This is an optimization exercise on Yosys and OpenROAD, whose aim is small area, not a production implementation. In this exercise RTL edits were held to simulation tests only and were not proved equivalent to the original. Some runs may be left out. An edit can pass the tests and still lose a function that they never use.

==> design/flow/run.sh <==
#!/bin/bash
# synth_recipe.tcl (not shown) runs the flow's synth.tcl, then flattens the netlist and writes it again
# the make line also repeats each setting of config.mk as NAME=value (left out here)
make -C /OpenROAD-flow-scripts/flow DESIGN_CONFIG=/design/flow/config.mk WORK_HOME=/design/flow/orfs CLKGATE_MAP_FILE= SYNTH_SCRIPT=/design/flow/synth_recipe.tcl finish
==> design/flow/config.mk <==
export PLATFORM = sky130hd
export DESIGN_NAME = CPUCore
export DESIGN_NICKNAME = CPUCore
export VERILOG_FILES = /design/flow/design.v
export SDC_FILE = /design/flow/constraint.sdc
export NUM_CORES = 4
export LEC_CHECK = 0
export CAP_MARGIN = 20
export CORE_MARGIN = 2
export CORE_UTILIZATION = 40
export PLACE_DENSITY = 0.6
export SLEW_MARGIN = 20
==> design/flow/constraint.sdc <==
create_clock -name core_clock -period 10.0 [get_ports {clk}]
set_input_delay 2.0000 -clock core_clock [delete_from_list [all_inputs] [get_ports {clk}]]
set_output_delay 2.0000 -clock core_clock [all_outputs]
set_load 0.01 [all_outputs]
==> design/flow/design.v <==
module ALUcntrl
(
input [3:0] Opcode,
input [3:0] OpcodeExt_ImmHi,
input [15:0] Reg2Data,
input [3:0] Rsrc_ImmLo,
output reg [3:0] ALUctrl,
output reg [15:0] Rsrc_Imm
);
reg [15:0] signExt, zeroExt, shiftExt;
reg [7:0] Imm;
parameter ADDI = 4'b0101;
parameter SUBI = 4'b1001;
parameter CMPI = 4'b1011;
parameter ANDI = 4'b0001;
parameter ORI = 4'b0010;
parameter XORI = 4'b0011;
parameter MOVI = 4'b1101;
parameter LSH= 4'b1000;
parameter LUI = 4'b1111;
parameter ADD = 4'b0101;
parameter SUB = 4'b1001;
parameter CMP = 4'b1011;
parameter AND = 4'b0001;
parameter OR = 4'b0010;
parameter XOR = 4'b0011;
parameter MOV = 4'b1101;
always@(*) begin
	Rsrc_Imm <= 16'b0;
	Imm <= {OpcodeExt_ImmHi[3:0], Rsrc_ImmLo[3:0]};  
	zeroExt <= {8'b00000000, Imm[7:0]};  
	signExt <= {{8{Imm[7]}}, Imm[7:0]};  
	shiftExt <= {{12{Rsrc_ImmLo[3]}}, Imm[3:0]};  
	case(Opcode) 
		ADDI: begin ALUctrl <= 4'b0101; Rsrc_Imm <= signExt; end
		SUBI: begin ALUctrl <= 4'b1001; Rsrc_Imm <= signExt; end
		CMPI: begin ALUctrl <= 4'b1011; Rsrc_Imm <= signExt; end
		ANDI: begin ALUctrl <= 4'b0001; Rsrc_Imm <= zeroExt; end
		ORI: begin ALUctrl <= 4'b0010; Rsrc_Imm <= zeroExt; end
		XORI: begin ALUctrl <= 4'b0011; Rsrc_Imm <= zeroExt; end
		MOVI: begin ALUctrl <= 4'b1101; Rsrc_Imm <= zeroExt; end
		LSH:
			if(OpcodeExt_ImmHi[2])  
			begin
				ALUctrl <= 4'b0100;
			end
		else if (OpcodeExt_ImmHi[0])
			begin
				ALUctrl <= 4'b0111;  
				Rsrc_Imm <= shiftExt;
			end
		else 
			begin
				ALUctrl <= 4'b0000;  
				Rsrc_Imm <= shiftExt;
			end
		LUI:
		begin
			ALUctrl <= 4'b1111; 
			Rsrc_Imm <= {8'b0, Imm[7:0]};
		end
		default: case(OpcodeExt_ImmHi)  
			ADD: begin ALUctrl <= 4'b0101; Rsrc_Imm <= Reg2Data; end
			SUB: begin ALUctrl <= 4'b1001; Rsrc_Imm <= Reg2Data; end
			CMP: begin ALUctrl <= 4'b1011; Rsrc_Imm <= Reg2Data; end
			AND: begin ALUctrl <= 4'b0001; Rsrc_Imm <= Reg2Data; end
			OR: begin ALUctrl <= 4'b0010; Rsrc_Imm <= Reg2Data; end
			XOR: begin ALUctrl <= 4'b0011; Rsrc_Imm <= Reg2Data; end
			MOV: begin ALUctrl <= 4'b1101; Rsrc_Imm <= Reg2Data; end
			default: begin ALUctrl <= 4'b0000; Rsrc_Imm <= Reg2Data; end 
			endcase
		endcase
	end
endmodule
module ALU (
	input clk,
	input Reset,
	input ALUen,
	input [15:0] Rdest,
	input [15:0] Rsrc,
	input [3:0] alucont,
	output reg [15:0] result,
	output reg [15:0] PSR
);
parameter ADD = 4'b0101;
parameter SUB = 4'b1001;
parameter AND = 4'b0001;
parameter OR = 4'b0010;
parameter XOR = 4'b0011;
parameter LSH = 4'b0100;
parameter LSHI = 4'b0000;
parameter RSHI = 4'b0111;
parameter CMP = 4'b1011;
parameter MOV = 4'b1101;
parameter LUI = 4'b1111;
reg [16:0] temp;   
reg [15:0] PSR_next;  
always @(posedge clk) begin
	if (~Reset) PSR <= 16'b0;
	else PSR <= PSR_next & 16'h00E5;
end
always @(*) begin
	result = 16'b0;
	temp = 17'b0;
	PSR_next = PSR;
	if (ALUen) begin
	case (alucont)
		AND: result = Rdest & Rsrc;  
		OR: result = Rdest | Rsrc;   
		XOR: result = Rdest ^ Rsrc;  
		MOV: result = Rsrc; 		 
		ADD: begin
			temp = Rdest + Rsrc;  
			result = temp[15:0];  
			PSR_next[0] = temp[16];  
			PSR_next[5] = (Rdest[15] == Rsrc[15]) && (result[15] != Rdest[15]);  
		end
		SUB: begin
			temp = Rdest + (~Rsrc + 1);  
			result = temp[15:0];  
			PSR_next[0] = temp[16];  
			PSR_next[5] = (Rdest[15] != Rsrc[15]) && (result[15] != Rdest[15]);  
		end
		LSH: begin
			if (Rsrc == 16'b1111111111111111) begin       
				 result = Rdest >> 1;          				 
			end else if (Rsrc == 16'h0001) begin			 
				 result = Rdest << 1;          				 
			end else begin
				 result = Rdest;               				 
			end
      end
		LSHI:begin
			result = Rdest << Rsrc;  
		end
		RSHI:begin
			result = Rdest >> Rsrc;  
		end
		CMP: begin
			temp = Rdest - Rsrc;	 
		   result = 16'b0;
			PSR_next[6] = (temp[15:0] == 16'b0);    
			PSR_next[7] = temp[16];                 
			PSR_next[2] = (temp[15] == 1'b1);       
		end
		LUI:
			result = (Rsrc << 8) | Rdest[7:0];  
		default: result = 16'b0;  
	endcase
	end
end
endmodule
module mux(
input [15:0] data1, data2,
input select,
output [15:0] dataout
);
assign dataout = select ? data1 : data2;
endmodule
module Controller(
input clk,
input Reset,
input [3:0] OpCode,
input [3:0] OpCodeExt_ImmHi,
input [3:0] RSource_ImmLo,     
output reg AluEn,
output reg MemMuxEn,
output reg RegFileEn,
output reg MemWriteEn,
output reg PCEn,
output reg InstrEn,
output reg PCRead,
output reg PCWrite
);
reg [3:0] state;
reg [3:0] NS;
parameter FETCH = 4'b0000;
parameter DECODE = 4'b0001;
parameter MEMEX = 4'b0010;  
parameter ALUEX = 4'b0011;  
parameter REGWB = 4'b0111;
parameter MEMWB = 4'b0100;
parameter JEX = 4'b0101;
parameter JEXWB = 4'b1000;
parameter PCUPDATE = 4'b1111;
parameter MEMTYPE = 4'b0100;
parameter BranchTYPE = 4'b1100;
always @(posedge clk) begin
	if(~Reset)
	begin
	state <= FETCH;
	end
	else state <= NS;
end
always @(*) begin
	NS <= FETCH;
	case(state)
		FETCH:NS<= DECODE;
		DECODE:begin
			case(OpCode)
				MEMTYPE:begin
					if(OpCodeExt_ImmHi == 4'b0000 || OpCodeExt_ImmHi == 4'b0100)begin
					NS <= MEMEX;  
					end
					if(OpCodeExt_ImmHi == 4'b1100 || OpCodeExt_ImmHi == 4'b1000 || OpCodeExt_ImmHi == 4'b1111)begin
					NS <= JEX;  
					end
				end
				BranchTYPE: NS <= JEX;
				default: NS <= ALUEX;
				endcase
		end
		MEMEX:NS <= MEMWB;
		ALUEX:NS <= REGWB;
		REGWB: NS <= JEX;
		MEMWB: NS <= JEX;
		JEX: NS <= JEXWB;
		JEXWB: NS <= PCUPDATE;
		PCUPDATE: NS <= FETCH;
		default:NS <= FETCH;
	endcase
		if(~Reset)
		begin
			NS <= FETCH;
		end
end
always @(*) begin
	AluEn <= 0;
	MemMuxEn <= 0;
	RegFileEn <= 0;
	PCEn <= 0;
	MemWriteEn <= 0;
	InstrEn <= 0;
	PCRead <= 0;
	PCWrite <= 0;
	case(state)
		FETCH:begin
			AluEn <= 0;
			MemMuxEn <= 0;
			RegFileEn <= 0;
			PCEn <= 0;
			MemWriteEn <= 0;
			InstrEn <= 1;
			PCRead <= 1;
			PCWrite <= 0;
		end
		DECODE:begin
		end
		MEMEX: begin
		MemMuxEn <= 1;
		end
		ALUEX:AluEn <= 1;
		MEMWB:begin
			if(OpCode == 4'b0100 && OpCodeExt_ImmHi == 4'b0100) begin
				MemWriteEn <=1;
				RegFileEn <= 0;
			end
			else if(OpCode == 4'b0100 && OpCodeExt_ImmHi == 4'b0000)begin
				MemMuxEn <= 1;
				RegFileEn <= 1;
			end
			else
			RegFileEn <=1;
		end
		REGWB: begin
		if((OpCode == 4'b0000 && OpCodeExt_ImmHi == 4'b1011)||(OpCode == 4'b1011 || (OpCode == 4'b0100 && OpCodeExt_ImmHi == 4'b0100))) RegFileEn <=0;
		else RegFileEn <=1;
		AluEn <= 1;
		end
		JEX: begin
			PCEn <= 1;
		end
		JEXWB: begin
			PCWrite <=1;
			MemWriteEn <= 1;
		end
		PCUPDATE: begin
			PCRead <= 1;
		end
		default: RegFileEn <=0;
		endcase
end
endmodule
module InstrReg(
input clk,
input En,
input [15:0] instruction,
output reg[3:0] opcode,
output reg[3:0] opcodeExt_ImmHi,
output reg[3:0] Rdest,
output reg[3:0] Rsrc_ImmLo
);
always @(posedge clk)
	if(En)begin
		opcode <= instruction[15:12];  
		Rdest <= instruction[11:8];	 
		opcodeExt_ImmHi <= instruction[7:4];	 
		Rsrc_ImmLo <= instruction[3:0];  
	end
endmodule
module PCControl(
input clk, PCen, Reset,
input [15:0] PSR,             
input [15:0] RegData,
input [3:0] dispLo,           
input [3:0] OpcodeExt_dispHi,
input [3:0] CondRlink,        
input [3:0] Opcode,           
output reg [15:0]PC           
);
reg [3:0] RlinkIndex;
reg [15:0] Rlink [7:0];
parameter JUMP = 4'b0100;
parameter BCOND = 4'b1100;
parameter EQ = 4'b0000;  
parameter NE = 4'b0001;  
parameter GE = 4'b1101;  
parameter CS = 4'b0010;  
parameter CC = 4'b0011;  
parameter HI = 4'b0100;  
parameter LS = 4'b0101;  
parameter LO = 4'b1010;  
parameter HS = 4'b1011;  
parameter GT = 4'b0110;  
parameter LE = 4'b0111;  
parameter FS = 4'b1000;  
parameter FC = 4'b1001;  
parameter LT = 4'b1100;  
parameter UC = 4'b1110;  
parameter JAL = 4'b1000;  
parameter JCOND = 4'b1100;  
parameter RET = 4'b1111;  
always @(posedge clk) begin
if(~Reset) begin
	PC <= 16'h0;
	RlinkIndex <= 4'd0;
end
else if(PCen)begin
    case (Opcode)
        JUMP: begin
            case (OpcodeExt_dispHi)
                JAL: begin
						  if (RlinkIndex < 8) begin
								Rlink[RlinkIndex] <= PC + 1'b1;
								RlinkIndex <= RlinkIndex + 1'b1;
							end
                    PC <= RegData;
                end
                JCOND: begin
                    case (CondRlink)
                        EQ: PC <= PSR[6] ? RegData : PC + 1'b1;   
                        NE: PC <= ~PSR[6] ? RegData : PC + 1'b1;  
                        GE: PC <= (PSR[7] | PSR[6]) ? RegData : PC + 1'b1;  
                        CS: PC <= PSR[0] ? RegData : PC + 1'b1;  
                        CC: PC <= ~PSR[0] ? RegData : PC + 1'b1;  
                        HI: PC <= PSR[2] ? RegData : PC + 1'b1;  
                        LS: PC <= ~PSR[2] ? RegData : PC + 1'b1;  
                        LO: PC <= (~PSR[2] & ~PSR[6]) ? RegData : PC + 1'b1;  
                        HS: PC <= (PSR[2] | PSR[6]) ? RegData : PC + 1'b1;  
                        GT: PC <= PSR[7] ? RegData : PC + 1'b1;  
                        LE: PC <= ~PSR[7] ? RegData : PC + 1'b1;  
                        FS: PC <= PSR[5] ? RegData : PC + 1'b1;  
                        FC: PC <= ~PSR[5] ? RegData : PC + 1'b1;  
                        LT: PC <= (~PSR[7] & ~PSR[6]) ? RegData : PC + 1'b1;  
                        UC: PC <= RegData;  
                        default: PC <= PC + 1'b1;  
                    endcase
                end
                RET: begin
					 if(RlinkIndex >0) begin
							RlinkIndex <= RlinkIndex - 1;
                    PC <= Rlink[RlinkIndex - 1];
                end else begin
						 PC <= PC +1;
						 end
					 end
                default: PC <= PC + 1'b1;  
            endcase
        end
        BCOND: begin
            case (CondRlink)
                EQ: PC <= PSR[6] ? PC + {{8{OpcodeExt_dispHi[3]}},OpcodeExt_dispHi[3:0], dispLo[3:0]} : PC + 1'b1;   
                NE: PC <= ~PSR[6] ? PC + {{8{OpcodeExt_dispHi[3]}},OpcodeExt_dispHi[3:0], dispLo[3:0]} : PC + 1'b1;  
                GE: PC <= (PSR[7] | PSR[6]) ? PC + {{8{OpcodeExt_dispHi[3]}},OpcodeExt_dispHi[3:0], dispLo[3:0]} : PC + 1'b1;  
                CS: PC <= PSR[0] ? PC + {{8{OpcodeExt_dispHi[3]}},OpcodeExt_dispHi[3:0], dispLo[3:0]} : PC + 1'b1;  
                CC: PC <= ~PSR[0] ? PC + {{8{OpcodeExt_dispHi[3]}},OpcodeExt_dispHi[3:0], dispLo[3:0]} : PC + 1'b1;  
                HI: PC <= PSR[2] ? PC + {{8{OpcodeExt_dispHi[3]}},OpcodeExt_dispHi[3:0], dispLo[3:0]} : PC + 1'b1;  
                LS: PC <= ~PSR[2] ? PC + {{8{OpcodeExt_dispHi[3]}},OpcodeExt_dispHi[3:0], dispLo[3:0]} : PC + 1'b1;  
                LO: PC <= (~PSR[2] & ~PSR[6]) ? PC + {{8{OpcodeExt_dispHi[3]}},OpcodeExt_dispHi[3:0], dispLo[3:0]} : PC + 1'b1;  
                HS: PC <= (PSR[2] | PSR[6]) ? PC + {{8{OpcodeExt_dispHi[3]}},OpcodeExt_dispHi[3:0], dispLo[3:0]} : PC + 1'b1;  
                GT: PC <= PSR[7] ? PC + {{8{OpcodeExt_dispHi[3]}},OpcodeExt_dispHi[3:0], dispLo[3:0]} : PC + 1'b1;  
                LE: PC <= ~PSR[7] ? PC + {{8{OpcodeExt_dispHi[3]}},OpcodeExt_dispHi[3:0], dispLo[3:0]} : PC + 1'b1;  
                FS: PC <= PSR[5] ? PC + {{8{OpcodeExt_dispHi[3]}},OpcodeExt_dispHi[3:0], dispLo[3:0]} : PC + 1'b1;  
                FC: PC <= ~PSR[5] ? PC + {{8{OpcodeExt_dispHi[3]}},OpcodeExt_dispHi[3:0], dispLo[3:0]} : PC + 1'b1;  
                LT: PC <= (~PSR[7] & ~PSR[6]) ? PC + {{8{OpcodeExt_dispHi[3]}},OpcodeExt_dispHi[3:0], dispLo[3:0]} : PC + 1'b1;  
                UC: PC <= PC + {{8{OpcodeExt_dispHi[3]}},OpcodeExt_dispHi[3:0], dispLo[3:0]};  
                default: PC <= PC + 1'b1;  
            endcase
        end
        default: PC <= PC + 1'b1;  
    endcase
	 end
end
endmodule
module RegFile (
	 input Reset,
    input clk,                     
    input En,                      
    input [3:0] read_addr,         
    input [3:0] readwrite_addr,    
    input [15:0] write_data,       
    output [15:0] read_data1,      
    output [15:0] read_data2       
);
	reg [15:0] registers [15:0];
	integer i;  
always @(posedge clk) begin
        if (!Reset) begin
            for (i = 0; i < 16; i = i + 1) begin
		    registers[i] <= 16'h0000;  
            end
        end 
	else if (En) begin  
            registers[readwrite_addr] <= write_data;  
        end
		  end
 assign read_data2 = registers[read_addr];  
 assign read_data1 = registers[readwrite_addr];  
endmodule
module CPUCore(
input clk,
input Reset,
output wire [15:0] mem_addr,
output wire        mem_we,
output wire [15:0] mem_wdata,
input  wire [15:0] mem_rdata
);
wire[3:0] OpCodeExt_ImmHi;
wire[3:0] OpCode;
wire[3:0] Rdest;
wire[3:0] Rsrc_ImmLo;
wire AluEn;
wire MemMuxEn;
wire RegFileEn;
wire MemWriteEn;
wire PCEn;
wire InstrEn;
wire PCRead;
wire PCWrite;
wire [15:0] PC;
wire[15:0] read_data1;  
wire[15:0] read_data2;
wire [15:0] MemData;
wire [15:0] Rsrc_ImmData;
wire [15:0] ALUResult;
wire [15:0] PSR;
wire [3:0]alucont;
wire [15:0] Mem_a1;
wire [15:0] MemAddr;
wire [15:0] AluMuxOut;
wire [15:0] MemDataFromMux;
assign MemData   = mem_rdata;
assign mem_addr  = MemAddr;
assign mem_we    = MemWriteEn;
assign mem_wdata = MemDataFromMux;
InstrReg InstrReg(
.clk(clk),
.En(InstrEn),
.instruction(MemData),
.opcode(OpCode),
.opcodeExt_ImmHi(OpCodeExt_ImmHi),
.Rdest(Rdest),
.Rsrc_ImmLo(Rsrc_ImmLo)
);
Controller Controller(
	.clk(clk),
	.Reset(Reset),
	.OpCode(OpCode),
	.OpCodeExt_ImmHi(OpCodeExt_ImmHi),
	.RSource_ImmLo(Rsrc_ImmLo),
	.AluEn(AluEn),
	.MemMuxEn(MemMuxEn),
	.RegFileEn(RegFileEn),
	.PCEn(PCEn),
	.PCRead(PCRead),
	.PCWrite(PCWrite),
	.MemWriteEn(MemWriteEn),
	.InstrEn(InstrEn)
);
PCControl PCControl(
	.Reset(Reset),
	.clk(clk),
	.PSR(PSR),
	.PCen(PCEn),
	.RegData(read_data2),
	.dispLo(Rsrc_ImmLo),   
	.OpcodeExt_dispHi(OpCodeExt_ImmHi),
	.CondRlink(Rdest),
	.Opcode(OpCode),  
	.PC(PC)  
);
RegFile RegFile (
	 .Reset(Reset),
    .clk(clk),                 
    .En(RegFileEn),                  
    .read_addr(Rsrc_ImmLo),  
    .readwrite_addr(Rdest),    
    .write_data(AluMuxOut),   
    .read_data1(read_data1),  
    .read_data2(read_data2)   
);
ALUcntrl ALUcntrl
(
	.Opcode(OpCode),
	.OpcodeExt_ImmHi(OpCodeExt_ImmHi),
	.Reg2Data(read_data2),
	.Rsrc_ImmLo(Rsrc_ImmLo),
	.ALUctrl(alucont),
	.Rsrc_Imm(Rsrc_ImmData)
);
ALU ALU (
	.clk(clk),
	.Reset(Reset),
	.ALUen(AluEn),
	.Rdest(read_data1),
	.Rsrc(Rsrc_ImmData),
	.alucont(alucont),
	.result(ALUResult),
	.PSR(PSR)
);
mux muxALu(
.select(MemMuxEn),
.data1(MemData),
.data2(ALUResult),
.dataout(AluMuxOut)
);
mux muxMEM1(
.select(PCWrite),
.data1(16'h8000),
.data2(read_data2),  
.dataout(Mem_a1)
);
mux muxMEM2(
.select(PCRead),
.data1(PC),
.data2(Mem_a1),
.dataout(MemAddr)
);
mux muxMEMdata(
.select(PCWrite),
.data1(PC),
.data2(read_data1),
.dataout(MemDataFromMux)
);
endmodule
==> key figures, run 1 <==
Global routing
  • Largest net degree at the start of global routing: 49
  • Overflow left after global routing: 0
  • GR peak layer: met2
  • Tot GR Track Use: 35.0%
  • Global Route met2 Usage: 51.0%
  • Vias in the first global route: 27,200
  • Global-route wire length before repair: 199,000 um
  • Initial antenna violation count: 5

Finish
  • Number of flip-flops in the largest register: 256
  • Fillcell total: 7,227
  • Registers with the most flip-flops: RegFile.registers (256), PCControl.Rlink (128), PCControl.PC (16)
  • Share of post-route cells with drive strength above 1: 14.1%
  • Finished Cell Area: 34,100 sq um
  • Final Non-Filler Cells: 4,172
  • Area added between synthesis and finish: 10.9%

Synth
  • Sequential fraction of the synthesis area: 41.4%
  • Compound-cell area share of the yosys netlist: 18.1%
  • Post-synthesis adder-cell area fraction: 2.41%
  • EDFF count, synth: 400
  • Mux contribution to synthesized area: 15.2%
  • Flops & latches, synth: 437
  • Synth area leader: edfxtp_1
  • Avg Cell Area, Syn: 9.83 sq um
  • Share of the synthesized area in the top cell type: 39.0%
  • Synthesized area: 30,800 sq um
  • Top-count cell post-synth: nor2_1
  • Synth area leaders: edfxtp_1 39%, mux4_2 12%, nor2_1 5.6%
  • Mapped Nets: 3,206
  • Simple-gate portion of the synthesized area: 17.0%

Clock tree
  • Clock slew at reported path FFs: 0.06 ns
  • Cells resized by post-CTS repair: 0
  • CTS tree: yes
  • CTS Buf Count: 48
  • Hold buffers post-CTS: 0

Hold path
  • Hold Path End: Controller.state[1]
  • Hold Crit Class: reg2reg
  • Hold Crit Depth: 1
  • Hold wc startpoint: Controller.state[2]

Timing
  • Least-Margin Pin Slew: 1.18 ns
  • Fin. Hold Viols: 0
  • Clock skew after layout: 0.0574 ns
  • Minimum hold slack: 0.606 ns
  • Setup TNS: 0 ns

Die
  • Die width: 281 um
  • Die area: 79,200 sq um
  • Chip height: 281 um
  • I/O pin count: 51

Setup path
  • Setup crit end: RegFile.registers[1][14]
  • CP Max Fanout: 39
  • RR Endpoint: RegFile.registers[1][14]
  • Worst Reg-to-Reg Cells: 19
  • WP data arrival: 7.58 ns
  • Worst EP required: 10.31 ns

Placement
  • Placed Area: 32,500 sq um
  • Placed cells: 4,083
  • HPWL after DPL: 99,000 um
  • Placement Setup Slack: 2.91 ns
  • Port bufs: 50

Route
  • DRC Markers: 0
  • Vias: 29,000
  • Drt total wl: 141,000 um
  • Initial DRC count: 4,590
  • Post-route ant nets: 0

Run status
  • Status: no timing/DRC/antenna violations
run 1: layout make-up:
cell class	instances	share of cell area, %
Clock buffer	60	3.65
Clock inverter	28	1.11
Antenna cell	1	0.00733
Sequential cell	437	37.4
Inverter	73	0.803
Timing Repair Buffer	170	4.18
Multi-Input combinational cell	2373	49.1
Tap cell	1030	3.78
run 1: worst max-delay path, stage by stage (launching register included):
cell       delay (ns)
dfxtp_4          0.78
buf_4            0.57
mux4_2           0.39
mux2_2           0.32
a32oi_1          0.53
and2_1           0.52
inv_1            0.39
ha_1             0.45
inv_1            0.09
o21bai_1         0.16
a2111o_1         0.45
a31oi_1          0.29
o21bai_1         0.13
a21oi_1          0.40
o2bb2ai_1        0.22
o31ai_1          0.14
xor2_1           0.19
a211o_1          0.31
o21ba_2          0.50
nor3_1           0.11
run 1: layout by cell type, fill, tap and decap left out, types with 34 or more instances in the layout:
master           instances
mux4_2                 162
nor3_1                  84
a221oi_1                41
inv_1                   66
a31oi_1                 41
o21ai_0                216
clkdlybuf4s50_1         49
edfxtp_1               400
ha_1                    56
a21oi_1                195
mux2i_1                 72
buf_4                  117
nor2_1                 458
xnor2_1                 34
nand3_1                 68
clkbuf_16               48
nand2_1                328
nand4_1                 36
Run 1, routing congestion:
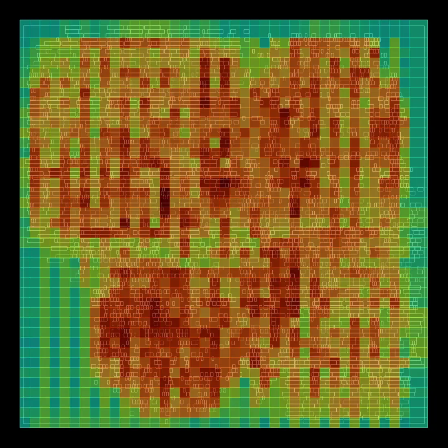
GR Util met1: 48.8%
final core utilization: 44.9%

Run 1, the metal 1 layer:
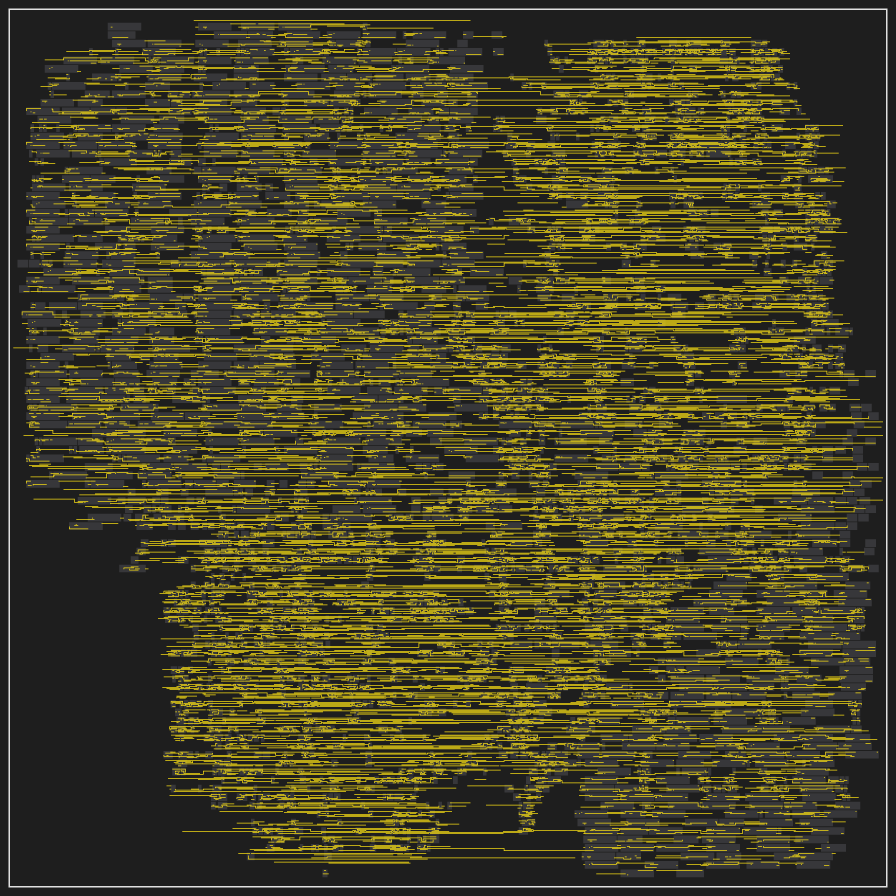
The layer holds 39% of the routed length. The wires run mostly horizontal. 3,016 nets have wire on it.

Run 1, placement by cell class:
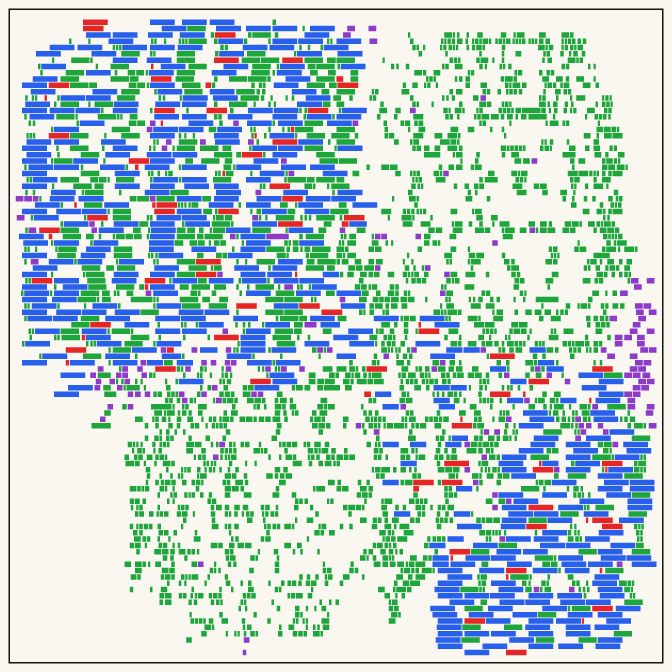
Key: blue = flip-flops [cells 437]; green = all other logic [cells 2,446]; purple = other buffers and delay cells [cells 170]; red = clock drivers and dummy loads [cells 88]
core area: 76,100 sq um
Core Rows: 101

Run 1, ports around the boundary:
Pins as bars across the die edge, other pins in gray.
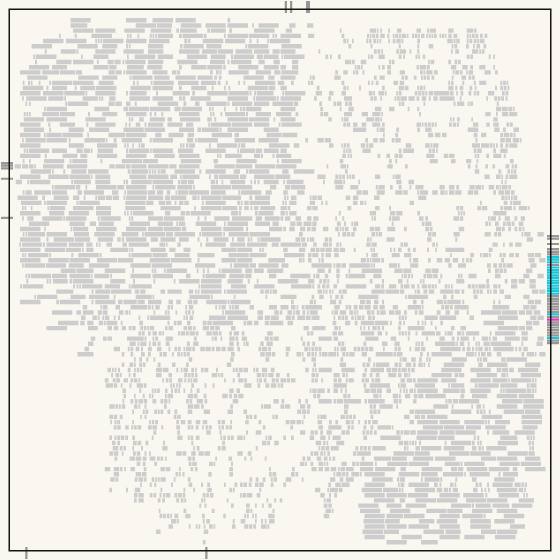

==> run 2: a larger rewrite; changed files in full <==
==> design/flow/design.v <==
module CPUCore(
input clk,
input Reset,
output wire [15:0] mem_addr,
output wire        mem_we,
output wire [15:0] mem_wdata,
input  wire [15:0] mem_rdata
);
localparam S_INIT = 4'd0,   
           S_FTCH = 4'd1,   
           S_EXEC = 4'd2,   
           S_SH1  = 4'd3,   
           S_SH2  = 4'd4,   
           S_RSH  = 4'd5,   
           S_MSET = 4'd6,   
           S_CAP  = 4'd7,   
           S_REST = 4'd8;   
reg [3:0]   ph;
reg [3:0]   st;
reg         first;
reg [255:0] rf;
reg [127:0] sk;
reg [15:0]  A, D, IR;
reg [3:0]   idx;
reg         c, cp;
reg         fC, fL, fF, fZ, fN;
wire [3:0] op  = IR[15:12];
wire [3:0] rdi = IR[11:8];
wire [3:0] ext = IR[7:4];
wire [3:0] rsi = IR[3:0];
wire [15:0] rtap;
wire [7:0]  stap;
genvar g;
generate
  for (g = 0; g < 16; g = g + 1) begin : gr
    assign rtap[g] = rf[16*g];
  end
  for (g = 0; g < 8; g = g + 1) begin : gs
    assign stap[g] = sk[16*g];
  end
endgenerate
wire [2:0] idxm1 = idx[2:0] - 3'd1;
wire rd_t = rtap[rdi];
wire rs_t = rtap[rsi];
wire st_t = stap[idxm1];
wire isR    = (op == 4'h0) | (op == 4'h6) | (op == 4'h7) | (op == 4'hA) | (op == 4'hE);
wire [3:0] f = isR ? ext : op;
wire fADD = (f == 4'h5), fSUB = (f == 4'h9), fCMP = (f == 4'hB), fAND = (f == 4'h1),
     fOR  = (f == 4'h2), fXOR = (f == 4'h3), fMOV = (f == 4'hD), fLUI = (f == 4'hF) & ~isR;
wire knownf = fADD | fSUB | fCMP | fAND | fOR | fXOR | fMOV | fLUI;
wire isALU  = knownf & (isR | (op != 4'h4 && op != 4'h8 && op != 4'hC));
wire isSHLR = isR & ~knownf;
wire isSH   = (op == 4'h8);
wire isMEM  = (op == 4'h4);
wire isB    = (op == 4'hC);
wire iLOAD  = isMEM & (ext == 4'h0);
wire iSTOR  = isMEM & (ext == 4'h4);
wire iJAL   = isMEM & (ext == 4'h8);
wire iJC    = isMEM & (ext == 4'hC);
wire iRET   = isMEM & (ext == 4'hF);
wire alu_we = isALU & ~((op == 4'h0 && ext == 4'hB) || op == 4'hB);
reg cond;
always @(*) begin
  case (rdi)
    4'h0: cond = fZ;
    4'h1: cond = ~fZ;
    4'hD: cond = fN | fZ;
    4'h2: cond = fC;
    4'h3: cond = ~fC;
    4'h4: cond = fL;
    4'h5: cond = ~fL;
    4'hA: cond = ~fL & ~fZ;
    4'hB: cond = fL | fZ;
    4'h6: cond = fN;
    4'h7: cond = ~fN;
    4'h8: cond = fF;
    4'h9: cond = ~fF;
    4'hC: cond = ~fN & ~fZ;
    4'hE: cond = 1'b1;
    default: cond = 1'b0;
  endcase
end
wire sExec = (st == S_EXEC);
wire ph0 = (ph == 4'd0);
wire ph15 = (ph == 4'd15);
wire immraw = IR[ph[2:0]];
wire sext   = ~isR & (fADD | fSUB | fCMP);
wire immb   = ph[3] ? (sext & IR[7]) : immraw;
wire a    = rd_t;
wire b    = isR ? rs_t : immb;
wire bb   = b ^ (fSUB | fCMP);
wire cin  = ph0 ? (fSUB | fCMP) : c;
wire sum  = a ^ bb ^ cin;
wire cout = (a & bb) | (cin & (a ^ bb));
reg alu_out;
always @(*) begin
  if (fADD | fSUB)      alu_out = sum;
  else if (fAND)        alu_out = a & b;
  else if (fOR)         alu_out = a | b;
  else if (fXOR)        alu_out = a ^ b;
  else if (fMOV)        alu_out = b;
  else if (fLUI)        alu_out = ph[3] ? immraw : a;
  else                  alu_out = 1'b0;
end
wire takenB = isB & cond;
wire pb     = sExec & takenB & (ph[3] ? IR[7] : immraw);
wire pcin   = ph0 ? ~(sExec & takenB) : cp;
wire pcsum  = A[0] ^ pb ^ pcin;
wire pcout  = (A[0] & pb) | (pcin & (A[0] ^ pb));
wire [3:0] m    = IR[3:0];
wire       shr  = isSH & ext[0];
wire [3:0] sel  = shr ? m : (4'd0 - m);
wire       dsel = D[sel];
wire [4:0] phs  = {1'b0, ph} + {1'b0, sel};
wire       zero = isSHLR ? c : IR[3];
wire       mask = zero | (shr ? phs[4] : ~phs[4]);
wire       shout = ~mask & dsel;
wire       shwe  = (m != 4'd0) | zero;
reg wen, wbit;
always @(*) begin
  wen = 1'b0; wbit = 1'b0;
  case (st)
    S_EXEC: begin wen = alu_we; wbit = alu_out; end
    S_SH1:  begin wen = ~shr & shwe; wbit = shout; end
    S_SH2:  begin wen = shr & shwe; wbit = shout; end
    S_MSET: begin wen = 1'b1; wbit = pcsum; end
    S_REST: begin wen = 1'b1; wbit = D[0]; end
    default: ;
  endcase
end
wire init = (st == S_INIT);
reg a_in;
always @(*) begin
  case (st)
    S_INIT: a_in = 1'b0;
    S_EXEC: begin
      if (iJAL | (iJC & cond)) a_in = rs_t;
      else if (iRET & (idx != 4'd0)) a_in = st_t;
      else a_in = pcsum;
    end
    S_SH2:  a_in = pcsum;
    S_MSET: a_in = rs_t;
    S_REST: a_in = rd_t;
    default: a_in = A[0];
  endcase
end
reg d_in;
always @(*) begin
  case (st)
    S_SH1, S_MSET: d_in = rd_t;
    S_RSH:         d_in = rs_t;
    S_CAP:         d_in = D[0];
    default:       d_in = A[15];
  endcase
end
integer r;
always @(posedge clk) begin
  for (r = 0; r < 16; r = r + 1)
    rf[16*r +: 16] <= {(init | (wen & (rdi == r))) ? (wbit & ~init) : rf[16*r], rf[16*r+1 +: 15]};
  for (r = 0; r < 8; r = r + 1)
    sk[16*r +: 16] <= {(sExec & iJAL & ~idx[3] & (idx[2:0] == r)) ? pcsum : sk[16*r], sk[16*r+1 +: 15]};
  A <= {a_in, A[15:1]};
  if (st == S_CAP && ph == 4'd1)
    D <= {mem_rdata[1:0], mem_rdata[15:2]};
  else
    D <= {d_in, D[15:1]};
  cp <= pcout;
  if (st == S_FTCH && ph == 4'd1) IR <= mem_rdata;
  if (st == S_RSH && ph15) IR[3:0] <= D[4:1];
  if (sExec) c <= cout;
  else if (st == S_RSH) c <= (ph[3:2] != 2'b00) & (c | rs_t);
end
always @(posedge clk) begin
  if (~Reset) begin
    ph <= 4'd0; st <= S_INIT; first <= 1'b1; idx <= 4'd0;
    fC <= 1'b0; fL <= 1'b0; fF <= 1'b0; fZ <= 1'b0; fN <= 1'b0;
  end else begin
    ph <= ph + 4'd1;
    if (sExec & isALU) begin
      if (fCMP) begin
        fZ <= (ph0 | fZ) & ~sum;
        if (ph15) begin fN <= ~cout; fL <= sum; end
      end
      if ((fADD | fSUB) & ph15) begin
        fC <= fADD ? cout : ~cout;
        fF <= cin ^ cout;
      end
    end
    if (ph15) begin
      if (sExec & iJAL & ~idx[3]) idx <= idx + 4'd1;
      if (sExec & iRET & (idx != 4'd0)) idx <= idx - 4'd1;
      if (st == S_FTCH) first <= 1'b0;
      case (st)
        S_INIT: st <= S_FTCH;
        S_FTCH: begin
          if (isSHLR) st <= S_RSH;
          else if (isSH & ~ext[2]) st <= S_SH1;
          else if (iLOAD | iSTOR) st <= S_MSET;
          else st <= S_EXEC;
        end
        S_SH1:  st <= S_SH2;
        S_RSH:  st <= S_SH1;
        S_MSET: st <= iLOAD ? S_CAP : S_REST;
        S_CAP:  st <= S_REST;
        default: st <= S_FTCH;
      endcase
    end
  end
end
assign mem_we    = ((st == S_FTCH) & (ph == 4'd1) & ~first) | ((st == S_REST) & ph0 & iSTOR);
assign mem_addr  = ((st == S_FTCH) & (ph == 4'd1)) ? 16'h8000 : A;
assign mem_wdata = D;
endmodule
==> design/flow/config.mk <==
export PLATFORM = sky130hd
export DESIGN_NAME = CPUCore
export DESIGN_NICKNAME = CPUCore
export VERILOG_FILES = /design/flow/design.v
export SDC_FILE = /design/flow/constraint.sdc
export NUM_CORES = 4
export LEC_CHECK = 0
export ABC_AREA = 1
export CAP_MARGIN = 20
export CORE_MARGIN = 2
export CORE_UTILIZATION = 40
export CTS_BUF_LIST = sky130_fd_sc_hd__clkbuf_4
export PLACE_DENSITY = 0.6
export SLEW_MARGIN = 20
Run 2, ports around the boundary:
Pins as bars across the die edge, other pins in gray.
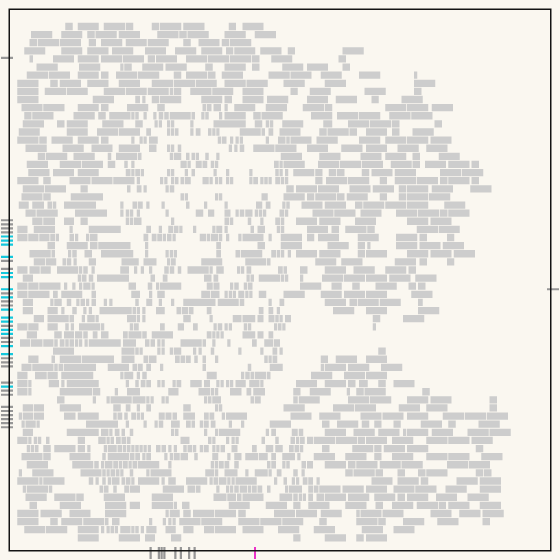
Key: magenta = mem_we [pins 1, direction output, edge south]; cyan = mem_wdata [pins 16, direction output, edge west]

Run 2, top view of the die:
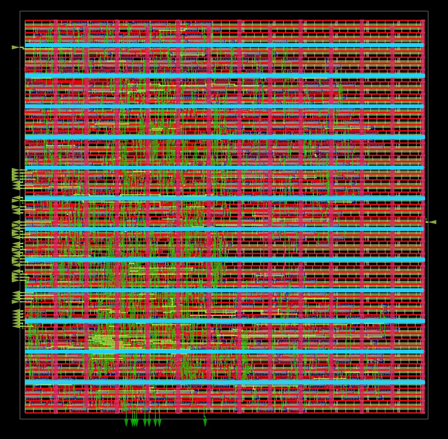
Core Rows: 64
final core utilization: 48.2%

==> run 2 against run 1 <==
Effect of this change: hold slack lost 0.31 ns; routed wire length shrank 84%; still clean on timing, DRC and antenna; first-iteration DRC count shrank 91%; synthesized area shrank 59%; cell area shrank 57%; worst setup slack gained 2.2 ns; utilization grew 3.3 points; count of clock-buffer cells in the layout grew 98; via count shrank 73%; die area shrank 59%; highest routed layer is now met4.
==> key figures, run 2 <==
Global routing
  • Overflow left after global routing: 0 (unchanged)
  • GR Util met1: 18.8% (was 48.8%)
  • Tot GR Track Use: 14.6% (was 35.0%)
  • Initial antenna violation count: 2 (was 5)
  • Global Route met2 Usage: 22.2% (was 51.0%)
  • Largest net degree at the start of global routing: 34 (was 49)
  • Vias in the first global route: 7,841 (was 27,200)

Setup path
  • Critical path depth in cells: 8 (was 19)
  • Buffers and inverters on the worst path: 4 (was 3)
  • Crit-path slowest cell: dfxtp_1 (was dfxtp_4)
  • Setup crit end: mem_addr[9] (was RegFile.registers[1][14])
  • Worst EP required: 8.00 ns (was 10.31 ns)
  • CP Max Fanout: 20 (was 39)
  • Crit-path leading delay family: buffers and inverters (was compound AO/OA/AOI/OAI gates)
  • RR Endpoint: rf[111] (was RegFile.registers[1][14])
  • Crit-path max cell delay: 0.56 ns (was 0.78 ns)

Finish
  • Fillcell total: 2,868 (was 7,227)
  • Commonest non-fill, non-tap cells in the layout: 435 x dfxtp_1, 204 x nand2_1, 158 x clkbuf_4, 106 x inv_1, 80 x nor2_1 (was 458 x nor2_1, 400 x edfxtp_1, 328 x nand2_1, 216 x o21ai_0, 195 x a21oi_1)
  • Diode count: 2 (was 1)
  • Area added between synthesis and finish: 18.3% (was 10.9%)
  • Portion of the layout cell area used by clock cells: 9.13% (was 4.76%)
  • Share of post-route cells with drive strength above 1: 15.4% (was 14.1%)
  • Multi-input combinational area share: 18.9% (was 49.1%)
  • Clock buffer count: 158 (was 60)
  • Seq area share: 62.2% (was 37.4%)
  • Nonclk buf count: 52 (was 170)
  • Registers with the most flip-flops: rf (256), sk (128) (was RegFile.registers (256), PCControl.Rlink (128), PCControl.PC (16))
  • Sequential cell count: 452 (was 437)
  • Signal buf overhead: 3.48% (was 4.18%)
  • Finished Cell Area: 14,800 sq um (was 34,100 sq um)
  • Multi-In Gates: 542 (was 2,373)
  • Final Non-Filler Cells: 1,746 (was 4,172)

Timing
  • Fin. Hold Viols: 0 (unchanged)
  • Least-Margin Pin Slew: 0.982 ns (was 1.18 ns)
  • Minimum hold slack: 0.294 ns (was 0.606 ns)
  • Setup TNS: 0 ns (unchanged)
  • Clock skew after layout: 0.0401 ns (was 0.0574 ns)

Synth
  • Sequential fraction of the synthesis area: 73.6% (was 41.4%)
  • Share of the synthesized area in the top cell type: 69.5% (was 39.0%)
  • Flops & latches, synth: 452 (was 437)
  • Mapped Nets: 1,162 (was 3,206)
  • EDFF count, synth: 17 (was 400)
  • Synth area leader: dfxtp_1 (was edfxtp_1)
  • Top-count cell post-synth: dfxtp_1 (was nor2_1)

Die
  • Die width: 181 um (was 281 um)
  • Core area: 30,700 sq um (was 76,100 sq um)
  • TAP cells: 396 (was 1,030)
  • I/O pin count: 51 (unchanged)
  • Chip height: 181 um (was 281 um)
  • Die area: 32,700 sq um (was 79,200 sq um)

Route
  • Initial DRC count: 430 (was 4,590)
  • DRC Markers: 0 (unchanged)
  • Vias: 7,812 (was 29,000)
  • Post-route ant nets: 0 (unchanged)

Clock tree
  • CTS Buf Count: 105 (was 48)
  • Clock slew at reported path FFs: 0.06 ns (about the same)
  • Hold buffers post-CTS: 0 (unchanged)
  • CTS tree: yes (unchanged)

Hold path
  • Hold Crit Depth: 0 (was 1)
  • Hold Path End: sk[82] (was Controller.state[1])

Run status
  • Status: no timing/DRC/antenna violations (unchanged)

Placement
  • Port bufs: 50 (unchanged)
  • Placement Setup Slack: 5.73 ns (was 2.91 ns)
Run 2, placement by cell class:
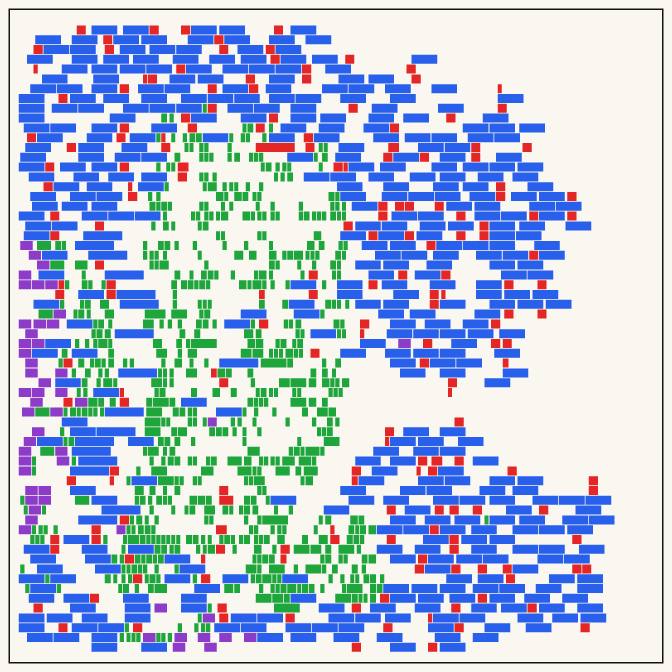
Key: blue = flip-flops [cells 452]; purple = other buffers and delay cells [cells 52]; green = all other logic [cells 658]; red = clock drivers and dummy loads [cells 186]

Run 2, the metal 1 layer:
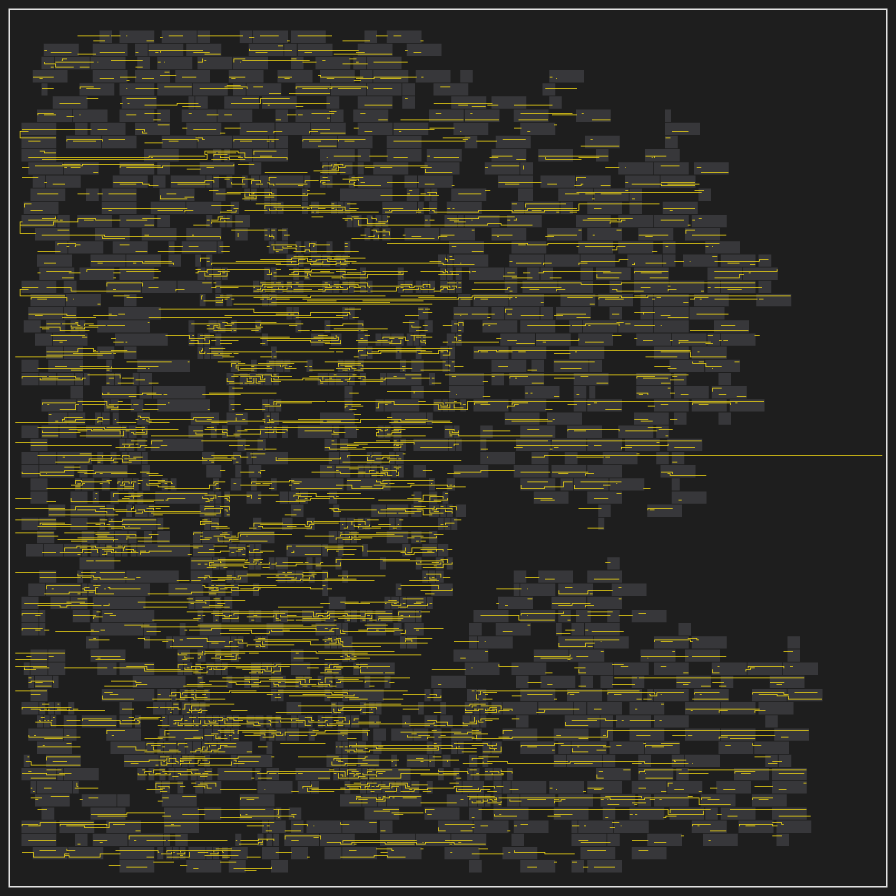
The longest straight run is 69.7 um. The layer holds 48% of the routed length.

-- run 2: cell count changes after synthesis, moves of 42 or more --
| cell | previous run | this run |
|---|---|---|
| a21oi_1 | 195 | 42 |
| a221oi_1 | 42 | 0 |
| clkbuf_1 | 169 | 10 |
| dfxtp_1 | 37 | 435 |
| edfxtp_1 | 400 | 17 |
| mux2i_1 | 72 | 1 |
| mux4_2 | 162 | 0 |
| nand2_1 | 331 | 204 |
| nor2_1 | 460 | 80 |
| nor3_1 | 90 | 16 |
| o21ai_0 | 216 | 39 |
-- run 2: cells by family (layout without fill, tap and decap cells) --
logic type	after synthesis	count (layout)	share of synthesized area, %
buffers and inverters	131	354	4.07
muxes	7	7	0.619
DFF	452	452	73.6
AOI/OAI and AO/OA	124	124	5.79
and+or+nand+nor	383	383	13.2
adders and majority gates	19	19	2.08
xor gates and xnor gates	9	9	0.629
other	0	2	0
-- run 2: worst reg2reg max path: cells and delay by family, from the launching register on --
kind / cells / cell delay (ns)
DFF: 1 / 0.90
and+or+nand+nor: 7 / 0.87
buffers and inverters: 2 / 0.67
AOI/OAI and AO/OA: 3 / 0.60
adders and majority gates: 1 / 0.48
Run 2, routing congestion:
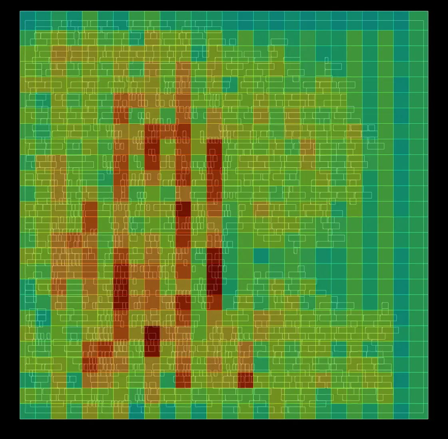

==> run 3, diff against run 2 <==
==> design/flow/config.mk (replaced) <==
export PLATFORM = sky130hd
export DESIGN_NAME = CPUCore
export DESIGN_NICKNAME = CPUCore
export VERILOG_FILES = /design/flow/design.v
export SDC_FILE = /design/flow/constraint.sdc
export NUM_CORES = 4
export LEC_CHECK = 0
export CAP_MARGIN = 20
export CORE_MARGIN = 2
export CORE_UTILIZATION = 40
export PLACE_DENSITY = 0.6
export SLEW_MARGIN = 20
Run 3, routing congestion:
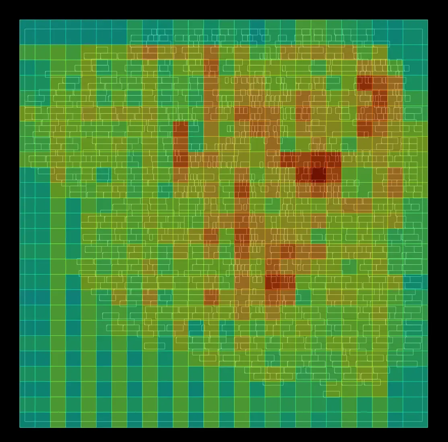
Global Route met2 Usage: 19.2%
GR Util met1: 19.0%
Tot GR Track Use: 13.2%
Avg WL per Cell: 15.2 um
final core utilization: 48.2%

Run 3, gate families picked out:
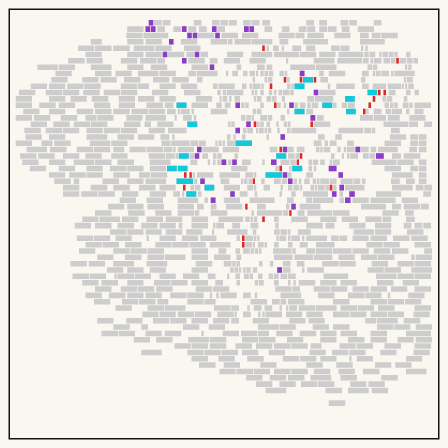
Key: cyan = adder and majority cells [cells 19, most used ha_1]; purple = AND and OR gates [cells 44, most used and2_1]; red = inverters [cells 28, most used inv_1]
Final Non-Filler Cells: 1,470
commonest non-fill, non-tap cell in the layout: dfxtp_1
multi-input combinational area share: 22.3%

Run 3, placement by cell class:
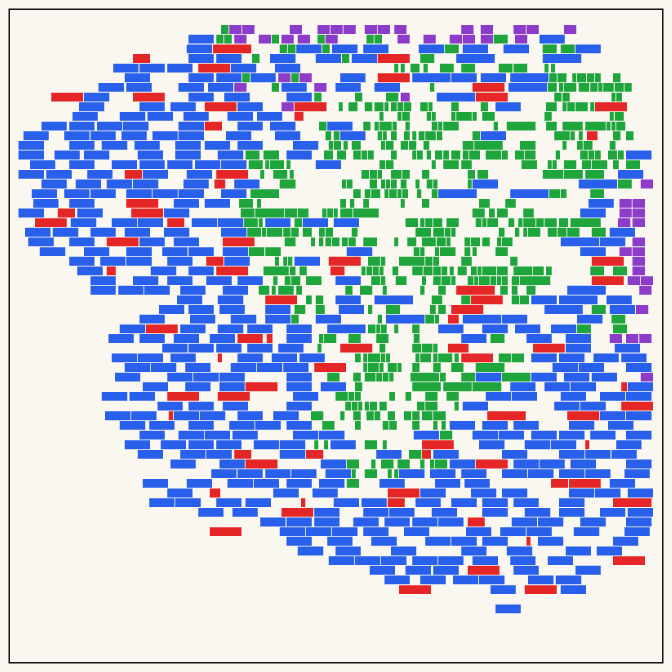
Key: red = clock drivers and dummy loads [cells 76]; blue = flip-flops [cells 452]; green = all other logic [cells 489]; purple = other buffers and delay cells [cells 51]

Run 3, top view of the die:
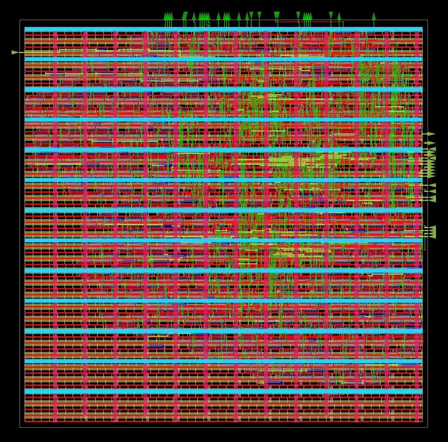
Finished Cell Area: 15,200 sq um
chip height: 184 um

==> run 3 against run 2 <==
Effect of this change: first-iteration DRC count down 0.47%; flip-flop and latch count is the same; cell area grew 2.8%; count of clock-buffer cells in the layout decreased by 98; clock skew down 0.018 ns; die area increased by 3.0%; synthesized area up 3.1%; utilization hardly changed; sequential share of layout area is 1.7 points lower; critical path depth is 4 lower.
==> key figures, run 3 <==
Setup path
  • Crit-path max cell delay: 0.61 ns (was 0.56 ns)
  • CP startpoint kind: flop (unchanged)
  • Buffers and inverters on the worst path: 1 (was 4)
  • Crit-path leading delay family: simple AND/OR/NAND/NOR gates (was buffers and inverters)
  • Critical path class: reg2out (unchanged)
  • Critical path depth in cells: 4 (was 8)
  • R2r setup slk: 5.26 ns (was 6.36 ns)
  • Worst R2R Start: IR[10] (was IR[0])
  • RR Endpoint: rf[191] (was rf[111])
  • CP Max Fanout: 19 (was 20)
  • Critical path cell sequence: nor2b_1 > nand4_1 > o22ai_1 > clkdlybuf4s50_1 (was ha_1 > inv_1 > nor2_1 > nand2_1 > inv_1 > buf_4 > nor2_1 > clkdlybuf4s50_1)
  • Worst Reg-to-Reg Cells: 13 (unchanged)
  • Worst EP required: 8.00 ns (about the same)
  • Crit-path slowest cell: dfxtp_1 (unchanged)
  • Setup crit end: mem_we (was mem_addr[9])
  • WP data arrival: 2.93 ns (was 3.06 ns)
  • Critical Path Start: st[0] (was ph[0])
  • Crit path capture type: output pin (unchanged)

Hold path
  • Hold Path End: rf[103] (was sk[82])
  • Hold Crit Depth: 0 (unchanged)
  • Hold wc startpoint: rf[104] (was sk[83])
  • Hold Crit Class: reg2reg (unchanged)

Clock tree
  • CTS tree: yes (unchanged)
  • Clock slew at reported path FFs: 0.06 ns (about the same)
  • Sinks on Clock Net: 452 (unchanged)
  • CTS Buf Count: 41 (was 105)
  • CTS HTree Levels: 2 (was 3)
  • Post-CTS Setup Bufs: 0 (unchanged)
  • Hold buffers post-CTS: 0 (unchanged)
  • Cells resized by post-CTS repair: 0 (unchanged)
  • Maximum clock path buffer count: 3 (unchanged)
  • Clock latency (worst-skew pair): 0.54 ns (was 0.74 ns)
  • Root Buffer: clkbuf_16 (was clkbuf_4)

Timing
  • RSZ-0062 raised after global routing: false (unchanged)
  • Setup TNS: 0 ns (unchanged)
  • Rel. slew slack: 29.4% (was 34.5%)
  • Clock skew after layout: 0.0225 ns (was 0.0401 ns)
  • Minimum hold slack: 0.318 ns (was 0.294 ns)
  • Endpoints failing setup: 0 (unchanged)
  • Fin. Hold Viols: 0 (unchanged)
  • Least-Margin Pin Slew: 1.05 ns (was 0.982 ns)
  • Fin. max-slew vios: 0 (unchanged)

Synth
  • Most frequent cells after synthesis: 435 x dfxtp_1, 63 x nand2_1, 38 x nor2_1, 31 x mux2_2 (was 435 x dfxtp_1, 204 x nand2_1, 106 x inv_1, 80 x nor2_1, 56 x nand3_1)
  • Ys Warns: 1 (unchanged)
  • Synthesized area: 12,900 sq um (was 12,500 sq um)
  • Synth unique cells: 77 (was 48)
  • Avg Cell Area, Syn: 13.1 sq um (was 11.1 sq um)
  • Mapped Nets: 1,019 (was 1,162)
  • Ys async rst share: 0% (unchanged)
  • EDFF count, synth: 17 (unchanged)
  • Top-count cell post-synth: dfxtp_1 (unchanged)
  • Share of the synthesized area in the top cell type: 67.5% (was 69.5%)
  • Main synth FF type: dfxtp_1 (unchanged)
  • Synth area leaders: dfxtp_1 67%, edfxtp_1 4.0%, mux2_2 2.7% (was dfxtp_1 70%, nand2_1 6.1%, edfxtp_1 4.1%)
  • Synthesized instance count: 982 (was 1,125)
  • Sequential fraction of the synthesis area: 71.4% (was 73.6%)
  • Synth area leader: dfxtp_1 (unchanged)
  • Flops & latches, synth: 452 (unchanged)

Finish
  • Fillcell total: 2,746 (was 2,868)
  • Final net count: 1,072 (was 1,306)
  • Diode count: 0 (was 2)
  • Registers with the most flip-flops: rf (256), sk (128) (unchanged)
  • Register name with the most flops: rf (unchanged)
  • Number of flip-flops in the largest register: 256 (unchanged)
  • Area added between synthesis and finish: 18.0% (was 18.3%)
  • Commonest non-fill, non-tap cells in the layout: 435 x dfxtp_1, 63 x nand2_1, 50 x clkdlybuf4s50_1, 44 x clkbuf_16, 38 x nor2_1 (was 435 x dfxtp_1, 204 x nand2_1, 158 x clkbuf_4, 106 x inv_1, 80 x nor2_1)
  • Share of post-route cells with drive strength above 1: 12.5% (was 15.4%)
  • Footprint of the multi-input gates: 3390 sq um (was 2800 sq um)

Route
  • Initial DRC count: 428 (was 430)
  • Post-route ant nets: 0 (unchanged)
  • Via/cell ratio: 4.77 (was 4.47)
  • DRC Markers: 0 (unchanged)
  • Vias: 7,010 (was 7,812)
  • Drt total wl: 22,300 um (was 23,100 um)

Die
  • Core Rows: 65 (was 64)
  • I/O pin count: 51 (unchanged)
  • Die area: 33,700 sq um (was 32,700 sq um)
  • Die width: 184 um (was 181 um)
  • Core area: 31,600 sq um (was 30,700 sq um)

Global routing
  • Global-route wire length before repair: 34,900 um (was 38,100 um)
  • Initial antenna violation count: 0 (was 2)
  • Overflow left after global routing: 0 (unchanged)
  • Largest net degree at the start of global routing: 22 (was 34)
  • Vias in the first global route: 6,534 (was 7,841)

Placement
  • Placed cells: 1,394 (was 1,558)
  • HPWL after DPL: 14,500 um (was 15,500 um)
  • GPL Wtd Cong: 0.878 (was 0.884)
  • Placed Area: 13,700 sq um (was 13,500 sq um)
  • Port bufs: 50 (unchanged)
  • Placement Setup Slack: 5.22 ns (was 5.73 ns)

Run
  • Max Cap Viol: 0 (unchanged)

Run status
  • Status: no timing/DRC/antenna violations (unchanged)
run 3: changes by cell type after synthesis, moves of 26 or more:
cell,previous run,this run
nor2_1,80,38
inv_1,106,28
and2_1,0,26
mux2i_1,1,28
nand3_1,56,20
nand2_1,204,63
run 3: metal layers:
metal	GRT usage [%]	up-vias	routed length, um
met4	4.93	0	644
met5	0	-	0
met1	19.0	3327	11200
met3	3.07	47	1240
met2	19.2	175	9230
li1	-	3461	-
run 3: cell type report:
class / count / area share, %
Multi-Input combinational cell: 461 / 22.3
Clock inverter: 16 / 1.54
Sequential cell: 452 / 60.5
Tap cell: 402 / 3.30
Clock buffer: 60 / 8.34
Inverter: 28 / 0.690
Timing Repair Buffer: 51 / 3.33
run 3: cells by family after synthesis:
group                      count (synthesis)  share of synthesized area (%)
DFF                                      452                           71.4
and+or+nand+nor                          239                           10.0
AOI/OAI and AO/OA                        121                           6.56
muxes                                     70                           6.74
buffers and inverters                     69                           2.34
adders and majority gates                 19                           2.02
xor gates and xnor gates                  12                          0.930
Run 3, ports around the boundary:
Pins as bars across the die edge, other pins in gray.
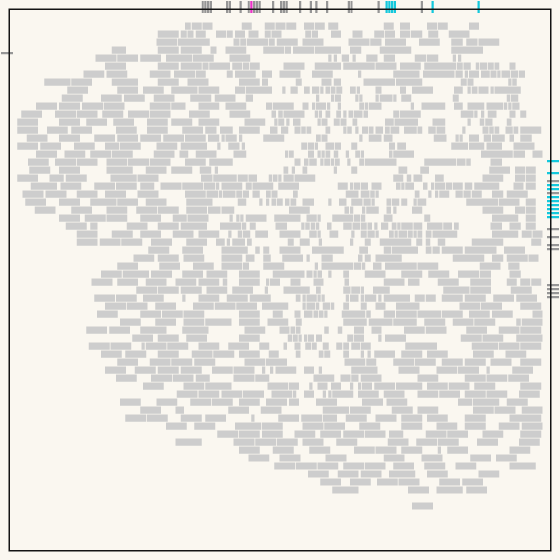

==> run 4: a larger rewrite; changed files in full <==
==> design/flow/design.v <==
module CPUCore(
input clk,
input Reset,
output wire [15:0] mem_addr,
output wire        mem_we,
output wire [15:0] mem_wdata,
input  wire [15:0] mem_rdata
);
localparam S_INIT = 3'd0,   
           S_FTCH = 3'd1,   
           S_PRE  = 3'd2,   
           S_EXEC = 3'd3,   
           S_SHF  = 3'd4,   
           S_MSET = 3'd5,   
           S_CAP  = 3'd6,   
           S_REST = 3'd7;   
reg [3:0]   ph;
reg [2:0]   st;
reg [255:0] rf;
reg [127:0] sk;
reg [15:0]  A, D, IR;
reg [3:0]   idx;
reg         c, cp;
reg         fC, fL, fF, fZ, fN;
wire [3:0] op  = IR[15:12];
wire [3:0] rdi = IR[11:8];
wire [3:0] ext = IR[7:4];
wire [3:0] rsi = IR[3:0];
wire sInit = (st == S_INIT);
wire sFtch = (st == S_FTCH);
wire sPre  = (st == S_PRE);
wire sExec = (st == S_EXEC);
wire sShf  = (st == S_SHF);
wire sMset = (st == S_MSET);
wire sCap  = (st == S_CAP);
wire sRest = (st == S_REST);
wire ph0  = (ph == 4'd0);
wire ph1  = (ph == 4'd1);
wire ph15 = (ph == 4'd15);
wire isR    = (op == 4'h0) | (op == 4'h6) | (op == 4'h7) | (op == 4'hA) | (op == 4'hE);
wire [3:0] f = isR ? ext : op;
wire fADD = (f == 4'h5), fSUB = (f == 4'h9), fCMP = (f == 4'hB), fAND = (f == 4'h1),
     fOR  = (f == 4'h2), fXOR = (f == 4'h3), fMOV = (f == 4'hD), fLUI = (f == 4'hF) & ~isR;
wire knownf = fADD | fSUB | fCMP | fAND | fOR | fXOR | fMOV | fLUI;
wire isALU  = knownf & (isR | (op != 4'h4 && op != 4'h8 && op != 4'hC));
wire isSHLR = isR & ~knownf;
wire isSH   = (op == 4'h8);
wire isMEM  = (op == 4'h4);
wire isB    = (op == 4'hC);
wire iLOAD  = isMEM & (ext == 4'h0);
wire iSTOR  = isMEM & (ext == 4'h4);
wire iJAL   = isMEM & (ext == 4'h8);
wire iJC    = isMEM & (ext == 4'hC);
wire iRET   = isMEM & (ext == 4'hF);
wire alu_we = isALU & ~((op == 4'h0 && ext == 4'hB) || op == 4'hB);
wire shimm  = isSH & ~ext[2];
wire shr    = isSH & ext[0];
wire [15:0] rtap;
wire [7:0]  stap;
genvar g;
generate
  for (g = 0; g < 16; g = g + 1) begin : gr
    assign rtap[g] = rf[16*g];
  end
  for (g = 0; g < 8; g = g + 1) begin : gs
    assign stap[g] = sk[16*g];
  end
endgenerate
wire [3:0] pidx = (sPre & ~isSH) ? rsi : rdi;
wire pt   = rtap[pidx];
wire [2:0] idxm1 = idx[2:0] - 3'd1;
wire st_t = stap[idxm1];
reg cond;
always @(*) begin
  case (rdi)
    4'h0: cond = fZ;
    4'h1: cond = ~fZ;
    4'hD: cond = fN | fZ;
    4'h2: cond = fC;
    4'h3: cond = ~fC;
    4'h4: cond = fL;
    4'h5: cond = ~fL;
    4'hA: cond = ~fL & ~fZ;
    4'hB: cond = fL | fZ;
    4'h6: cond = fN;
    4'h7: cond = ~fN;
    4'h8: cond = fF;
    4'h9: cond = ~fF;
    4'hC: cond = ~fN & ~fZ;
    4'hE: cond = 1'b1;
    default: cond = 1'b0;
  endcase
end
wire immraw = IR[ph[2:0]];
wire sext   = ~isR & (fADD | fSUB | fCMP);
wire immb   = ph[3] ? (sext & IR[7]) : immraw;
wire a    = pt;
wire b    = isR ? D[0] : immb;
wire bb   = b ^ (fSUB | fCMP);
wire cin  = ph0 ? (fSUB | fCMP) : c;
wire sum  = a ^ bb ^ cin;
wire cout = (a & bb) | (cin & (a ^ bb));
reg alu_out;
always @(*) begin
  if (fADD | fSUB)      alu_out = sum;
  else if (fAND)        alu_out = a & b;
  else if (fOR)         alu_out = a | b;
  else if (fXOR)        alu_out = a ^ b;
  else if (fMOV)        alu_out = b;
  else if (fLUI)        alu_out = ph[3] ? immraw : a;
  else                  alu_out = 1'b0;
end
wire takenB = sExec & isB & cond;
wire pb     = takenB & (ph[3] ? IR[7] : immraw);
wire pcin   = ph0 ? ~takenB : cp;
wire pcsum  = A[0] ^ pb ^ pcin;
wire pcout  = (A[0] & pb) | (pcin & (A[0] ^ pb));
wire [3:0] cnt  = IR[3:0];
wire       zero = isSHLR ? c : IR[3];
wire       cnz  = (cnt != 4'd0);
wire       shout = ~zero & (shr ? (~ph15 & D[1]) : (~ph0 & D[15]));
reg wen, wbit;
always @(*) begin
  wen = 1'b0; wbit = 1'b0;
  case (st)
    S_EXEC: begin wen = alu_we; wbit = alu_out; end
    S_SHF:  begin wen = zero | cnz; wbit = shout; end
    S_MSET: begin wen = 1'b1; wbit = pcsum; end
    S_REST: begin wen = 1'b1; wbit = D[0]; end
    default: ;
  endcase
end
reg a_in;
always @(*) begin
  case (st)
    S_INIT: a_in = 1'b0;
    S_EXEC: begin
      if (iJAL | (iJC & cond)) a_in = D[0];
      else if (iRET & (idx != 4'd0)) a_in = st_t;
      else a_in = pcsum;
    end
    S_MSET: a_in = D[0];
    S_REST: a_in = pt;
    default: a_in = A[0];
  endcase
end
reg d_in;
always @(*) begin
  case (st)
    S_PRE, S_MSET: d_in = pt;
    S_SHF:         d_in = shr ? wbit : pt;
    S_CAP:         d_in = D[0];
    default:       d_in = A[15];
  endcase
end
wire [3:0] dlo, dhi;
generate
  for (g = 0; g < 4; g = g + 1) begin : gd
    assign dlo[g] = sInit | (wen & (rdi[1:0] == g));
    assign dhi[g] = sInit | (rdi[3:2] == g);
  end
endgenerate
wire wb = wbit & ~sInit;
integer r;
always @(posedge clk) begin
  for (r = 0; r < 16; r = r + 1)
    rf[16*r +: 16] <= {(dlo[r%4] & dhi[r/4]) ? wb : rf[16*r], rf[16*r+1 +: 15]};
  for (r = 0; r < 8; r = r + 1)
    sk[16*r +: 16] <= {(sExec & iJAL & ~idx[3] & (idx[2:0] == r)) ? pcsum : sk[16*r], sk[16*r+1 +: 15]};
  A <= {a_in, A[15:1]};
  if (sCap & ph1)
    D <= {mem_rdata[1:0], mem_rdata[15:2]};
  else
    D <= {d_in, D[15:1]};
  cp <= pcout;
  if ((sFtch | sInit) & ph1) IR <= mem_rdata;
  if (sPre & isSHLR & ph15) IR[3:0] <= D[4:1];
  if (sShf & ph15 & cnz) IR[3:0] <= cnt - 4'd1;
  if (sExec) c <= cout;
  else if (sPre) c <= (ph[3:2] != 2'b00) & (c | pt);
end
always @(posedge clk) begin
  if (~Reset) begin
    ph <= 4'd0; st <= S_INIT; idx <= 4'd0;
    fC <= 1'b0; fL <= 1'b0; fF <= 1'b0; fZ <= 1'b0; fN <= 1'b0;
  end else begin
    ph <= ph + 4'd1;
    if (sExec & isALU) begin
      if (fCMP) begin
        fZ <= (ph0 | fZ) & ~sum;
        if (ph15) begin fN <= ~cout; fL <= sum; end
      end
      if ((fADD | fSUB) & ph15) begin
        fC <= fADD ? cout : ~cout;
        fF <= cin ^ cout;
      end
    end
    if (ph15) begin
      if (sExec & iJAL & ~idx[3]) idx <= idx + 4'd1;
      if (sExec & iRET & (idx != 4'd0)) idx <= idx - 4'd1;
      case (st)
        S_INIT, S_FTCH: begin
          if (isSHLR | (shimm & shr) | iLOAD | iSTOR | iJAL | iJC | (isR & isALU)) st <= S_PRE;
          else if (shimm) st <= S_SHF;
          else st <= S_EXEC;
        end
        S_PRE: begin
          if (isSHLR | shimm) st <= S_SHF;
          else if (iLOAD | iSTOR) st <= S_MSET;
          else st <= S_EXEC;
        end
        S_SHF:  if (zero | (cnt[3:1] == 3'd0)) st <= S_EXEC;
        S_MSET: st <= iLOAD ? S_CAP : S_REST;
        S_CAP:  st <= S_REST;
        default: st <= S_FTCH;
      endcase
    end
  end
end
wire f0 = sInit & ph0;
wire f8 = sFtch & ph1;
assign mem_we    = f8 | (sRest & ph0 & iSTOR);
assign mem_addr  = {f8 | (A[15] & ~f0), A[14:0] & ~{15{f0 | f8}}};
assign mem_wdata = D;
endmodule
==> design/flow/config.mk <==
export PLATFORM = sky130hd
export DESIGN_NAME = CPUCore
export DESIGN_NICKNAME = CPUCore
export VERILOG_FILES = /design/flow/design.v
export SDC_FILE = /design/flow/constraint.sdc
export NUM_CORES = 4
export LEC_CHECK = 0
export ABC_AREA = 1
export CAP_MARGIN = 20
export CORE_MARGIN = 2
export CORE_UTILIZATION = 60
export CTS_BUF_LIST = sky130_fd_sc_hd__clkbuf_16
export CTS_CLUSTER_DIAMETER = 60
export CTS_CLUSTER_SIZE = 32
export PLACE_DENSITY = 0.7
export SLEW_MARGIN = 20
Run 4, ports around the boundary:
Pins as bars across the die edge, other pins in gray.
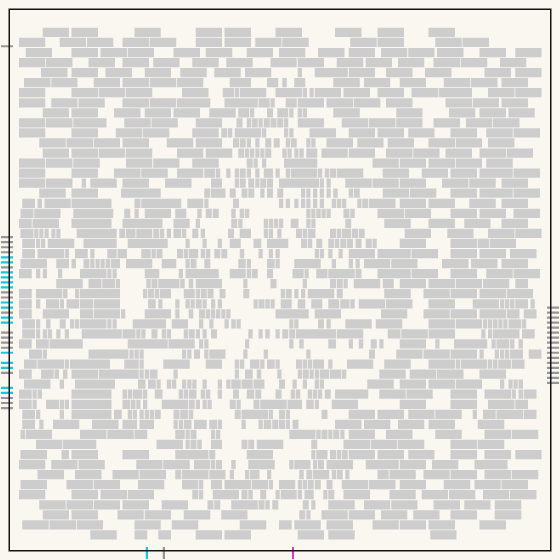
Key: magenta = mem_we [pins 1, direction output, edge south]; cyan = mem_wdata [pins 16, direction output, edge 15 west, 1 south]

Run 4, routing congestion:
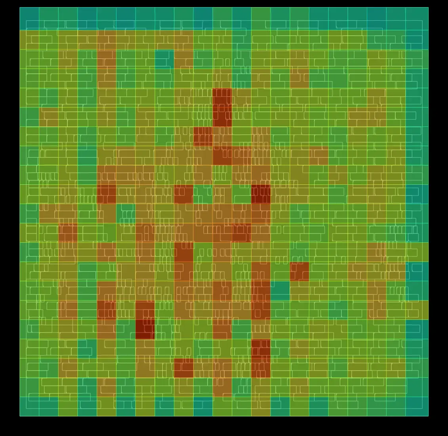
GR Util met1: 29.0%
final core utilization: 69.3%
Tot GR Track Use: 18.7%
Global Route met2 Usage: 27.5%
GR met3 Demand/Resource: 3.53%

Run 4, gate families picked out:
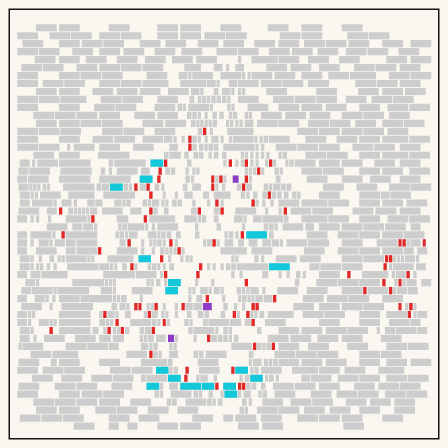
Key: red = inverters [cells 85, most used inv_1]; purple = AND and OR gates [cells 3]; cyan = adder and majority cells [cells 17, most used ha_1]
multi-input combinational area share: 19.0%
Final Non-Filler Cells: 1,390

Run 4, top view of the die:
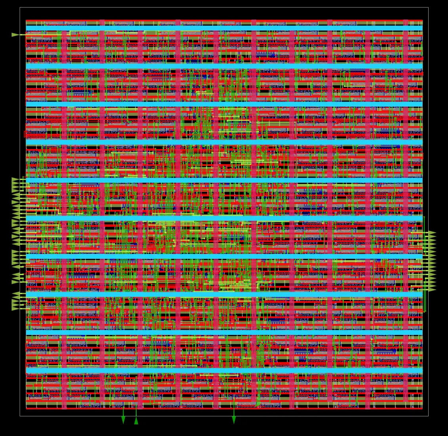
Core Rows: 51
die width: 146 um
drt total wl: 19,700 um
I/O pin count: 51
Finished Cell Area: 13,600 sq um

==> run 4 against run 3 <==
Effect of this change: final cell count decreased by 5.4%; count of clock-buffer cells in the layout decreased by 39; non-clock buffer count unchanged; critical path type unchanged.
==> key figures, run 4 <==
Hold path
  • Hold Crit Depth: 0 (unchanged)
  • Hold wc startpoint: rf[121] (was rf[104])
  • Hold Crit Class: reg2reg (unchanged)
  • Hold Path End: rf[120] (was rf[103])

Setup path
  • Crit path capture type: output pin (unchanged)
  • Worst R2R Start: IR[13] (was IR[10])
  • Worst EP required: 8.00 ns (about the same)
  • Critical path class: reg2out (unchanged)
  • Worst Reg-to-Reg Cells: 17 (was 13)
  • Crit-path most repeated cell: nand2_1
  • Critical path cell sequence: ha_1 > nand2_1 > nor2_2 > nand2_1 > o21ai_1 > nor2_1 > clkdlybuf4s50_1 (was nor2b_1 > nand4_1 > o22ai_1 > clkdlybuf4s50_1)
  • Crit-path max cell delay: 0.59 ns (was 0.61 ns)
  • Crit-path slowest cell: o21ai_1 (was dfxtp_1)
  • WP data arrival: 3.27 ns (was 2.93 ns)
  • CP startpoint kind: flop (unchanged)
  • R2r setup slk: 6.29 ns (was 5.26 ns)
  • Buffers and inverters on the worst path: 1 (unchanged)
  • CP Max Fanout: 15 (was 19)
  • Crit-path leading delay family: simple AND/OR/NAND/NOR gates (unchanged)

Route
  • DRC Markers: 0 (unchanged)
  • Via/cell ratio: 4.86 (was 4.77)
  • Initial DRC count: 391 (was 428)
  • Vias: 6,761 (was 7,010)
  • Post-route ant nets: 0 (unchanged)

Clock tree
  • Cells resized by post-CTS repair: 0 (unchanged)
  • Clock slew at reported path FFs: 0.10 ns (was 0.06 ns)
  • Post-CTS Setup Bufs: 0 (unchanged)
  • CTS HTree Levels: 1 (was 2)
  • Hold buffers post-CTS: 0 (unchanged)
  • Sinks on Clock Net: 450 (was 452)
  • Maximum clock path buffer count: 3 (unchanged)
  • CTS Buf Count: 21 (was 41)
  • CTS tree: yes (unchanged)

Placement
  • HPWL after DPL: 13,900 um (was 14,500 um)
  • GPL Wtd Cong: 0.899 (was 0.878)
  • Placement Setup Slack: 4.86 ns (was 5.22 ns)
  • Port bufs: 50 (unchanged)
  • Placed Area: 12,900 sq um (was 13,700 sq um)

Synth
  • Synth area leader: dfxtp_1 (unchanged)
  • Synthesized area: 12,100 sq um (was 12,900 sq um)
  • Simple-gate portion of the synthesized area: 13.3% (was 10.0%)
  • XOR/XNOR Fraction of Synth Area: 0.361% (was 0.930%)
  • Mapped Nets: 1,083 (was 1,019)
  • Synth unique cells: 46 (was 77)
  • Compound-cell area share of the yosys netlist: 5.66% (was 6.56%)
  • Top-count cell post-synth: dfxtp_1 (unchanged)
  • Ys async rst share: 0% (unchanged)
  • Sequential fraction of the synthesis area: 75.7% (was 71.4%)
  • Mux contribution to synthesized area: 0.0826% (was 6.74%)
  • Ys Warns: 1 (unchanged)
  • Flops & latches, synth: 450 (was 452)
  • Synthesized instance count: 1,048 (was 982)
  • Post-synthesis adder-cell area fraction: 1.94% (was 2.02%)
  • EDFF count, synth: 17 (unchanged)
  • Share of the synthesized area in the top cell type: 71.5% (was 67.5%)
  • Main synth FF type: dfxtp_1 (unchanged)
  • Synth area leaders: dfxtp_1 72%, nand2_1 6.6%, edfxtp_1 4.2% (was dfxtp_1 67%, edfxtp_1 4.0%, mux2_2 2.7%)

Timing
  • Clock skew after layout: 0.0245 ns (was 0.0225 ns)
  • Rel. slew slack: 34.2% (was 29.4%)
  • Minimum hold slack: 0.318 ns (about the same)
  • Setup TNS: 0 ns (unchanged)
  • Endpoints failing setup: 0 (unchanged)
  • Fin. max-slew vios: 0 (unchanged)
  • Final worst slack: 4.73 ns (was 5.07 ns)

Run
  • Max Cap Viol: 0 (unchanged)

Finish
  • Fillcell total: 1,498 (was 2,746)
  • Registers with the most flip-flops: rf (256), sk (128) (unchanged)
  • Register name with the most flops: rf (unchanged)
  • Share of post-route cells with drive strength above 1: 6.67% (was 12.5%)
  • Diode count: 0 (unchanged)
  • Final net count: 1,150 (was 1,072)
  • Commonest non-fill, non-tap cells in the layout: 433 x dfxtp_1, 212 x nand2_1, 81 x inv_1, 68 x nor2_1, 53 x nand3_1 (was 435 x dfxtp_1, 63 x nand2_1, 50 x clkdlybuf4s50_1, 44 x clkbuf_16, 38 x nor2_1)
  • Commonest non-fill, non-tap cell in the layout: dfxtp_1 (unchanged)
  • Number of flip-flops in the largest register: 256 (unchanged)

Global routing
  • Vias in the first global route: 6,457 (was 6,534)
  • Initial antenna violation count: 0 (unchanged)
  • Global-route wire length before repair: 32,300 um (was 34,900 um)
  • Largest net degree at the start of global routing: 34 (was 22)

Run status
  • Status: no timing/DRC/antenna violations (unchanged)

Die
  • Core area: 19,700 sq um (was 31,600 sq um)
[run 4: cell type report]
type                    instances  area (sq um)  area share [%]
well taps                     265           332            2.43
clock buffers                  21           526            3.86
repair buffers                 51           508            3.73
multi-input cells             506          2590            19.0
flip-flops and latches        450          9180            67.4
inverters                      85           319            2.34
clock inverters                12           176            1.29
[run 4: stage by stage]
| stage | std cells |
|---|---|
| 2_1_floorplan | 1048 |
| 3_3_place_gp | 1357 |
| 3_5_place_dp | 1357 |
| 4_1_cts | 1390 |
| 5_1_grt | 1390 |
| 6_report | 1390 |
[run 4: how the worst max path moves through the flow]
stage                from      endpoint  slack [ns]  depth (start not counted)
floorplan           st[2]  mem_addr[10]        5.87                          8
global placement    ph[0]   mem_addr[4]        5.04                          7
detailed placement  ph[0]   mem_addr[1]        4.86                          7
CTS                 ph[0]   mem_addr[1]        4.28                          7
global route        ph[0]   mem_addr[1]        4.38                          7
finish              ph[0]   mem_addr[1]        4.73                          7
[run 4: layer usage]
layer  share of wire (%)  global-route usage [%]
met1                  52                    29.0
met2                  41                    27.5
met3                 5.7                    3.53
met4                 1.5                    3.98
met5                   0                       0
Run 4, the metal 1 layer:
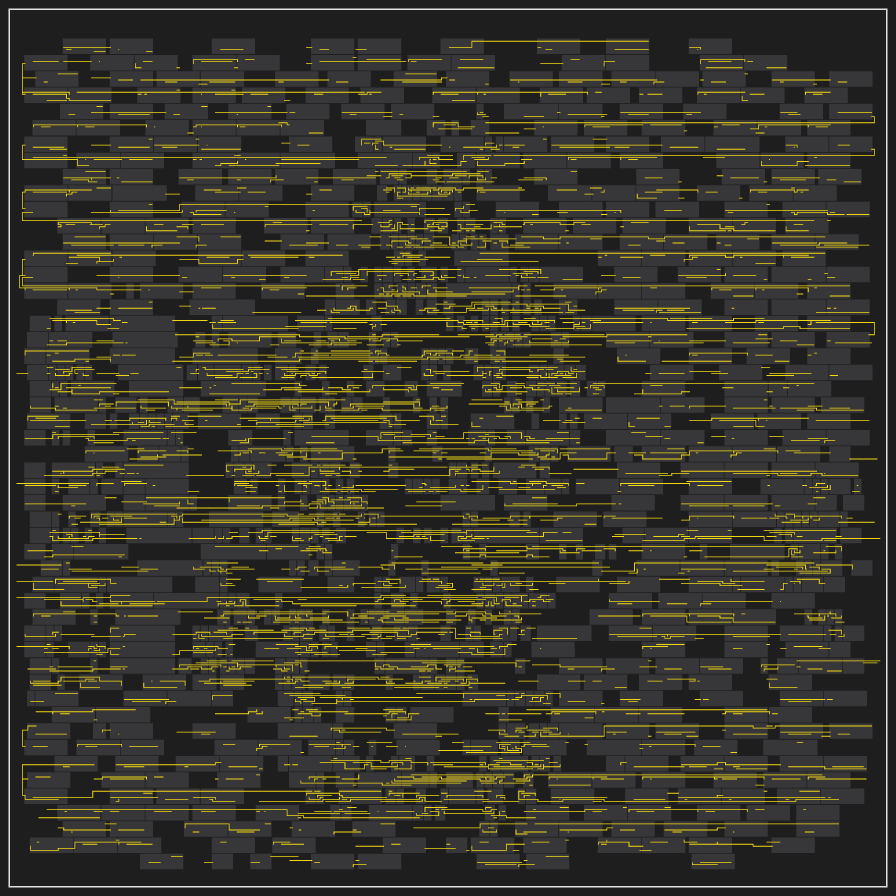

==> run 5, diff against run 4 <==
--- a/design/flow/config.mk
+++ b/design/flow/config.mk
@@ -9,8 +9,8 @@
 export CAP_MARGIN = 20
 export CORE_MARGIN = 2
 export CORE_UTILIZATION = 60
-export CTS_BUF_LIST = sky130_fd_sc_hd__clkbuf_16
-export CTS_CLUSTER_DIAMETER = 60
-export CTS_CLUSTER_SIZE = 32
+export CTS_BUF_LIST = sky130_fd_sc_hd__clkbuf_8
+export CTS_CLUSTER_DIAMETER = 50
+export CTS_CLUSTER_SIZE = 20
 export PLACE_DENSITY = 0.7
 export SLEW_MARGIN = 20
Run 5, the metal 1 layer:
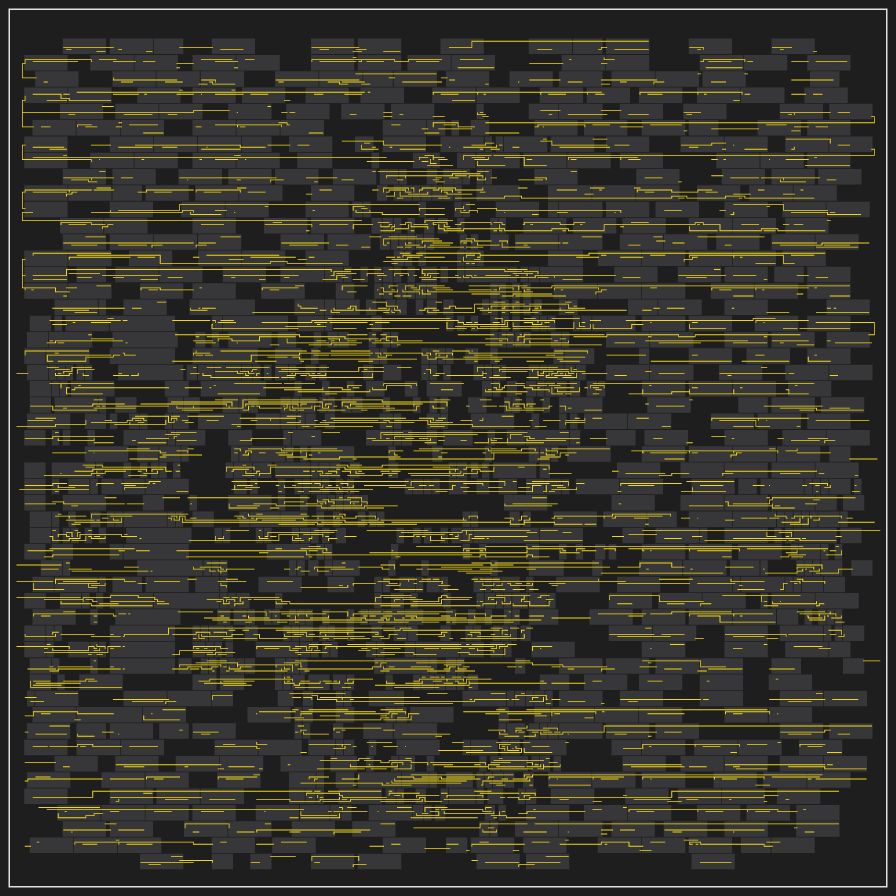
The layer carries 10,300 um of wire. The wires run mostly horizontal. 1,090 nets have wire on it. The layer holds 53% of the routed length. The longest straight run is 64.9 um.

Run 5, top view of the die:
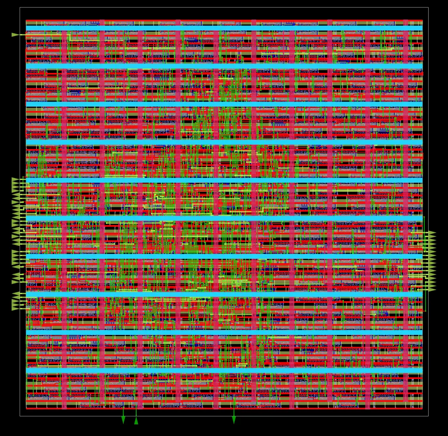
chip height: 146 um
final core utilization: 68.8%
Final Non-Filler Cells: 1,403
drt total wl: 19,700 um
die area: 21,400 sq um

==> run 5 against run 4 <==
Effect of this change: clock skew is 0.0055 ns higher; synthesized area stayed put; critical path type unchanged; count of clock-buffer cells in the layout is 10 higher.
==> key figures, run 5 <==
Setup path
  • R2r setup slk: 6.28 ns (was 6.29 ns)
  • Worst R2R Start: IR[8] (was IR[13])
  • CP Max Fanout: 15 (unchanged)
  • Critical path class: reg2out (unchanged)
  • Crit-path slowest cell: o21ai_1 (unchanged)
  • Worst EP required: 8.00 ns (about the same)
  • Critical Path Start: ph[0] (unchanged)
  • Critical path cell sequence: ha_1 > nand2_1 > nor2_2 > nand2_1 > o21ai_1 > nor2_1 > clkdlybuf4s50_1 (unchanged)
  • Crit-path most repeated cell: nand2_1 (unchanged)
  • CP startpoint kind: flop (unchanged)
  • Worst Reg-to-Reg Cells: 16 (was 17)
  • RR Endpoint: rf[239] (unchanged)
  • WP data arrival: 3.37 ns (was 3.27 ns)
  • Crit-path max cell delay: 0.58 ns (was 0.59 ns)
  • Crit path capture type: output pin (unchanged)
  • Setup crit end: mem_addr[1] (unchanged)

Finish
  • Fillcell total: 1,520 (was 1,498)
  • Commonest non-fill, non-tap cells in the layout: 433 x dfxtp_1, 212 x nand2_1, 81 x inv_1, 68 x nor2_1, 53 x nand3_1 (unchanged)
  • Register name with the most flops: rf (unchanged)
  • Area added between synthesis and finish: 11.6% (was 12.4%)
  • Diode count: 0 (unchanged)
  • Share of post-route cells with drive strength above 1: 7.73% (was 6.67%)
  • Finished Cell Area: 13,500 sq um (was 13,600 sq um)
  • Number of flip-flops in the largest register: 256 (unchanged)
  • Registers with the most flip-flops: rf (256), sk (128) (unchanged)
  • Commonest non-fill, non-tap cell in the layout: dfxtp_1 (unchanged)
  • Final net count: 1,160 (was 1,150)

Synth
  • Share of the synthesized area in the top cell type: 71.5% (unchanged)
  • EDFF count, synth: 17 (unchanged)
  • Mapped Nets: 1,083 (unchanged)
  • Synthesized area: 12,100 sq um (unchanged)
  • Synth area leaders: dfxtp_1 72%, nand2_1 6.6%, edfxtp_1 4.2% (unchanged)
  • Avg Cell Area, Syn: 11.6 sq um (unchanged)
  • Flops & latches, synth: 450 (unchanged)
  • Top-count cell post-synth: dfxtp_1 (unchanged)
  • Ys Warns: 1 (unchanged)
  • Synth unique cells: 46 (unchanged)
  • Ys async rst share: 0% (unchanged)
  • Main synth FF type: dfxtp_1 (unchanged)
  • Synth area leader: dfxtp_1 (unchanged)
  • Most frequent cells after synthesis: 433 x dfxtp_1, 212 x nand2_1, 80 x inv_1, 69 x nor2_1, 53 x nand3_1 (unchanged)
  • Sequential fraction of the synthesis area: 75.7% (unchanged)
  • Synthesized instance count: 1,048 (unchanged)

Route
  • Initial DRC count: 407 (was 391)
  • 1st-pass router iterations: 5 (unchanged)
  • Met1 WL: 10,300 um (about the same)
  • Top sig layer: met4 (unchanged)
  • Vias: 6,812 (was 6,761)
  • DRC Markers: 0 (unchanged)
  • Via/cell ratio: 4.86 (about the same)
  • DR WL met2: 7820 um (was 8010 um)
  • WL met3: 1120 um (unchanged)
  • Post-route ant nets: 0 (unchanged)

Clock tree
  • Maximum clock path buffer count: 3 (unchanged)
  • Cells resized by post-CTS repair: 0 (unchanged)
  • Clock latency (worst-skew pair): 0.60 ns (was 0.53 ns)
  • Clock slew at reported path FFs: 0.11 ns (was 0.10 ns)
  • Root Buffer: clkbuf_8 (was clkbuf_16)
  • Hold buffers post-CTS: 0 (unchanged)
  • CTS tree: yes (unchanged)
  • Sinks on Clock Net: 450 (unchanged)
  • Post-CTS Setup Bufs: 0 (unchanged)
  • CTS Buf Count: 31 (was 21)
  • CTS HTree Levels: 1 (unchanged)

Global routing
  • Overflow left after global routing: 0 (unchanged)
  • Global-route wire length before repair: 32,400 um (was 32,300 um)
  • Vias in the first global route: 6,532 (was 6,457)
  • Tot GR Track Use: 18.7% (unchanged)
  • Largest net degree at the start of global routing: 22 (was 34)
  • Initial antenna violation count: 0 (unchanged)

Placement
  • Port bufs: 50 (unchanged)
  • HPWL after DPL: 13,900 um (unchanged)
  • Placed Area: 12,900 sq um (unchanged)
  • Placed cells: 1,357 (unchanged)
  • GPL Wtd Cong: 0.899 (unchanged)

Hold path
  • Hold Crit Depth: 0 (unchanged)
  • Hold Path End: sk[121] (was rf[120])
  • Hold Crit Class: reg2reg (unchanged)
  • Hold wc startpoint: sk[122] (was rf[121])

Run status
  • Status: no timing/DRC/antenna violations (unchanged)

Timing
  • Minimum hold slack: 0.323 ns (was 0.318 ns)
  • Rel. slew slack: 35.5% (was 34.2%)
  • Fin crit period: 5.37 ns (was 5.27 ns)
  • Endpoints failing setup: 0 (unchanged)
  • Crit share post-route: 53.7% (was 52.7%)
  • RSZ-0062 raised after global routing: false (unchanged)
  • Least-Margin Pin Slew: 0.962 ns (was 0.981 ns)
  • Max Clock Freq: 186 MHz (was 190 MHz)
  • Setup TNS: 0 ns (unchanged)
  • Clock skew after layout: 0.0300 ns (was 0.0245 ns)
  • Fin. Hold Viols: 0 (unchanged)
  • Fin. max-slew vios: 0 (unchanged)

Die
  • Die width: 146 um (unchanged)
  • I/O pin count: 51 (unchanged)
  • Core Rows: 51 (unchanged)
  • Core area: 19,700 sq um (unchanged)
  • Initial Util: 61.7% (unchanged)

Run
  • Max Cap Viol: 0 (unchanged)
Run 5, ports around the boundary:
Pins as bars across the die edge, other pins in gray.
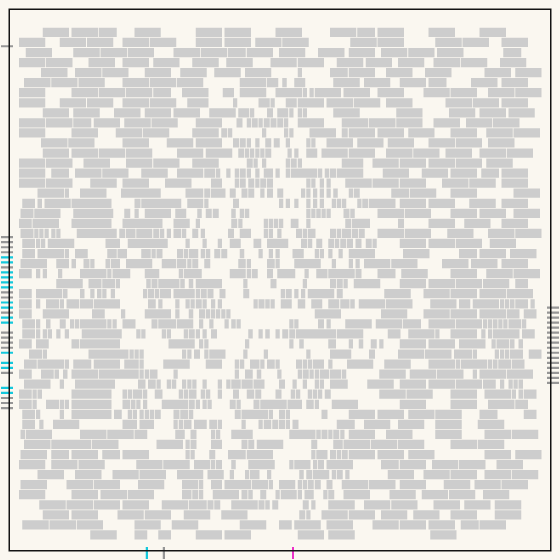
Key: magenta = mem_we [pins 1, direction output, edge south]; cyan = mem_wdata [pins 16, direction output, edge 15 west, 1 south]
All pins by edge: 32 west, 16 east, 3 south.

Run 5, routing congestion:
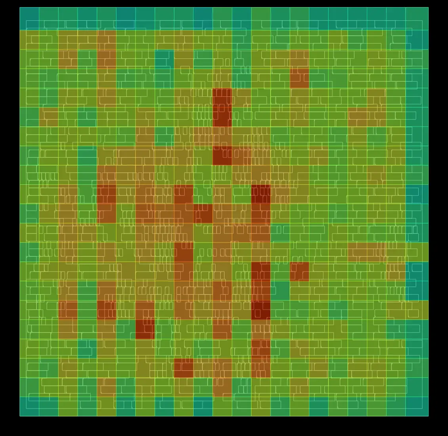
Global Route met2 Usage: 27.1%
GR Util met1: 29.1%
GR met3 Demand/Resource: 3.81%
Avg WL per Cell: 14.0 um
GR peak layer: met1

[run 5: worst max-delay path: cells and delay by family (launching register included)]
kind | cells | cell delay (ns)
compound gates | 1 | 0.58
flops | 1 | 0.50
simple gates | 4 | 0.98
fa+ha+maj | 1 | 0.20
buf+inv | 1 | 0.52
[run 5: layout make-up]
type	count	area (sq um)	share of cell area, %
clock buffer	31	427	3.15
clock inverter	15	174	1.29
inverter	85	319	2.36
multi-input combinational	506	2590	19.1
sequential	450	9180	67.9
tap	265	332	2.45
timing repair buffer	51	508	3.76
[run 5: stage by stage]
stage / util, % / setup slack, ns
global route: 68.8 / 4.31
CTS: 68.8 / 4.22
finish: 68.8 / 4.63
global placement: 65.7 / 5.04
detailed placement: 65.7 / 4.86
floorplan: - / 5.87
[run 5: logic make-up (layout without fill, tap and decap cells)]
logic type,count (synthesis),count (layout),share of synthesized area (%)
DFF,450,450,75.7
and+or+nand+nor,372,372,13.3
AOI/OAI and AO/OA,111,111,5.66
buffers and inverters,92,182,2.97
adders and majority gates,17,17,1.94
xor gates and xnor gates,5,5,0.361
muxes,1,1,0.0826
Run 5, gate families picked out:
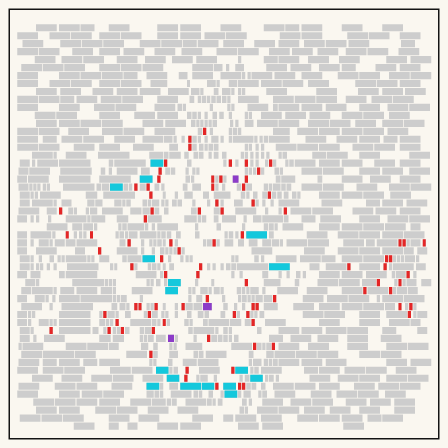

--- run 6 (changed files replaced; the others as in run 5) ---
removed: design/flow/run.sh
==> design/flow/design.v <==
module CPUCore(
input clk,
input Reset,
output wire [15:0] mem_addr,
output wire        mem_we,
output wire [15:0] mem_wdata,
input  wire [15:0] mem_rdata
);
localparam S_INIT = 3'd0,   
           S_FTCH = 3'd1,   
           S_PRE  = 3'd2,   
           S_EXEC = 3'd3,   
           S_SHF  = 3'd4,   
           S_MSET = 3'd5,   
           S_CAP  = 3'd6,   
           S_REST = 3'd7;   
reg [3:0]   ph;
reg [2:0]   st;
reg [255:0] rf;
reg [127:0] sk;
reg [15:0]  A, D, IR;
reg [3:0]   idx;
reg         c, cp;
reg         fC, fL, fF, fZ, fN;
wire [3:0] op  = IR[15:12];
wire [3:0] rdi = IR[11:8];
wire [3:0] ext = IR[7:4];
wire [3:0] rsi = IR[3:0];
wire sInit = (st == S_INIT);
wire sFtch = (st == S_FTCH);
wire sPre  = (st == S_PRE);
wire sExec = (st == S_EXEC);
wire sShf  = (st == S_SHF);
wire sMset = (st == S_MSET);
wire sCap  = (st == S_CAP);
wire sRest = (st == S_REST);
wire ph0  = (ph == 4'd0);
wire ph1  = (ph == 4'd1);
wire ph15 = (ph == 4'd15);
wire isR    = (op == 4'h0) | (op == 4'h6) | (op == 4'h7) | (op == 4'hA) | (op == 4'hE);
wire isSH   = (op == 4'h8);
wire isMEM  = (op == 4'h4);
wire isB    = (op == 4'hC);
wire [3:0] f = isR ? ext : op;
wire knownR = (f[0] & ~(f[2] & f[1])) | (f == 4'b0010);
wire isALU  = isR ? knownR : ~(isMEM | isSH | isB);
wire isSHLR = isR & ~knownR;
wire fLOG  = (f[3:2] == 2'b00);
wire fSUBC = f[3] & ~f[2];            
wire fADDS = fSUBC | (f[3:2] == 2'b01);  
wire fCMP  = fSUBC & f[1];
wire fMOV  = f[3] & f[2] & ~f[1];
wire iLOAD  = isMEM & (ext == 4'h0);
wire iSTOR  = isMEM & (ext == 4'h4);
wire iJAL   = isMEM & (ext == 4'h8);
wire iJC    = isMEM & (ext == 4'hC);
wire iRET   = isMEM & (ext == 4'hF);
wire alu_we = isALU & ~(fCMP & ~op[2] & (op[3] ? op[0] : ~op[1]));   
wire shimm  = isSH & ~ext[2];
wire shr    = isSH & ext[0];
wire [15:0] rtap;
wire [7:0]  stap;
genvar g;
generate
  for (g = 0; g < 16; g = g + 1) begin : gr
    assign rtap[g] = rf[16*g];
  end
  for (g = 0; g < 8; g = g + 1) begin : gs
    assign stap[g] = sk[16*g];
  end
endgenerate
wire [3:0] pidx = (sPre & ~isSH) ? rsi : rdi;
wire pt   = rtap[pidx];
wire [2:0] idxm1 = idx[2:0] - 3'd1;
wire st_t = stap[idxm1];
reg cbase;
always @(*) begin
  case (rdi[3:1])
    3'd0: cbase = fZ;
    3'd1: cbase = fC;
    3'd2: cbase = fL;
    3'd3: cbase = fN;
    3'd4: cbase = fF;
    3'd5: cbase = fL | fZ;
    3'd6: cbase = fN | fZ;
    default: cbase = 1'b0;
  endcase
end
wire cond = cbase ^ rdi[0] ^ (rdi[3] & (rdi[2] | rdi[1]));
wire immraw = IR[ph[2:0]];
wire sext   = ~isR & fADDS;
wire immb   = ph[3] ? (sext & IR[7]) : immraw;
wire a    = pt;
wire b    = isR ? D[0] : immb;
wire bb   = b ^ fSUBC;
wire cin  = ph0 ? fSUBC : c;
wire axb  = a ^ bb;
wire sum  = axb ^ cin;
wire cout = (a & bb) | (cin & axb);
wire lxor = a ^ b;
wire land = a & b;
wire logic_out = f[1] ? (f[0] ? lxor : (lxor | land)) : land;
wire alu_out = fLOG ? logic_out :
               fADDS ? (sum & ~fCMP) :
               fMOV ? b :
               (ph[3] ? immraw : a);    
wire takenB = sExec & isB & cond;
wire pb     = takenB & (ph[3] ? IR[7] : immraw);
wire pcin   = ph0 ? ~takenB : cp;
wire pxa    = A[0] ^ pb;
wire pcsum  = pxa ^ pcin;
wire pcout  = (A[0] & pb) | (pcin & pxa);
wire [3:0] cnt  = IR[3:0];
wire       zero = isSHLR ? c : IR[3];
wire       cnz  = (cnt != 4'd0);
wire       shout = ~zero & (shr ? (~ph15 & D[1]) : (~ph0 & D[15]));
reg wen, wbit;
always @(*) begin
  wen = 1'b0; wbit = 1'b0;
  case (st)
    S_EXEC: begin wen = alu_we; wbit = alu_out; end
    S_SHF:  begin wen = zero | cnz; wbit = shout; end
    S_MSET: begin wen = 1'b1; wbit = pcsum; end
    S_REST: begin wen = 1'b1; wbit = D[0]; end
    default: ;
  endcase
end
reg a_in;
always @(*) begin
  case (st)
    S_INIT: a_in = 1'b0;
    S_EXEC: begin
      if (iJAL | (iJC & cond)) a_in = D[0];
      else if (iRET & (idx != 4'd0)) a_in = st_t;
      else a_in = pcsum;
    end
    S_MSET: a_in = D[0];
    S_REST: a_in = pt;
    default: a_in = A[0];
  endcase
end
reg d_in;
always @(*) begin
  case (st)
    S_PRE:         d_in = pt;
    S_MSET:        d_in = pt & iSTOR;
    S_SHF:         d_in = shr ? wbit : pt;
    S_CAP:         d_in = D[0];
    default:       d_in = A[15];
  endcase
end
wire [3:0] dlo, dhi;
generate
  for (g = 0; g < 4; g = g + 1) begin : gd
    assign dlo[g] = sInit | (wen & (rdi[1:0] == g));
    assign dhi[g] = sInit | (rdi[3:2] == g);
  end
endgenerate
wire wb = wbit & ~sInit;
wire push = sExec & iJAL & ~idx[3];
integer r;
always @(posedge clk) begin
  for (r = 0; r < 16; r = r + 1)
    rf[16*r +: 16] <= {(dlo[r%4] & dhi[r/4]) ? wb : rf[16*r], rf[16*r+1 +: 15]};
  for (r = 0; r < 8; r = r + 1)
    sk[16*r +: 16] <= {(push & (idx[2:0] == r)) ? pcsum : sk[16*r], sk[16*r+1 +: 15]};
  A <= {a_in, A[15:1]};
  D <= {d_in, D[15:1]} | ({16{sCap & ph1}} & {mem_rdata[1:0], mem_rdata[15:2]});
  cp <= pcout;
  if ((sFtch | sInit) & ph1) IR <= mem_rdata;
  if (sPre & isSHLR & ph15) IR[3:0] <= D[4:1];
  if (sShf & ph15 & cnz) IR[3:0] <= cnt - 4'd1;
  if (sExec) c <= cout;
  else if (sPre) c <= (ph[3:2] != 2'b00) & (c | pt);
end
always @(posedge clk) begin
  if (~Reset) begin
    ph <= 4'd0; st <= S_INIT; idx <= 4'd0;
    fC <= 1'b0; fL <= 1'b0; fF <= 1'b0; fZ <= 1'b0; fN <= 1'b0;
  end else begin
    ph <= ph + 4'd1;
    if (sExec & isALU & fADDS) begin
      if (fCMP) begin
        fZ <= (ph0 | fZ) & ~sum;
        if (ph15) begin fN <= ~cout; fL <= sum; end
      end else if (ph15) begin
        fC <= cout ^ fSUBC;
        fF <= cin ^ cout;
      end
    end
    if (ph15) begin
      if (push) idx <= idx + 4'd1;
      if (sExec & iRET & (idx != 4'd0)) idx <= idx - 4'd1;
      case (st)
        S_INIT, S_FTCH: begin
          if (isSHLR | (shimm & shr) | iLOAD | iSTOR | iJAL | iJC | (isR & isALU)) st <= S_PRE;
          else if (shimm) st <= S_SHF;
          else st <= S_EXEC;
        end
        S_PRE: begin
          if (isSHLR | shimm) st <= S_SHF;
          else if (iLOAD | iSTOR) st <= S_MSET;
          else st <= S_EXEC;
        end
        S_SHF:  if (zero | (cnt[3:1] == 3'd0)) st <= S_EXEC;
        S_MSET: st <= iLOAD ? S_CAP : S_REST;
        S_CAP:  st <= S_REST;
        default: st <= S_FTCH;
      endcase
    end
  end
end
wire f0 = sInit & ph0;
wire f8 = sFtch & ph1;
assign mem_we    = f8 | (sRest & ph0 & iSTOR);
assign mem_addr  = {f8 | (A[15] & ~f0), A[14:0] & ~{15{f0 | f8}}};
assign mem_wdata = D;
endmodule
==> design/flow/flow/run.sh <==
#!/bin/bash
# Standard layout, with the port buffers made from the smallest buffer cell
# and a clock tree of clkbuf_8 leaf clusters without dummy loads.
export BUFFER_PORTS_ARGS="-buffer_cell sky130_fd_sc_hd__buf_1"
export CTS_ARGS="-sink_clustering_enable -repair_clock_nets -buf_list sky130_fd_sc_hd__clkbuf_8 -sink_clustering_size 24 -sink_clustering_max_diameter 40 -dont_use_dummy_load"
bash standard.sh > standard.log 2>&1
==> design/flow/standard.sh <==
#!/bin/bash
# synth_recipe.tcl (not shown) runs the flow's synth.tcl, then flattens the netlist and writes it again
# the make line also repeats each setting of config.mk as NAME=value (left out here)
make -C /OpenROAD-flow-scripts/flow DESIGN_CONFIG=/design/flow/config.mk WORK_HOME=/design/flow/orfs CLKGATE_MAP_FILE= SYNTH_SCRIPT=/design/flow/synth_recipe.tcl "${@:-finish}"
Run 6, gate families picked out:
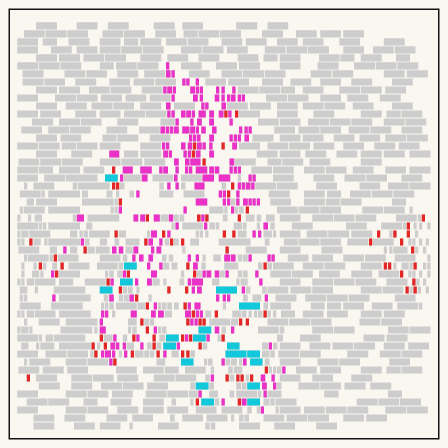
Key: magenta = NAND gates [cells 229, most used nand2_1]; red = inverters [cells 91, most used inv_1]; cyan = adder and majority cells [cells 19, most used ha_1, where south]
multi-input combinational area share: 18.9%
Final Non-Filler Cells: 1,354

Run 6, routing congestion:
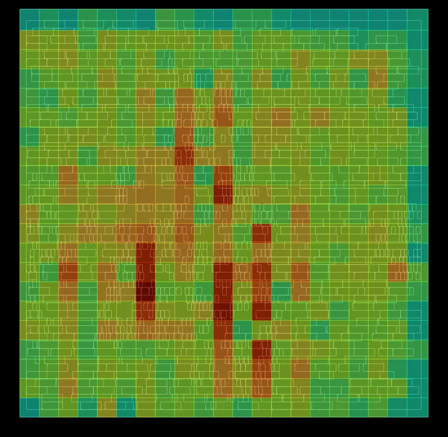
GR met3 Demand/Resource: 3.29%
Global Route met2 Usage: 26.1%
Tot GR Track Use: 18.1%
GR Util met1: 27.7%

Run 6, placement by cell class:
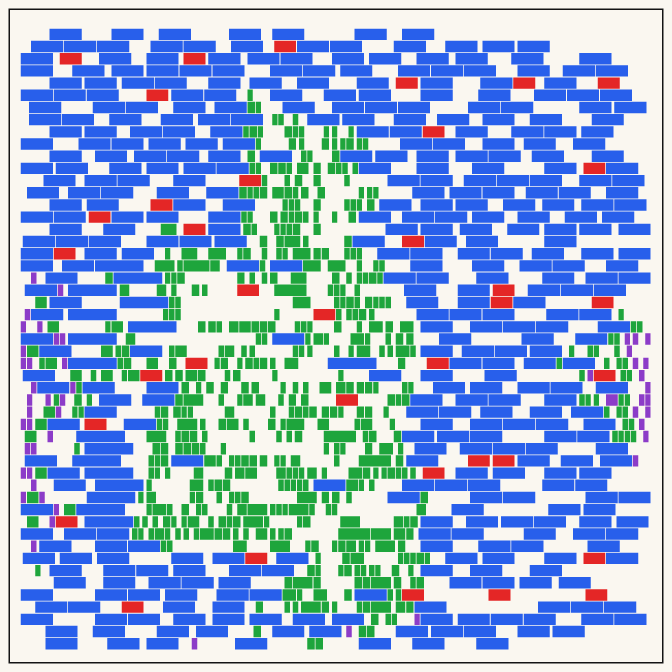
Key: red = cells driving clock nets [cells 36]; purple = other buffers and delay cells [cells 51]; blue = flip-flops [cells 450]; green = all other logic [cells 551]

Run 6, ports around the boundary:
Pins as bars across the die edge, other pins in gray.
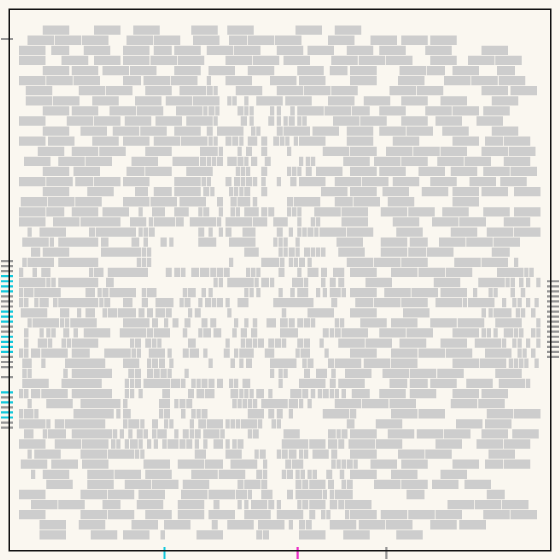
Key: cyan = mem_wdata [pins 16, direction output, edge 15 west, 1 south]; magenta = mem_we [pins 1, direction output, edge south]
All pins by edge: 32 west, 16 east, 3 south.

==> run 6 against run 5 <==
Effect of this change: largest cell class unchanged; still clean; via count shrank 2.0%; global-route usage shrank 0.58 points; hold slack lost 0.058 ns; worst setup slack better by 0.46 ns.
==> key figures, run 6 <==
Placement
  • GPL Wtd Cong: 0.863 (was 0.899)
  • Placed cells: 1,316 (was 1,357)
  • HPWL after DPL: 13,200 um (was 13,900 um)
  • Placement Setup Slack: 5.21 ns (was 4.86 ns)
  • Placed Area: 12,500 sq um (was 12,900 sq um)
  • Port bufs: 50 (unchanged)

Setup path
  • Crit path capture type: output pin (unchanged)
  • Crit-path slowest cell: nor2_2 (was o21ai_1)
  • Critical path class: reg2out (unchanged)
  • Crit-path max cell delay: 0.55 ns (was 0.58 ns)
  • Critical path cell sequence: ha_1 > nand2_1 > nor2_2 > nand2_1 > o21ai_1 > clkbuf_4 > nor2_1 > buf_1 (was ha_1 > nand2_1 > nor2_2 > nand2_1 > o21ai_1 > nor2_1 > clkdlybuf4s50_1)
  • Worst EP required: 8.00 ns (about the same)
  • CP Max Fanout: 14 (was 15)
  • CP startpoint kind: flop (unchanged)
  • Crit-path most repeated cell: nand2_1 (unchanged)
  • WP data arrival: 2.91 ns (was 3.37 ns)

Synth
  • Avg Cell Area, Syn: 11.9 sq um (was 11.6 sq um)
  • EDFF count, synth: 17 (unchanged)
  • Sequential fraction of the synthesis area: 76.4% (was 75.7%)
  • Synth unique cells: 43 (was 46)
  • Synthesized area: 12,000 sq um (was 12,100 sq um)
  • Top-count cell post-synth: dfxtp_1 (unchanged)
  • Synth area leaders: dfxtp_1 72%, nand2_1 4.5%, edfxtp_1 4.2% (was dfxtp_1 72%, nand2_1 6.6%, edfxtp_1 4.2%)
  • Ys async rst share: 0% (unchanged)
  • Ys Warns: 1 (unchanged)
  • Synthesized instance count: 1,009 (was 1,048)
  • Share of the synthesized area in the top cell type: 72.1% (was 71.5%)
  • Most frequent cells after synthesis: 433 x dfxtp_1, 144 x nand2_1, 86 x inv_1, 68 x nor2_1, 61 x nand3_1 (was 433 x dfxtp_1, 212 x nand2_1, 80 x inv_1, 69 x nor2_1, 53 x nand3_1)
  • Main synth FF type: dfxtp_1 (unchanged)
  • Flops & latches, synth: 450 (unchanged)
  • Mapped Nets: 1,046 (was 1,083)
  • Synth area leader: dfxtp_1 (unchanged)

Route
  • Avg WL per Cell: 14.0 um (about the same)
  • Via/cell ratio: 4.93 (was 4.86)
  • DRC Markers: 0 (unchanged)
  • Post-route ant nets: 0 (unchanged)
  • 1st-pass router iterations: 5 (unchanged)
  • Drt total wl: 18,900 um (was 19,700 um)
  • Vias: 6,675 (was 6,812)
  • Initial DRC count: 432 (was 407)

Finish
  • Nonclk inv count: 91 (was 85)
  • Area-dominant class: flip-flops and latches (unchanged)
  • Commonest non-fill, non-tap cells in the layout: 433 x dfxtp_1, 144 x nand2_1, 86 x inv_1, 66 x nor2_1, 61 x nand3_1 (was 433 x dfxtp_1, 212 x nand2_1, 81 x inv_1, 68 x nor2_1, 53 x nand3_1)
  • Number of flip-flops in the largest register: 256 (unchanged)
  • Finished Cell Area: 13,000 sq um (was 13,500 sq um)
  • Diode count: 1 (was 0)
  • Register name with the most flops: rf (unchanged)
  • Nonclk buf count: 51 (unchanged)
  • Registers with the most flip-flops: rf (256), sk (128) (unchanged)
  • Sequential cell count: 450 (unchanged)
  • Multi-In Gates: 460 (was 506)
  • Share of post-route cells with drive strength above 1: 5.79% (was 7.73%)
  • Seq area share: 70.6% (was 67.9%)
  • Clock buffer count: 36 (was 31)
  • Area added between synthesis and finish: 8.18% (was 11.6%)
  • Seq. cell area: 9180 sq um (unchanged)
  • Footprint of the multi-input gates: 2450 sq um (was 2590 sq um)
  • Signal buf overhead: 1.50% (was 3.76%)
  • Portion of the layout cell area used by clock cells: 3.81% (was 4.44%)
  • Commonest non-fill, non-tap cell in the layout: dfxtp_1 (unchanged)
  • Final net count: 1,127 (was 1,160)
  • Fillcell total: 1,539 (was 1,520)
  • Final core utilization: 66.6% (was 68.8%)

Clock tree
  • Clock slew at reported path FFs: 0.12 ns (was 0.11 ns)
  • Maximum clock path buffer count: 3 (unchanged)
  • CTS tree: yes (unchanged)
  • Root Buffer: clkbuf_8 (unchanged)
  • CTS HTree Levels: 2 (was 1)
  • Cells resized by post-CTS repair: 0 (unchanged)
  • Post-CTS Setup Bufs: 0 (unchanged)
  • CTS Buf Count: 36 (was 31)
  • Hold buffers post-CTS: 0 (unchanged)
  • Clock latency (worst-skew pair): 0.55 ns (was 0.60 ns)
  • Sinks on Clock Net: 450 (unchanged)

Timing
  • Final worst slack: 5.09 ns (was 4.63 ns)
  • Max Clock Freq: 204 MHz (was 186 MHz)
  • Fin crit period: 4.91 ns (was 5.37 ns)
  • Setup TNS: 0 ns (unchanged)
  • Endpoints failing setup: 0 (unchanged)
  • Crit share post-route: 49.1% (was 53.7%)
  • RSZ-0062 raised after global routing: false (unchanged)
  • Fin. Hold Viols: 0 (unchanged)
  • Rel. slew slack: 54.5% (was 35.5%)
  • Least-Margin Pin Slew: 0.682 ns (was 0.962 ns)
  • Fin. max-slew vios: 0 (unchanged)
  • Minimum hold slack: 0.265 ns (was 0.323 ns)
  • Clock skew after layout: 0.0767 ns (was 0.0300 ns)

Run
  • Max Cap Viol: 0 (unchanged)

Die
  • Core area: 19,500 sq um (was 19,700 sq um)
  • I/O pin count: 51 (unchanged)
  • Core Rows: 51 (unchanged)
  • TAP cells: 265 (unchanged)
  • Die area: 21,200 sq um (was 21,400 sq um)
  • Chip height: 146 um (about the same)
  • Initial Util: 61.5% (was 61.7%)
  • Die width: 146 um (about the same)

Global routing
  • Overflow left after global routing: 0 (unchanged)
  • Global-route wire length before repair: 30,900 um (was 32,400 um)
  • Initial antenna violation count: 0 (unchanged)
  • Largest net degree at the start of global routing: 25 (was 22)
  • Vias in the first global route: 6,277 (was 6,532)

Run status
  • Status: no timing/DRC/antenna violations (unchanged)

Hold path
  • Hold Crit Class: reg2reg (unchanged)
-- run 6: worst max-delay path, delay by kind of cell, from the launching register on --
family	cells	cell delay (ns)
simple gates	4	0.92
flops	1	0.53
buf+inv	2	0.43
compound gates	1	0.33
fa+ha+maj	1	0.22
-- run 6: cell families after synthesis --
kind of cell | Yosys count | share of synthesized area (%)
buffers and inverters | 99 | 3.23
DFF | 450 | 76.4
xor gates and xnor gates | 8 | 0.583
AOI/OAI and AO/OA | 122 | 6.05
and+or+nand+nor | 311 | 11.6
adders and majority gates | 19 | 2.17
-- run 6: path summary, 6_finish.rpt --
kind              startpoint            to  slack [ns]  cells past startpoint
hold / removal        sk[77]        sk[76]        0.26                      0
hold reg to reg       sk[77]        sk[76]        0.26                      0
setup reg to reg      IR[12]       rf[239]        6.35                     20
setup / recovery       ph[0]  mem_addr[13]        5.09                      8
-- run 6: layer usage --
layer	global-route usage [%]	up-vias	wire length [um]
li1	-	3388	-
met1	27.7	3063	10000
met2	26.1	182	7540
met3	3.29	42	902
met4	6.27	0	493
met5	0	-	0
Run 6, the metal 1 layer:
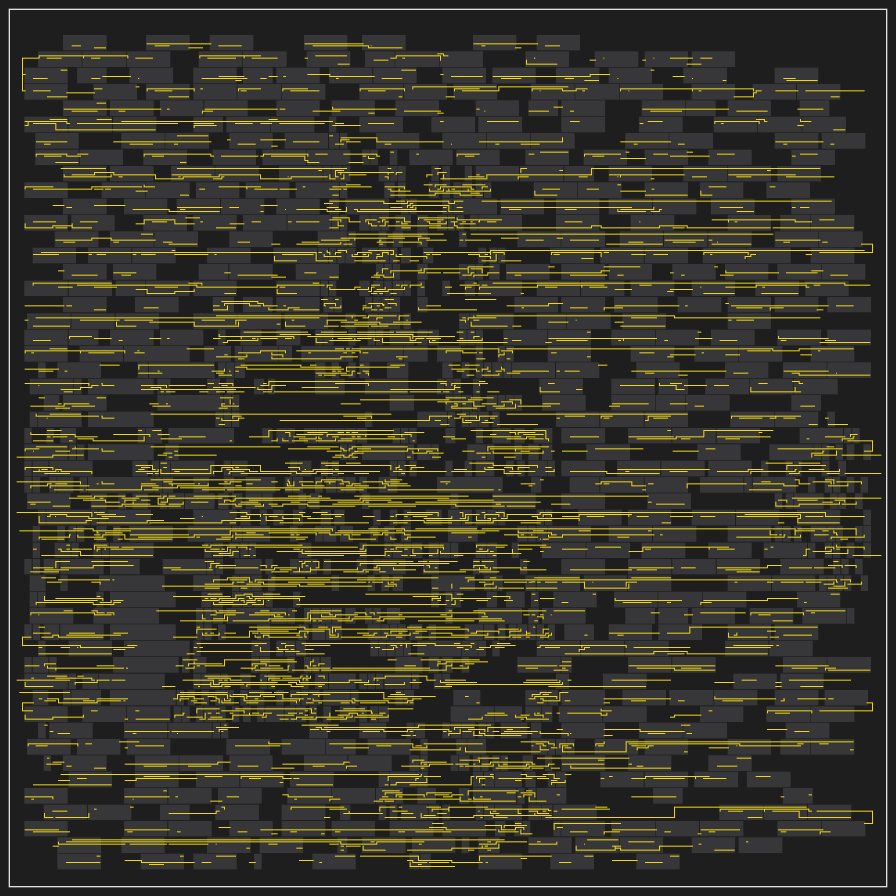

==> run 7, diff against run 6 <==
==> design/flow/flow/run.sh (replaced) <==
#!/bin/bash
# Standard layout, with the port buffers made from the smallest buffer cell
# and a clock tree of clkbuf_8 leaf clusters without dummy loads.
export BUFFER_PORTS_ARGS="-buffer_cell sky130_fd_sc_hd__buf_1"
export CTS_ARGS="-sink_clustering_enable -repair_clock_nets -buf_list sky130_fd_sc_hd__clkbuf_8 -sink_clustering_size 20 -sink_clustering_max_diameter 50 -dont_use_dummy_load"
bash standard.sh > standard.log 2>&1
Run 7, the metal 1 layer:
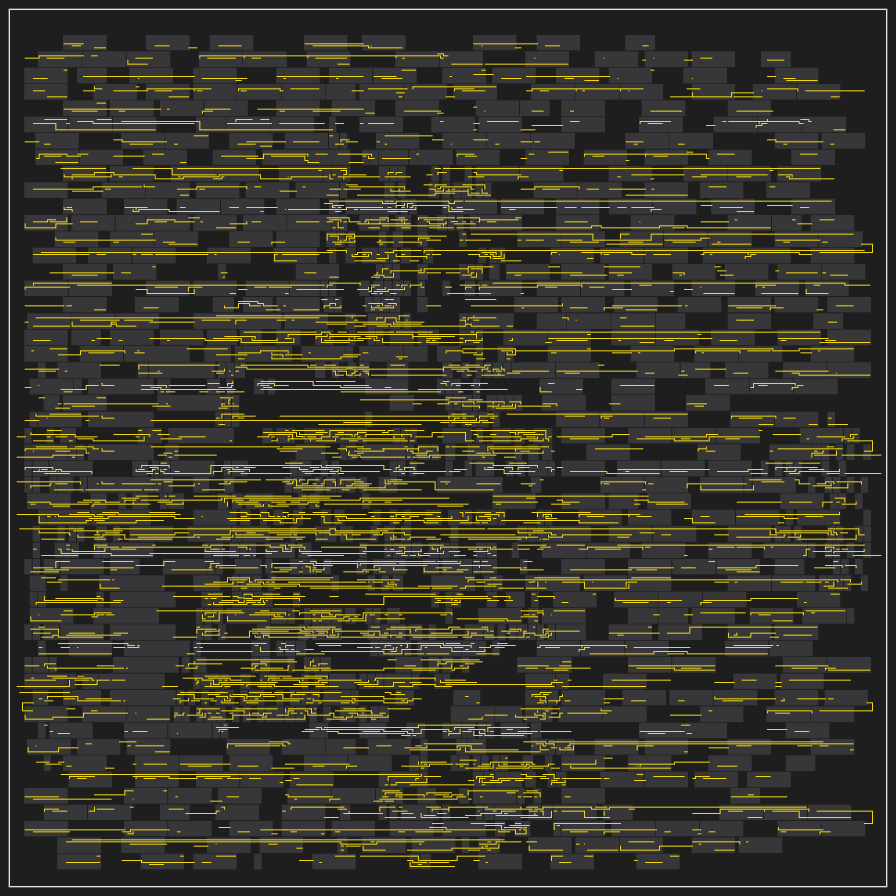
The longest straight run is 73.1 um. The wires run mostly horizontal. The layer carries 9,950 um of wire.
drt total wl: 19,000 um
Vias: 6,662
GR Util met1: 27.7%

Run 7, gate families picked out:
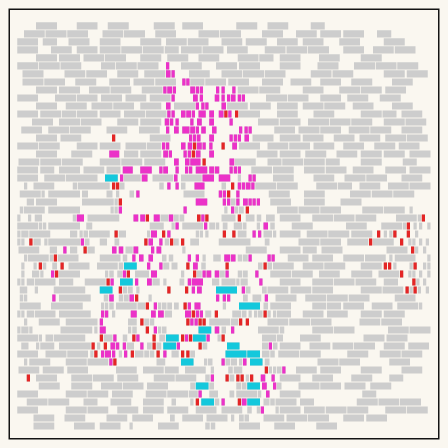
Key: magenta = NAND gates [cells 229, most used nand2_1]; red = inverters [cells 91, most used inv_1]; cyan = adder and majority cells [cells 19, most used ha_1, where south]
Final Non-Filler Cells: 1,351
multi-input combinational area share: 18.9%

==> run 7 against run 6 <==
Effect of this change: still clean; count of clock-buffer cells in the layout down 2; maximum frequency shrank 2.7%; critical path type unchanged; highest routed layer unchanged.
==> key figures, run 7 <==
Synth
  • Synthesized instance count: 1,009 (unchanged)
  • Top-count cell post-synth: dfxtp_1 (unchanged)
  • Main synth FF type: dfxtp_1 (unchanged)
  • Synthesized area: 12,000 sq um (unchanged)
  • Sequential fraction of the synthesis area: 76.4% (unchanged)
  • Synth area leaders: dfxtp_1 72%, nand2_1 4.5%, edfxtp_1 4.2% (unchanged)
  • Ys async rst share: 0% (unchanged)
  • Synth area leader: dfxtp_1 (unchanged)
  • EDFF count, synth: 17 (unchanged)
  • Most frequent cells after synthesis: 433 x dfxtp_1, 144 x nand2_1, 86 x inv_1, 68 x nor2_1, 61 x nand3_1 (unchanged)
  • Synth unique cells: 43 (unchanged)
  • Flops & latches, synth: 450 (unchanged)
  • Mapped Nets: 1,046 (unchanged)
  • Ys Warns: 1 (unchanged)
  • Share of the synthesized area in the top cell type: 72.1% (unchanged)

Placement
  • GPL Wtd Cong: 0.863 (unchanged)
  • Placement Setup Slack: 5.21 ns (unchanged)
  • Port bufs: 50 (unchanged)
  • HPWL after DPL: 13,200 um (unchanged)

Die
  • Die width: 146 um (unchanged)
  • I/O pin count: 51 (unchanged)
  • Chip height: 146 um (unchanged)
  • Die area: 21,200 sq um (unchanged)
  • Initial Util: 61.5% (unchanged)
  • TAP cells: 265 (unchanged)
  • Core area: 19,500 sq um (unchanged)

Hold path
  • Hold wc startpoint: sk[77] (unchanged)
  • Hold Crit Class: reg2reg (unchanged)
  • Hold Path End: sk[76] (unchanged)
  • Hold Crit Depth: 0 (unchanged)

Timing
  • RSZ-0062 raised after global routing: false (unchanged)
  • Max Clock Freq: 198 MHz (was 204 MHz)
  • Fin. max-slew vios: 0 (unchanged)
  • Final worst slack: 4.95 ns (was 5.09 ns)
  • Least-Margin Pin Slew: 1.03 ns (was 0.682 ns)
  • Rel. slew slack: 30.7% (was 54.5%)
  • Minimum hold slack: 0.282 ns (was 0.265 ns)
  • Clock skew after layout: 0.0719 ns (was 0.0767 ns)
  • Crit share post-route: 50.5% (was 49.1%)

Setup path
  • WP data arrival: 3.05 ns (was 2.91 ns)
  • Crit path capture type: output pin (unchanged)
  • RR Endpoint: rf[239] (unchanged)
  • CP startpoint kind: flop (unchanged)
  • Critical path class: reg2out (unchanged)
  • Worst Reg-to-Reg Cells: 20 (unchanged)
  • CP Max Fanout: 15 (was 14)

Finish
  • Area added between synthesis and finish: 7.89% (was 8.18%)
  • Share of post-route cells with drive strength above 1: 5.53% (was 5.79%)
  • Area-dominant class: flip-flops and latches (unchanged)
  • Signal buf overhead: 1.45% (was 1.50%)
  • Clock buffer count: 34 (was 36)
  • Multi-In Gates: 460 (unchanged)
  • Seq area share: 70.8% (was 70.6%)
  • Seq. cell area: 9180 sq um (unchanged)
  • Final net count: 1,124 (was 1,127)
  • Nonclk inv count: 91 (unchanged)
  • Sequential cell count: 450 (unchanged)
  • Portion of the layout cell area used by clock cells: 3.61% (was 3.81%)

Global routing
  • GR peak layer: met1 (unchanged)
  • Vias in the first global route: 6,263 (was 6,277)
  • Overflow left after global routing: 0 (unchanged)
  • Global Route met2 Usage: 26.4% (was 26.1%)
  • Initial antenna violation count: 0 (unchanged)
  • GR met3 Demand/Resource: 3.26% (was 3.29%)
  • Largest net degree at the start of global routing: 21 (was 25)

Clock tree
  • Cells resized by post-CTS repair: 0 (unchanged)
  • CTS tree: yes (unchanged)
  • Hold buffers post-CTS: 0 (unchanged)
  • Post-CTS Setup Bufs: 0 (unchanged)
  • CTS Buf Count: 34 (was 36)
  • Clock slew at reported path FFs: 0.11 ns (was 0.12 ns)
  • CTS HTree Levels: 2 (unchanged)
  • Root Buffer: clkbuf_8 (unchanged)
  • Clock latency (worst-skew pair): 0.54 ns (was 0.55 ns)
  • Maximum clock path buffer count: 3 (unchanged)

Route
  • DR WL met2: 7580 um (was 7540 um)
  • Via/cell ratio: 4.93 (about the same)
  • 1st-pass router iterations: 5 (unchanged)
  • Met1 WL: 9950 um (was 10,000 um)
  • DRC Markers: 0 (unchanged)
  • WL met3: 997 um (was 902 um)

Run status
  • Status: no timing/DRC/antenna violations (unchanged)

Run
  • Max Cap Viol: 0 (unchanged)
Run 7, placement by cell class:
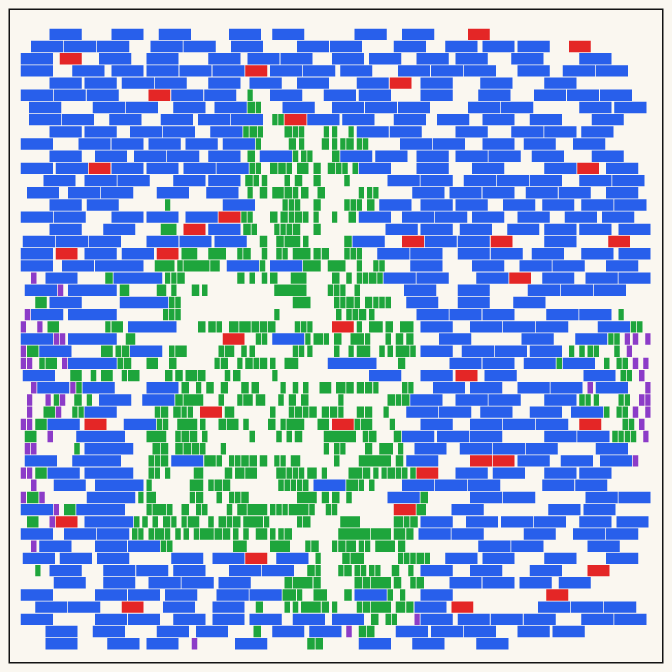
Key: purple = other buffers and delay cells [cells 50]; green = all other logic [cells 551]; blue = flip-flops [cells 450]; red = cells driving clock nets [cells 34]

Run 7, routing congestion:
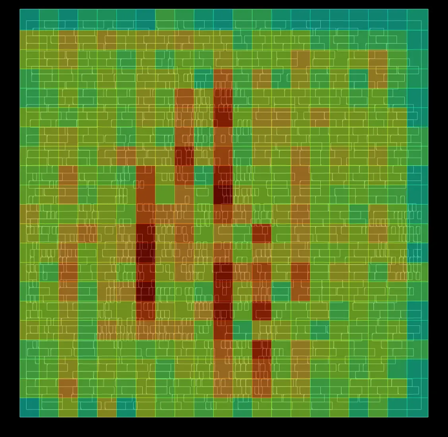
Avg WL per Cell: 14.1 um
Tot GR Track Use: 18.2%

==> run 7: worst max-delay path: stages (launching register included) <==
cell	delay, ns
dfxtp_1	0.55
ha_1	0.22
nand2_1	0.09
nor2_2	0.55
nand2_1	0.22
o21ai_1	0.61
nor2_1	0.10
buf_1	0.17
==> run 7: worst max path at each step <==
stage / start / slack [ns] / end
after global placement: st[2] / 5.33 / mem_addr[3]
after global routing: ph[0] / 4.67 / mem_addr[13]
final: ph[0] / 4.95 / mem_addr[5]
after detailed placement: ph[0] / 5.21 / mem_addr[1]
after floorplan: st[2] / 5.88 / mem_addr[10]
after CTS: ph[0] / 4.60 / mem_addr[14]
==> run 7: metrics by stage <==
step	cell area, sq um	std cells	util, %
2_1_floorplan	12000	1009	-
3_3_place_gp	12500	1316	64.0
3_5_place_dp	12500	1316	64.0
4_1_cts	13000	1350	66.4
5_1_grt	13000	1350	66.4
6_report	13000	1351	66.4
==> run 7: cell families after synthesis <==
| logic type | share of synthesized area (%) |
|---|---|
| AO/OA/AOI/OAI | 6.05 |
| adder cells (fa/ha/maj) | 2.17 |
| flip-flops | 76.4 |
| XOR/XNOR | 0.583 |
| buffers and inverters | 3.23 |
| AND/OR/NAND/NOR | 11.6 |

## port drivers added, routing unchanged
No port has a modelled driver above. Below, the same layouts with a new extraction and two added sets of constraints. Step 1, drivers: a clkbuf_16 drives clk and a buf_2 each remaining input, both assumed. Step 2, shift: input delay + t, output delay - t, t = (earliest + latest rising clock arrival at the registers) / 2. This alone moves slack from input paths to output paths. a / b / c = ideal / step 1 / step 2; a / b = the first two.
run	shift t [ns]	slack for setup (ns)	hold WS [ns]
run 1	0.679	2.735 / 2.735 / 2.735	0.606 / 0.606 / 0.606
run 2	0.758	4.935 / 4.889 / 5.647	0.294 / 0.294 / 0.294
run 3	0.583	5.069 / 5.019 / 5.265	0.318 / 0.318 / 0.318
run 4	0.572	4.727 / 4.679 / 5.251	0.318 / 0.318 / 0.318
run 5	0.630	4.631 / 4.590 / 5.220	0.323 / 0.323 / 0.323
run 6	0.549	5.090 / 5.051 / 5.601	0.265 / 0.265 / 0.265
run 7	0.551	4.954 / 4.912 / 5.463	0.282 / 0.282 / 0.282
After both steps every run listed still meets setup and hold.
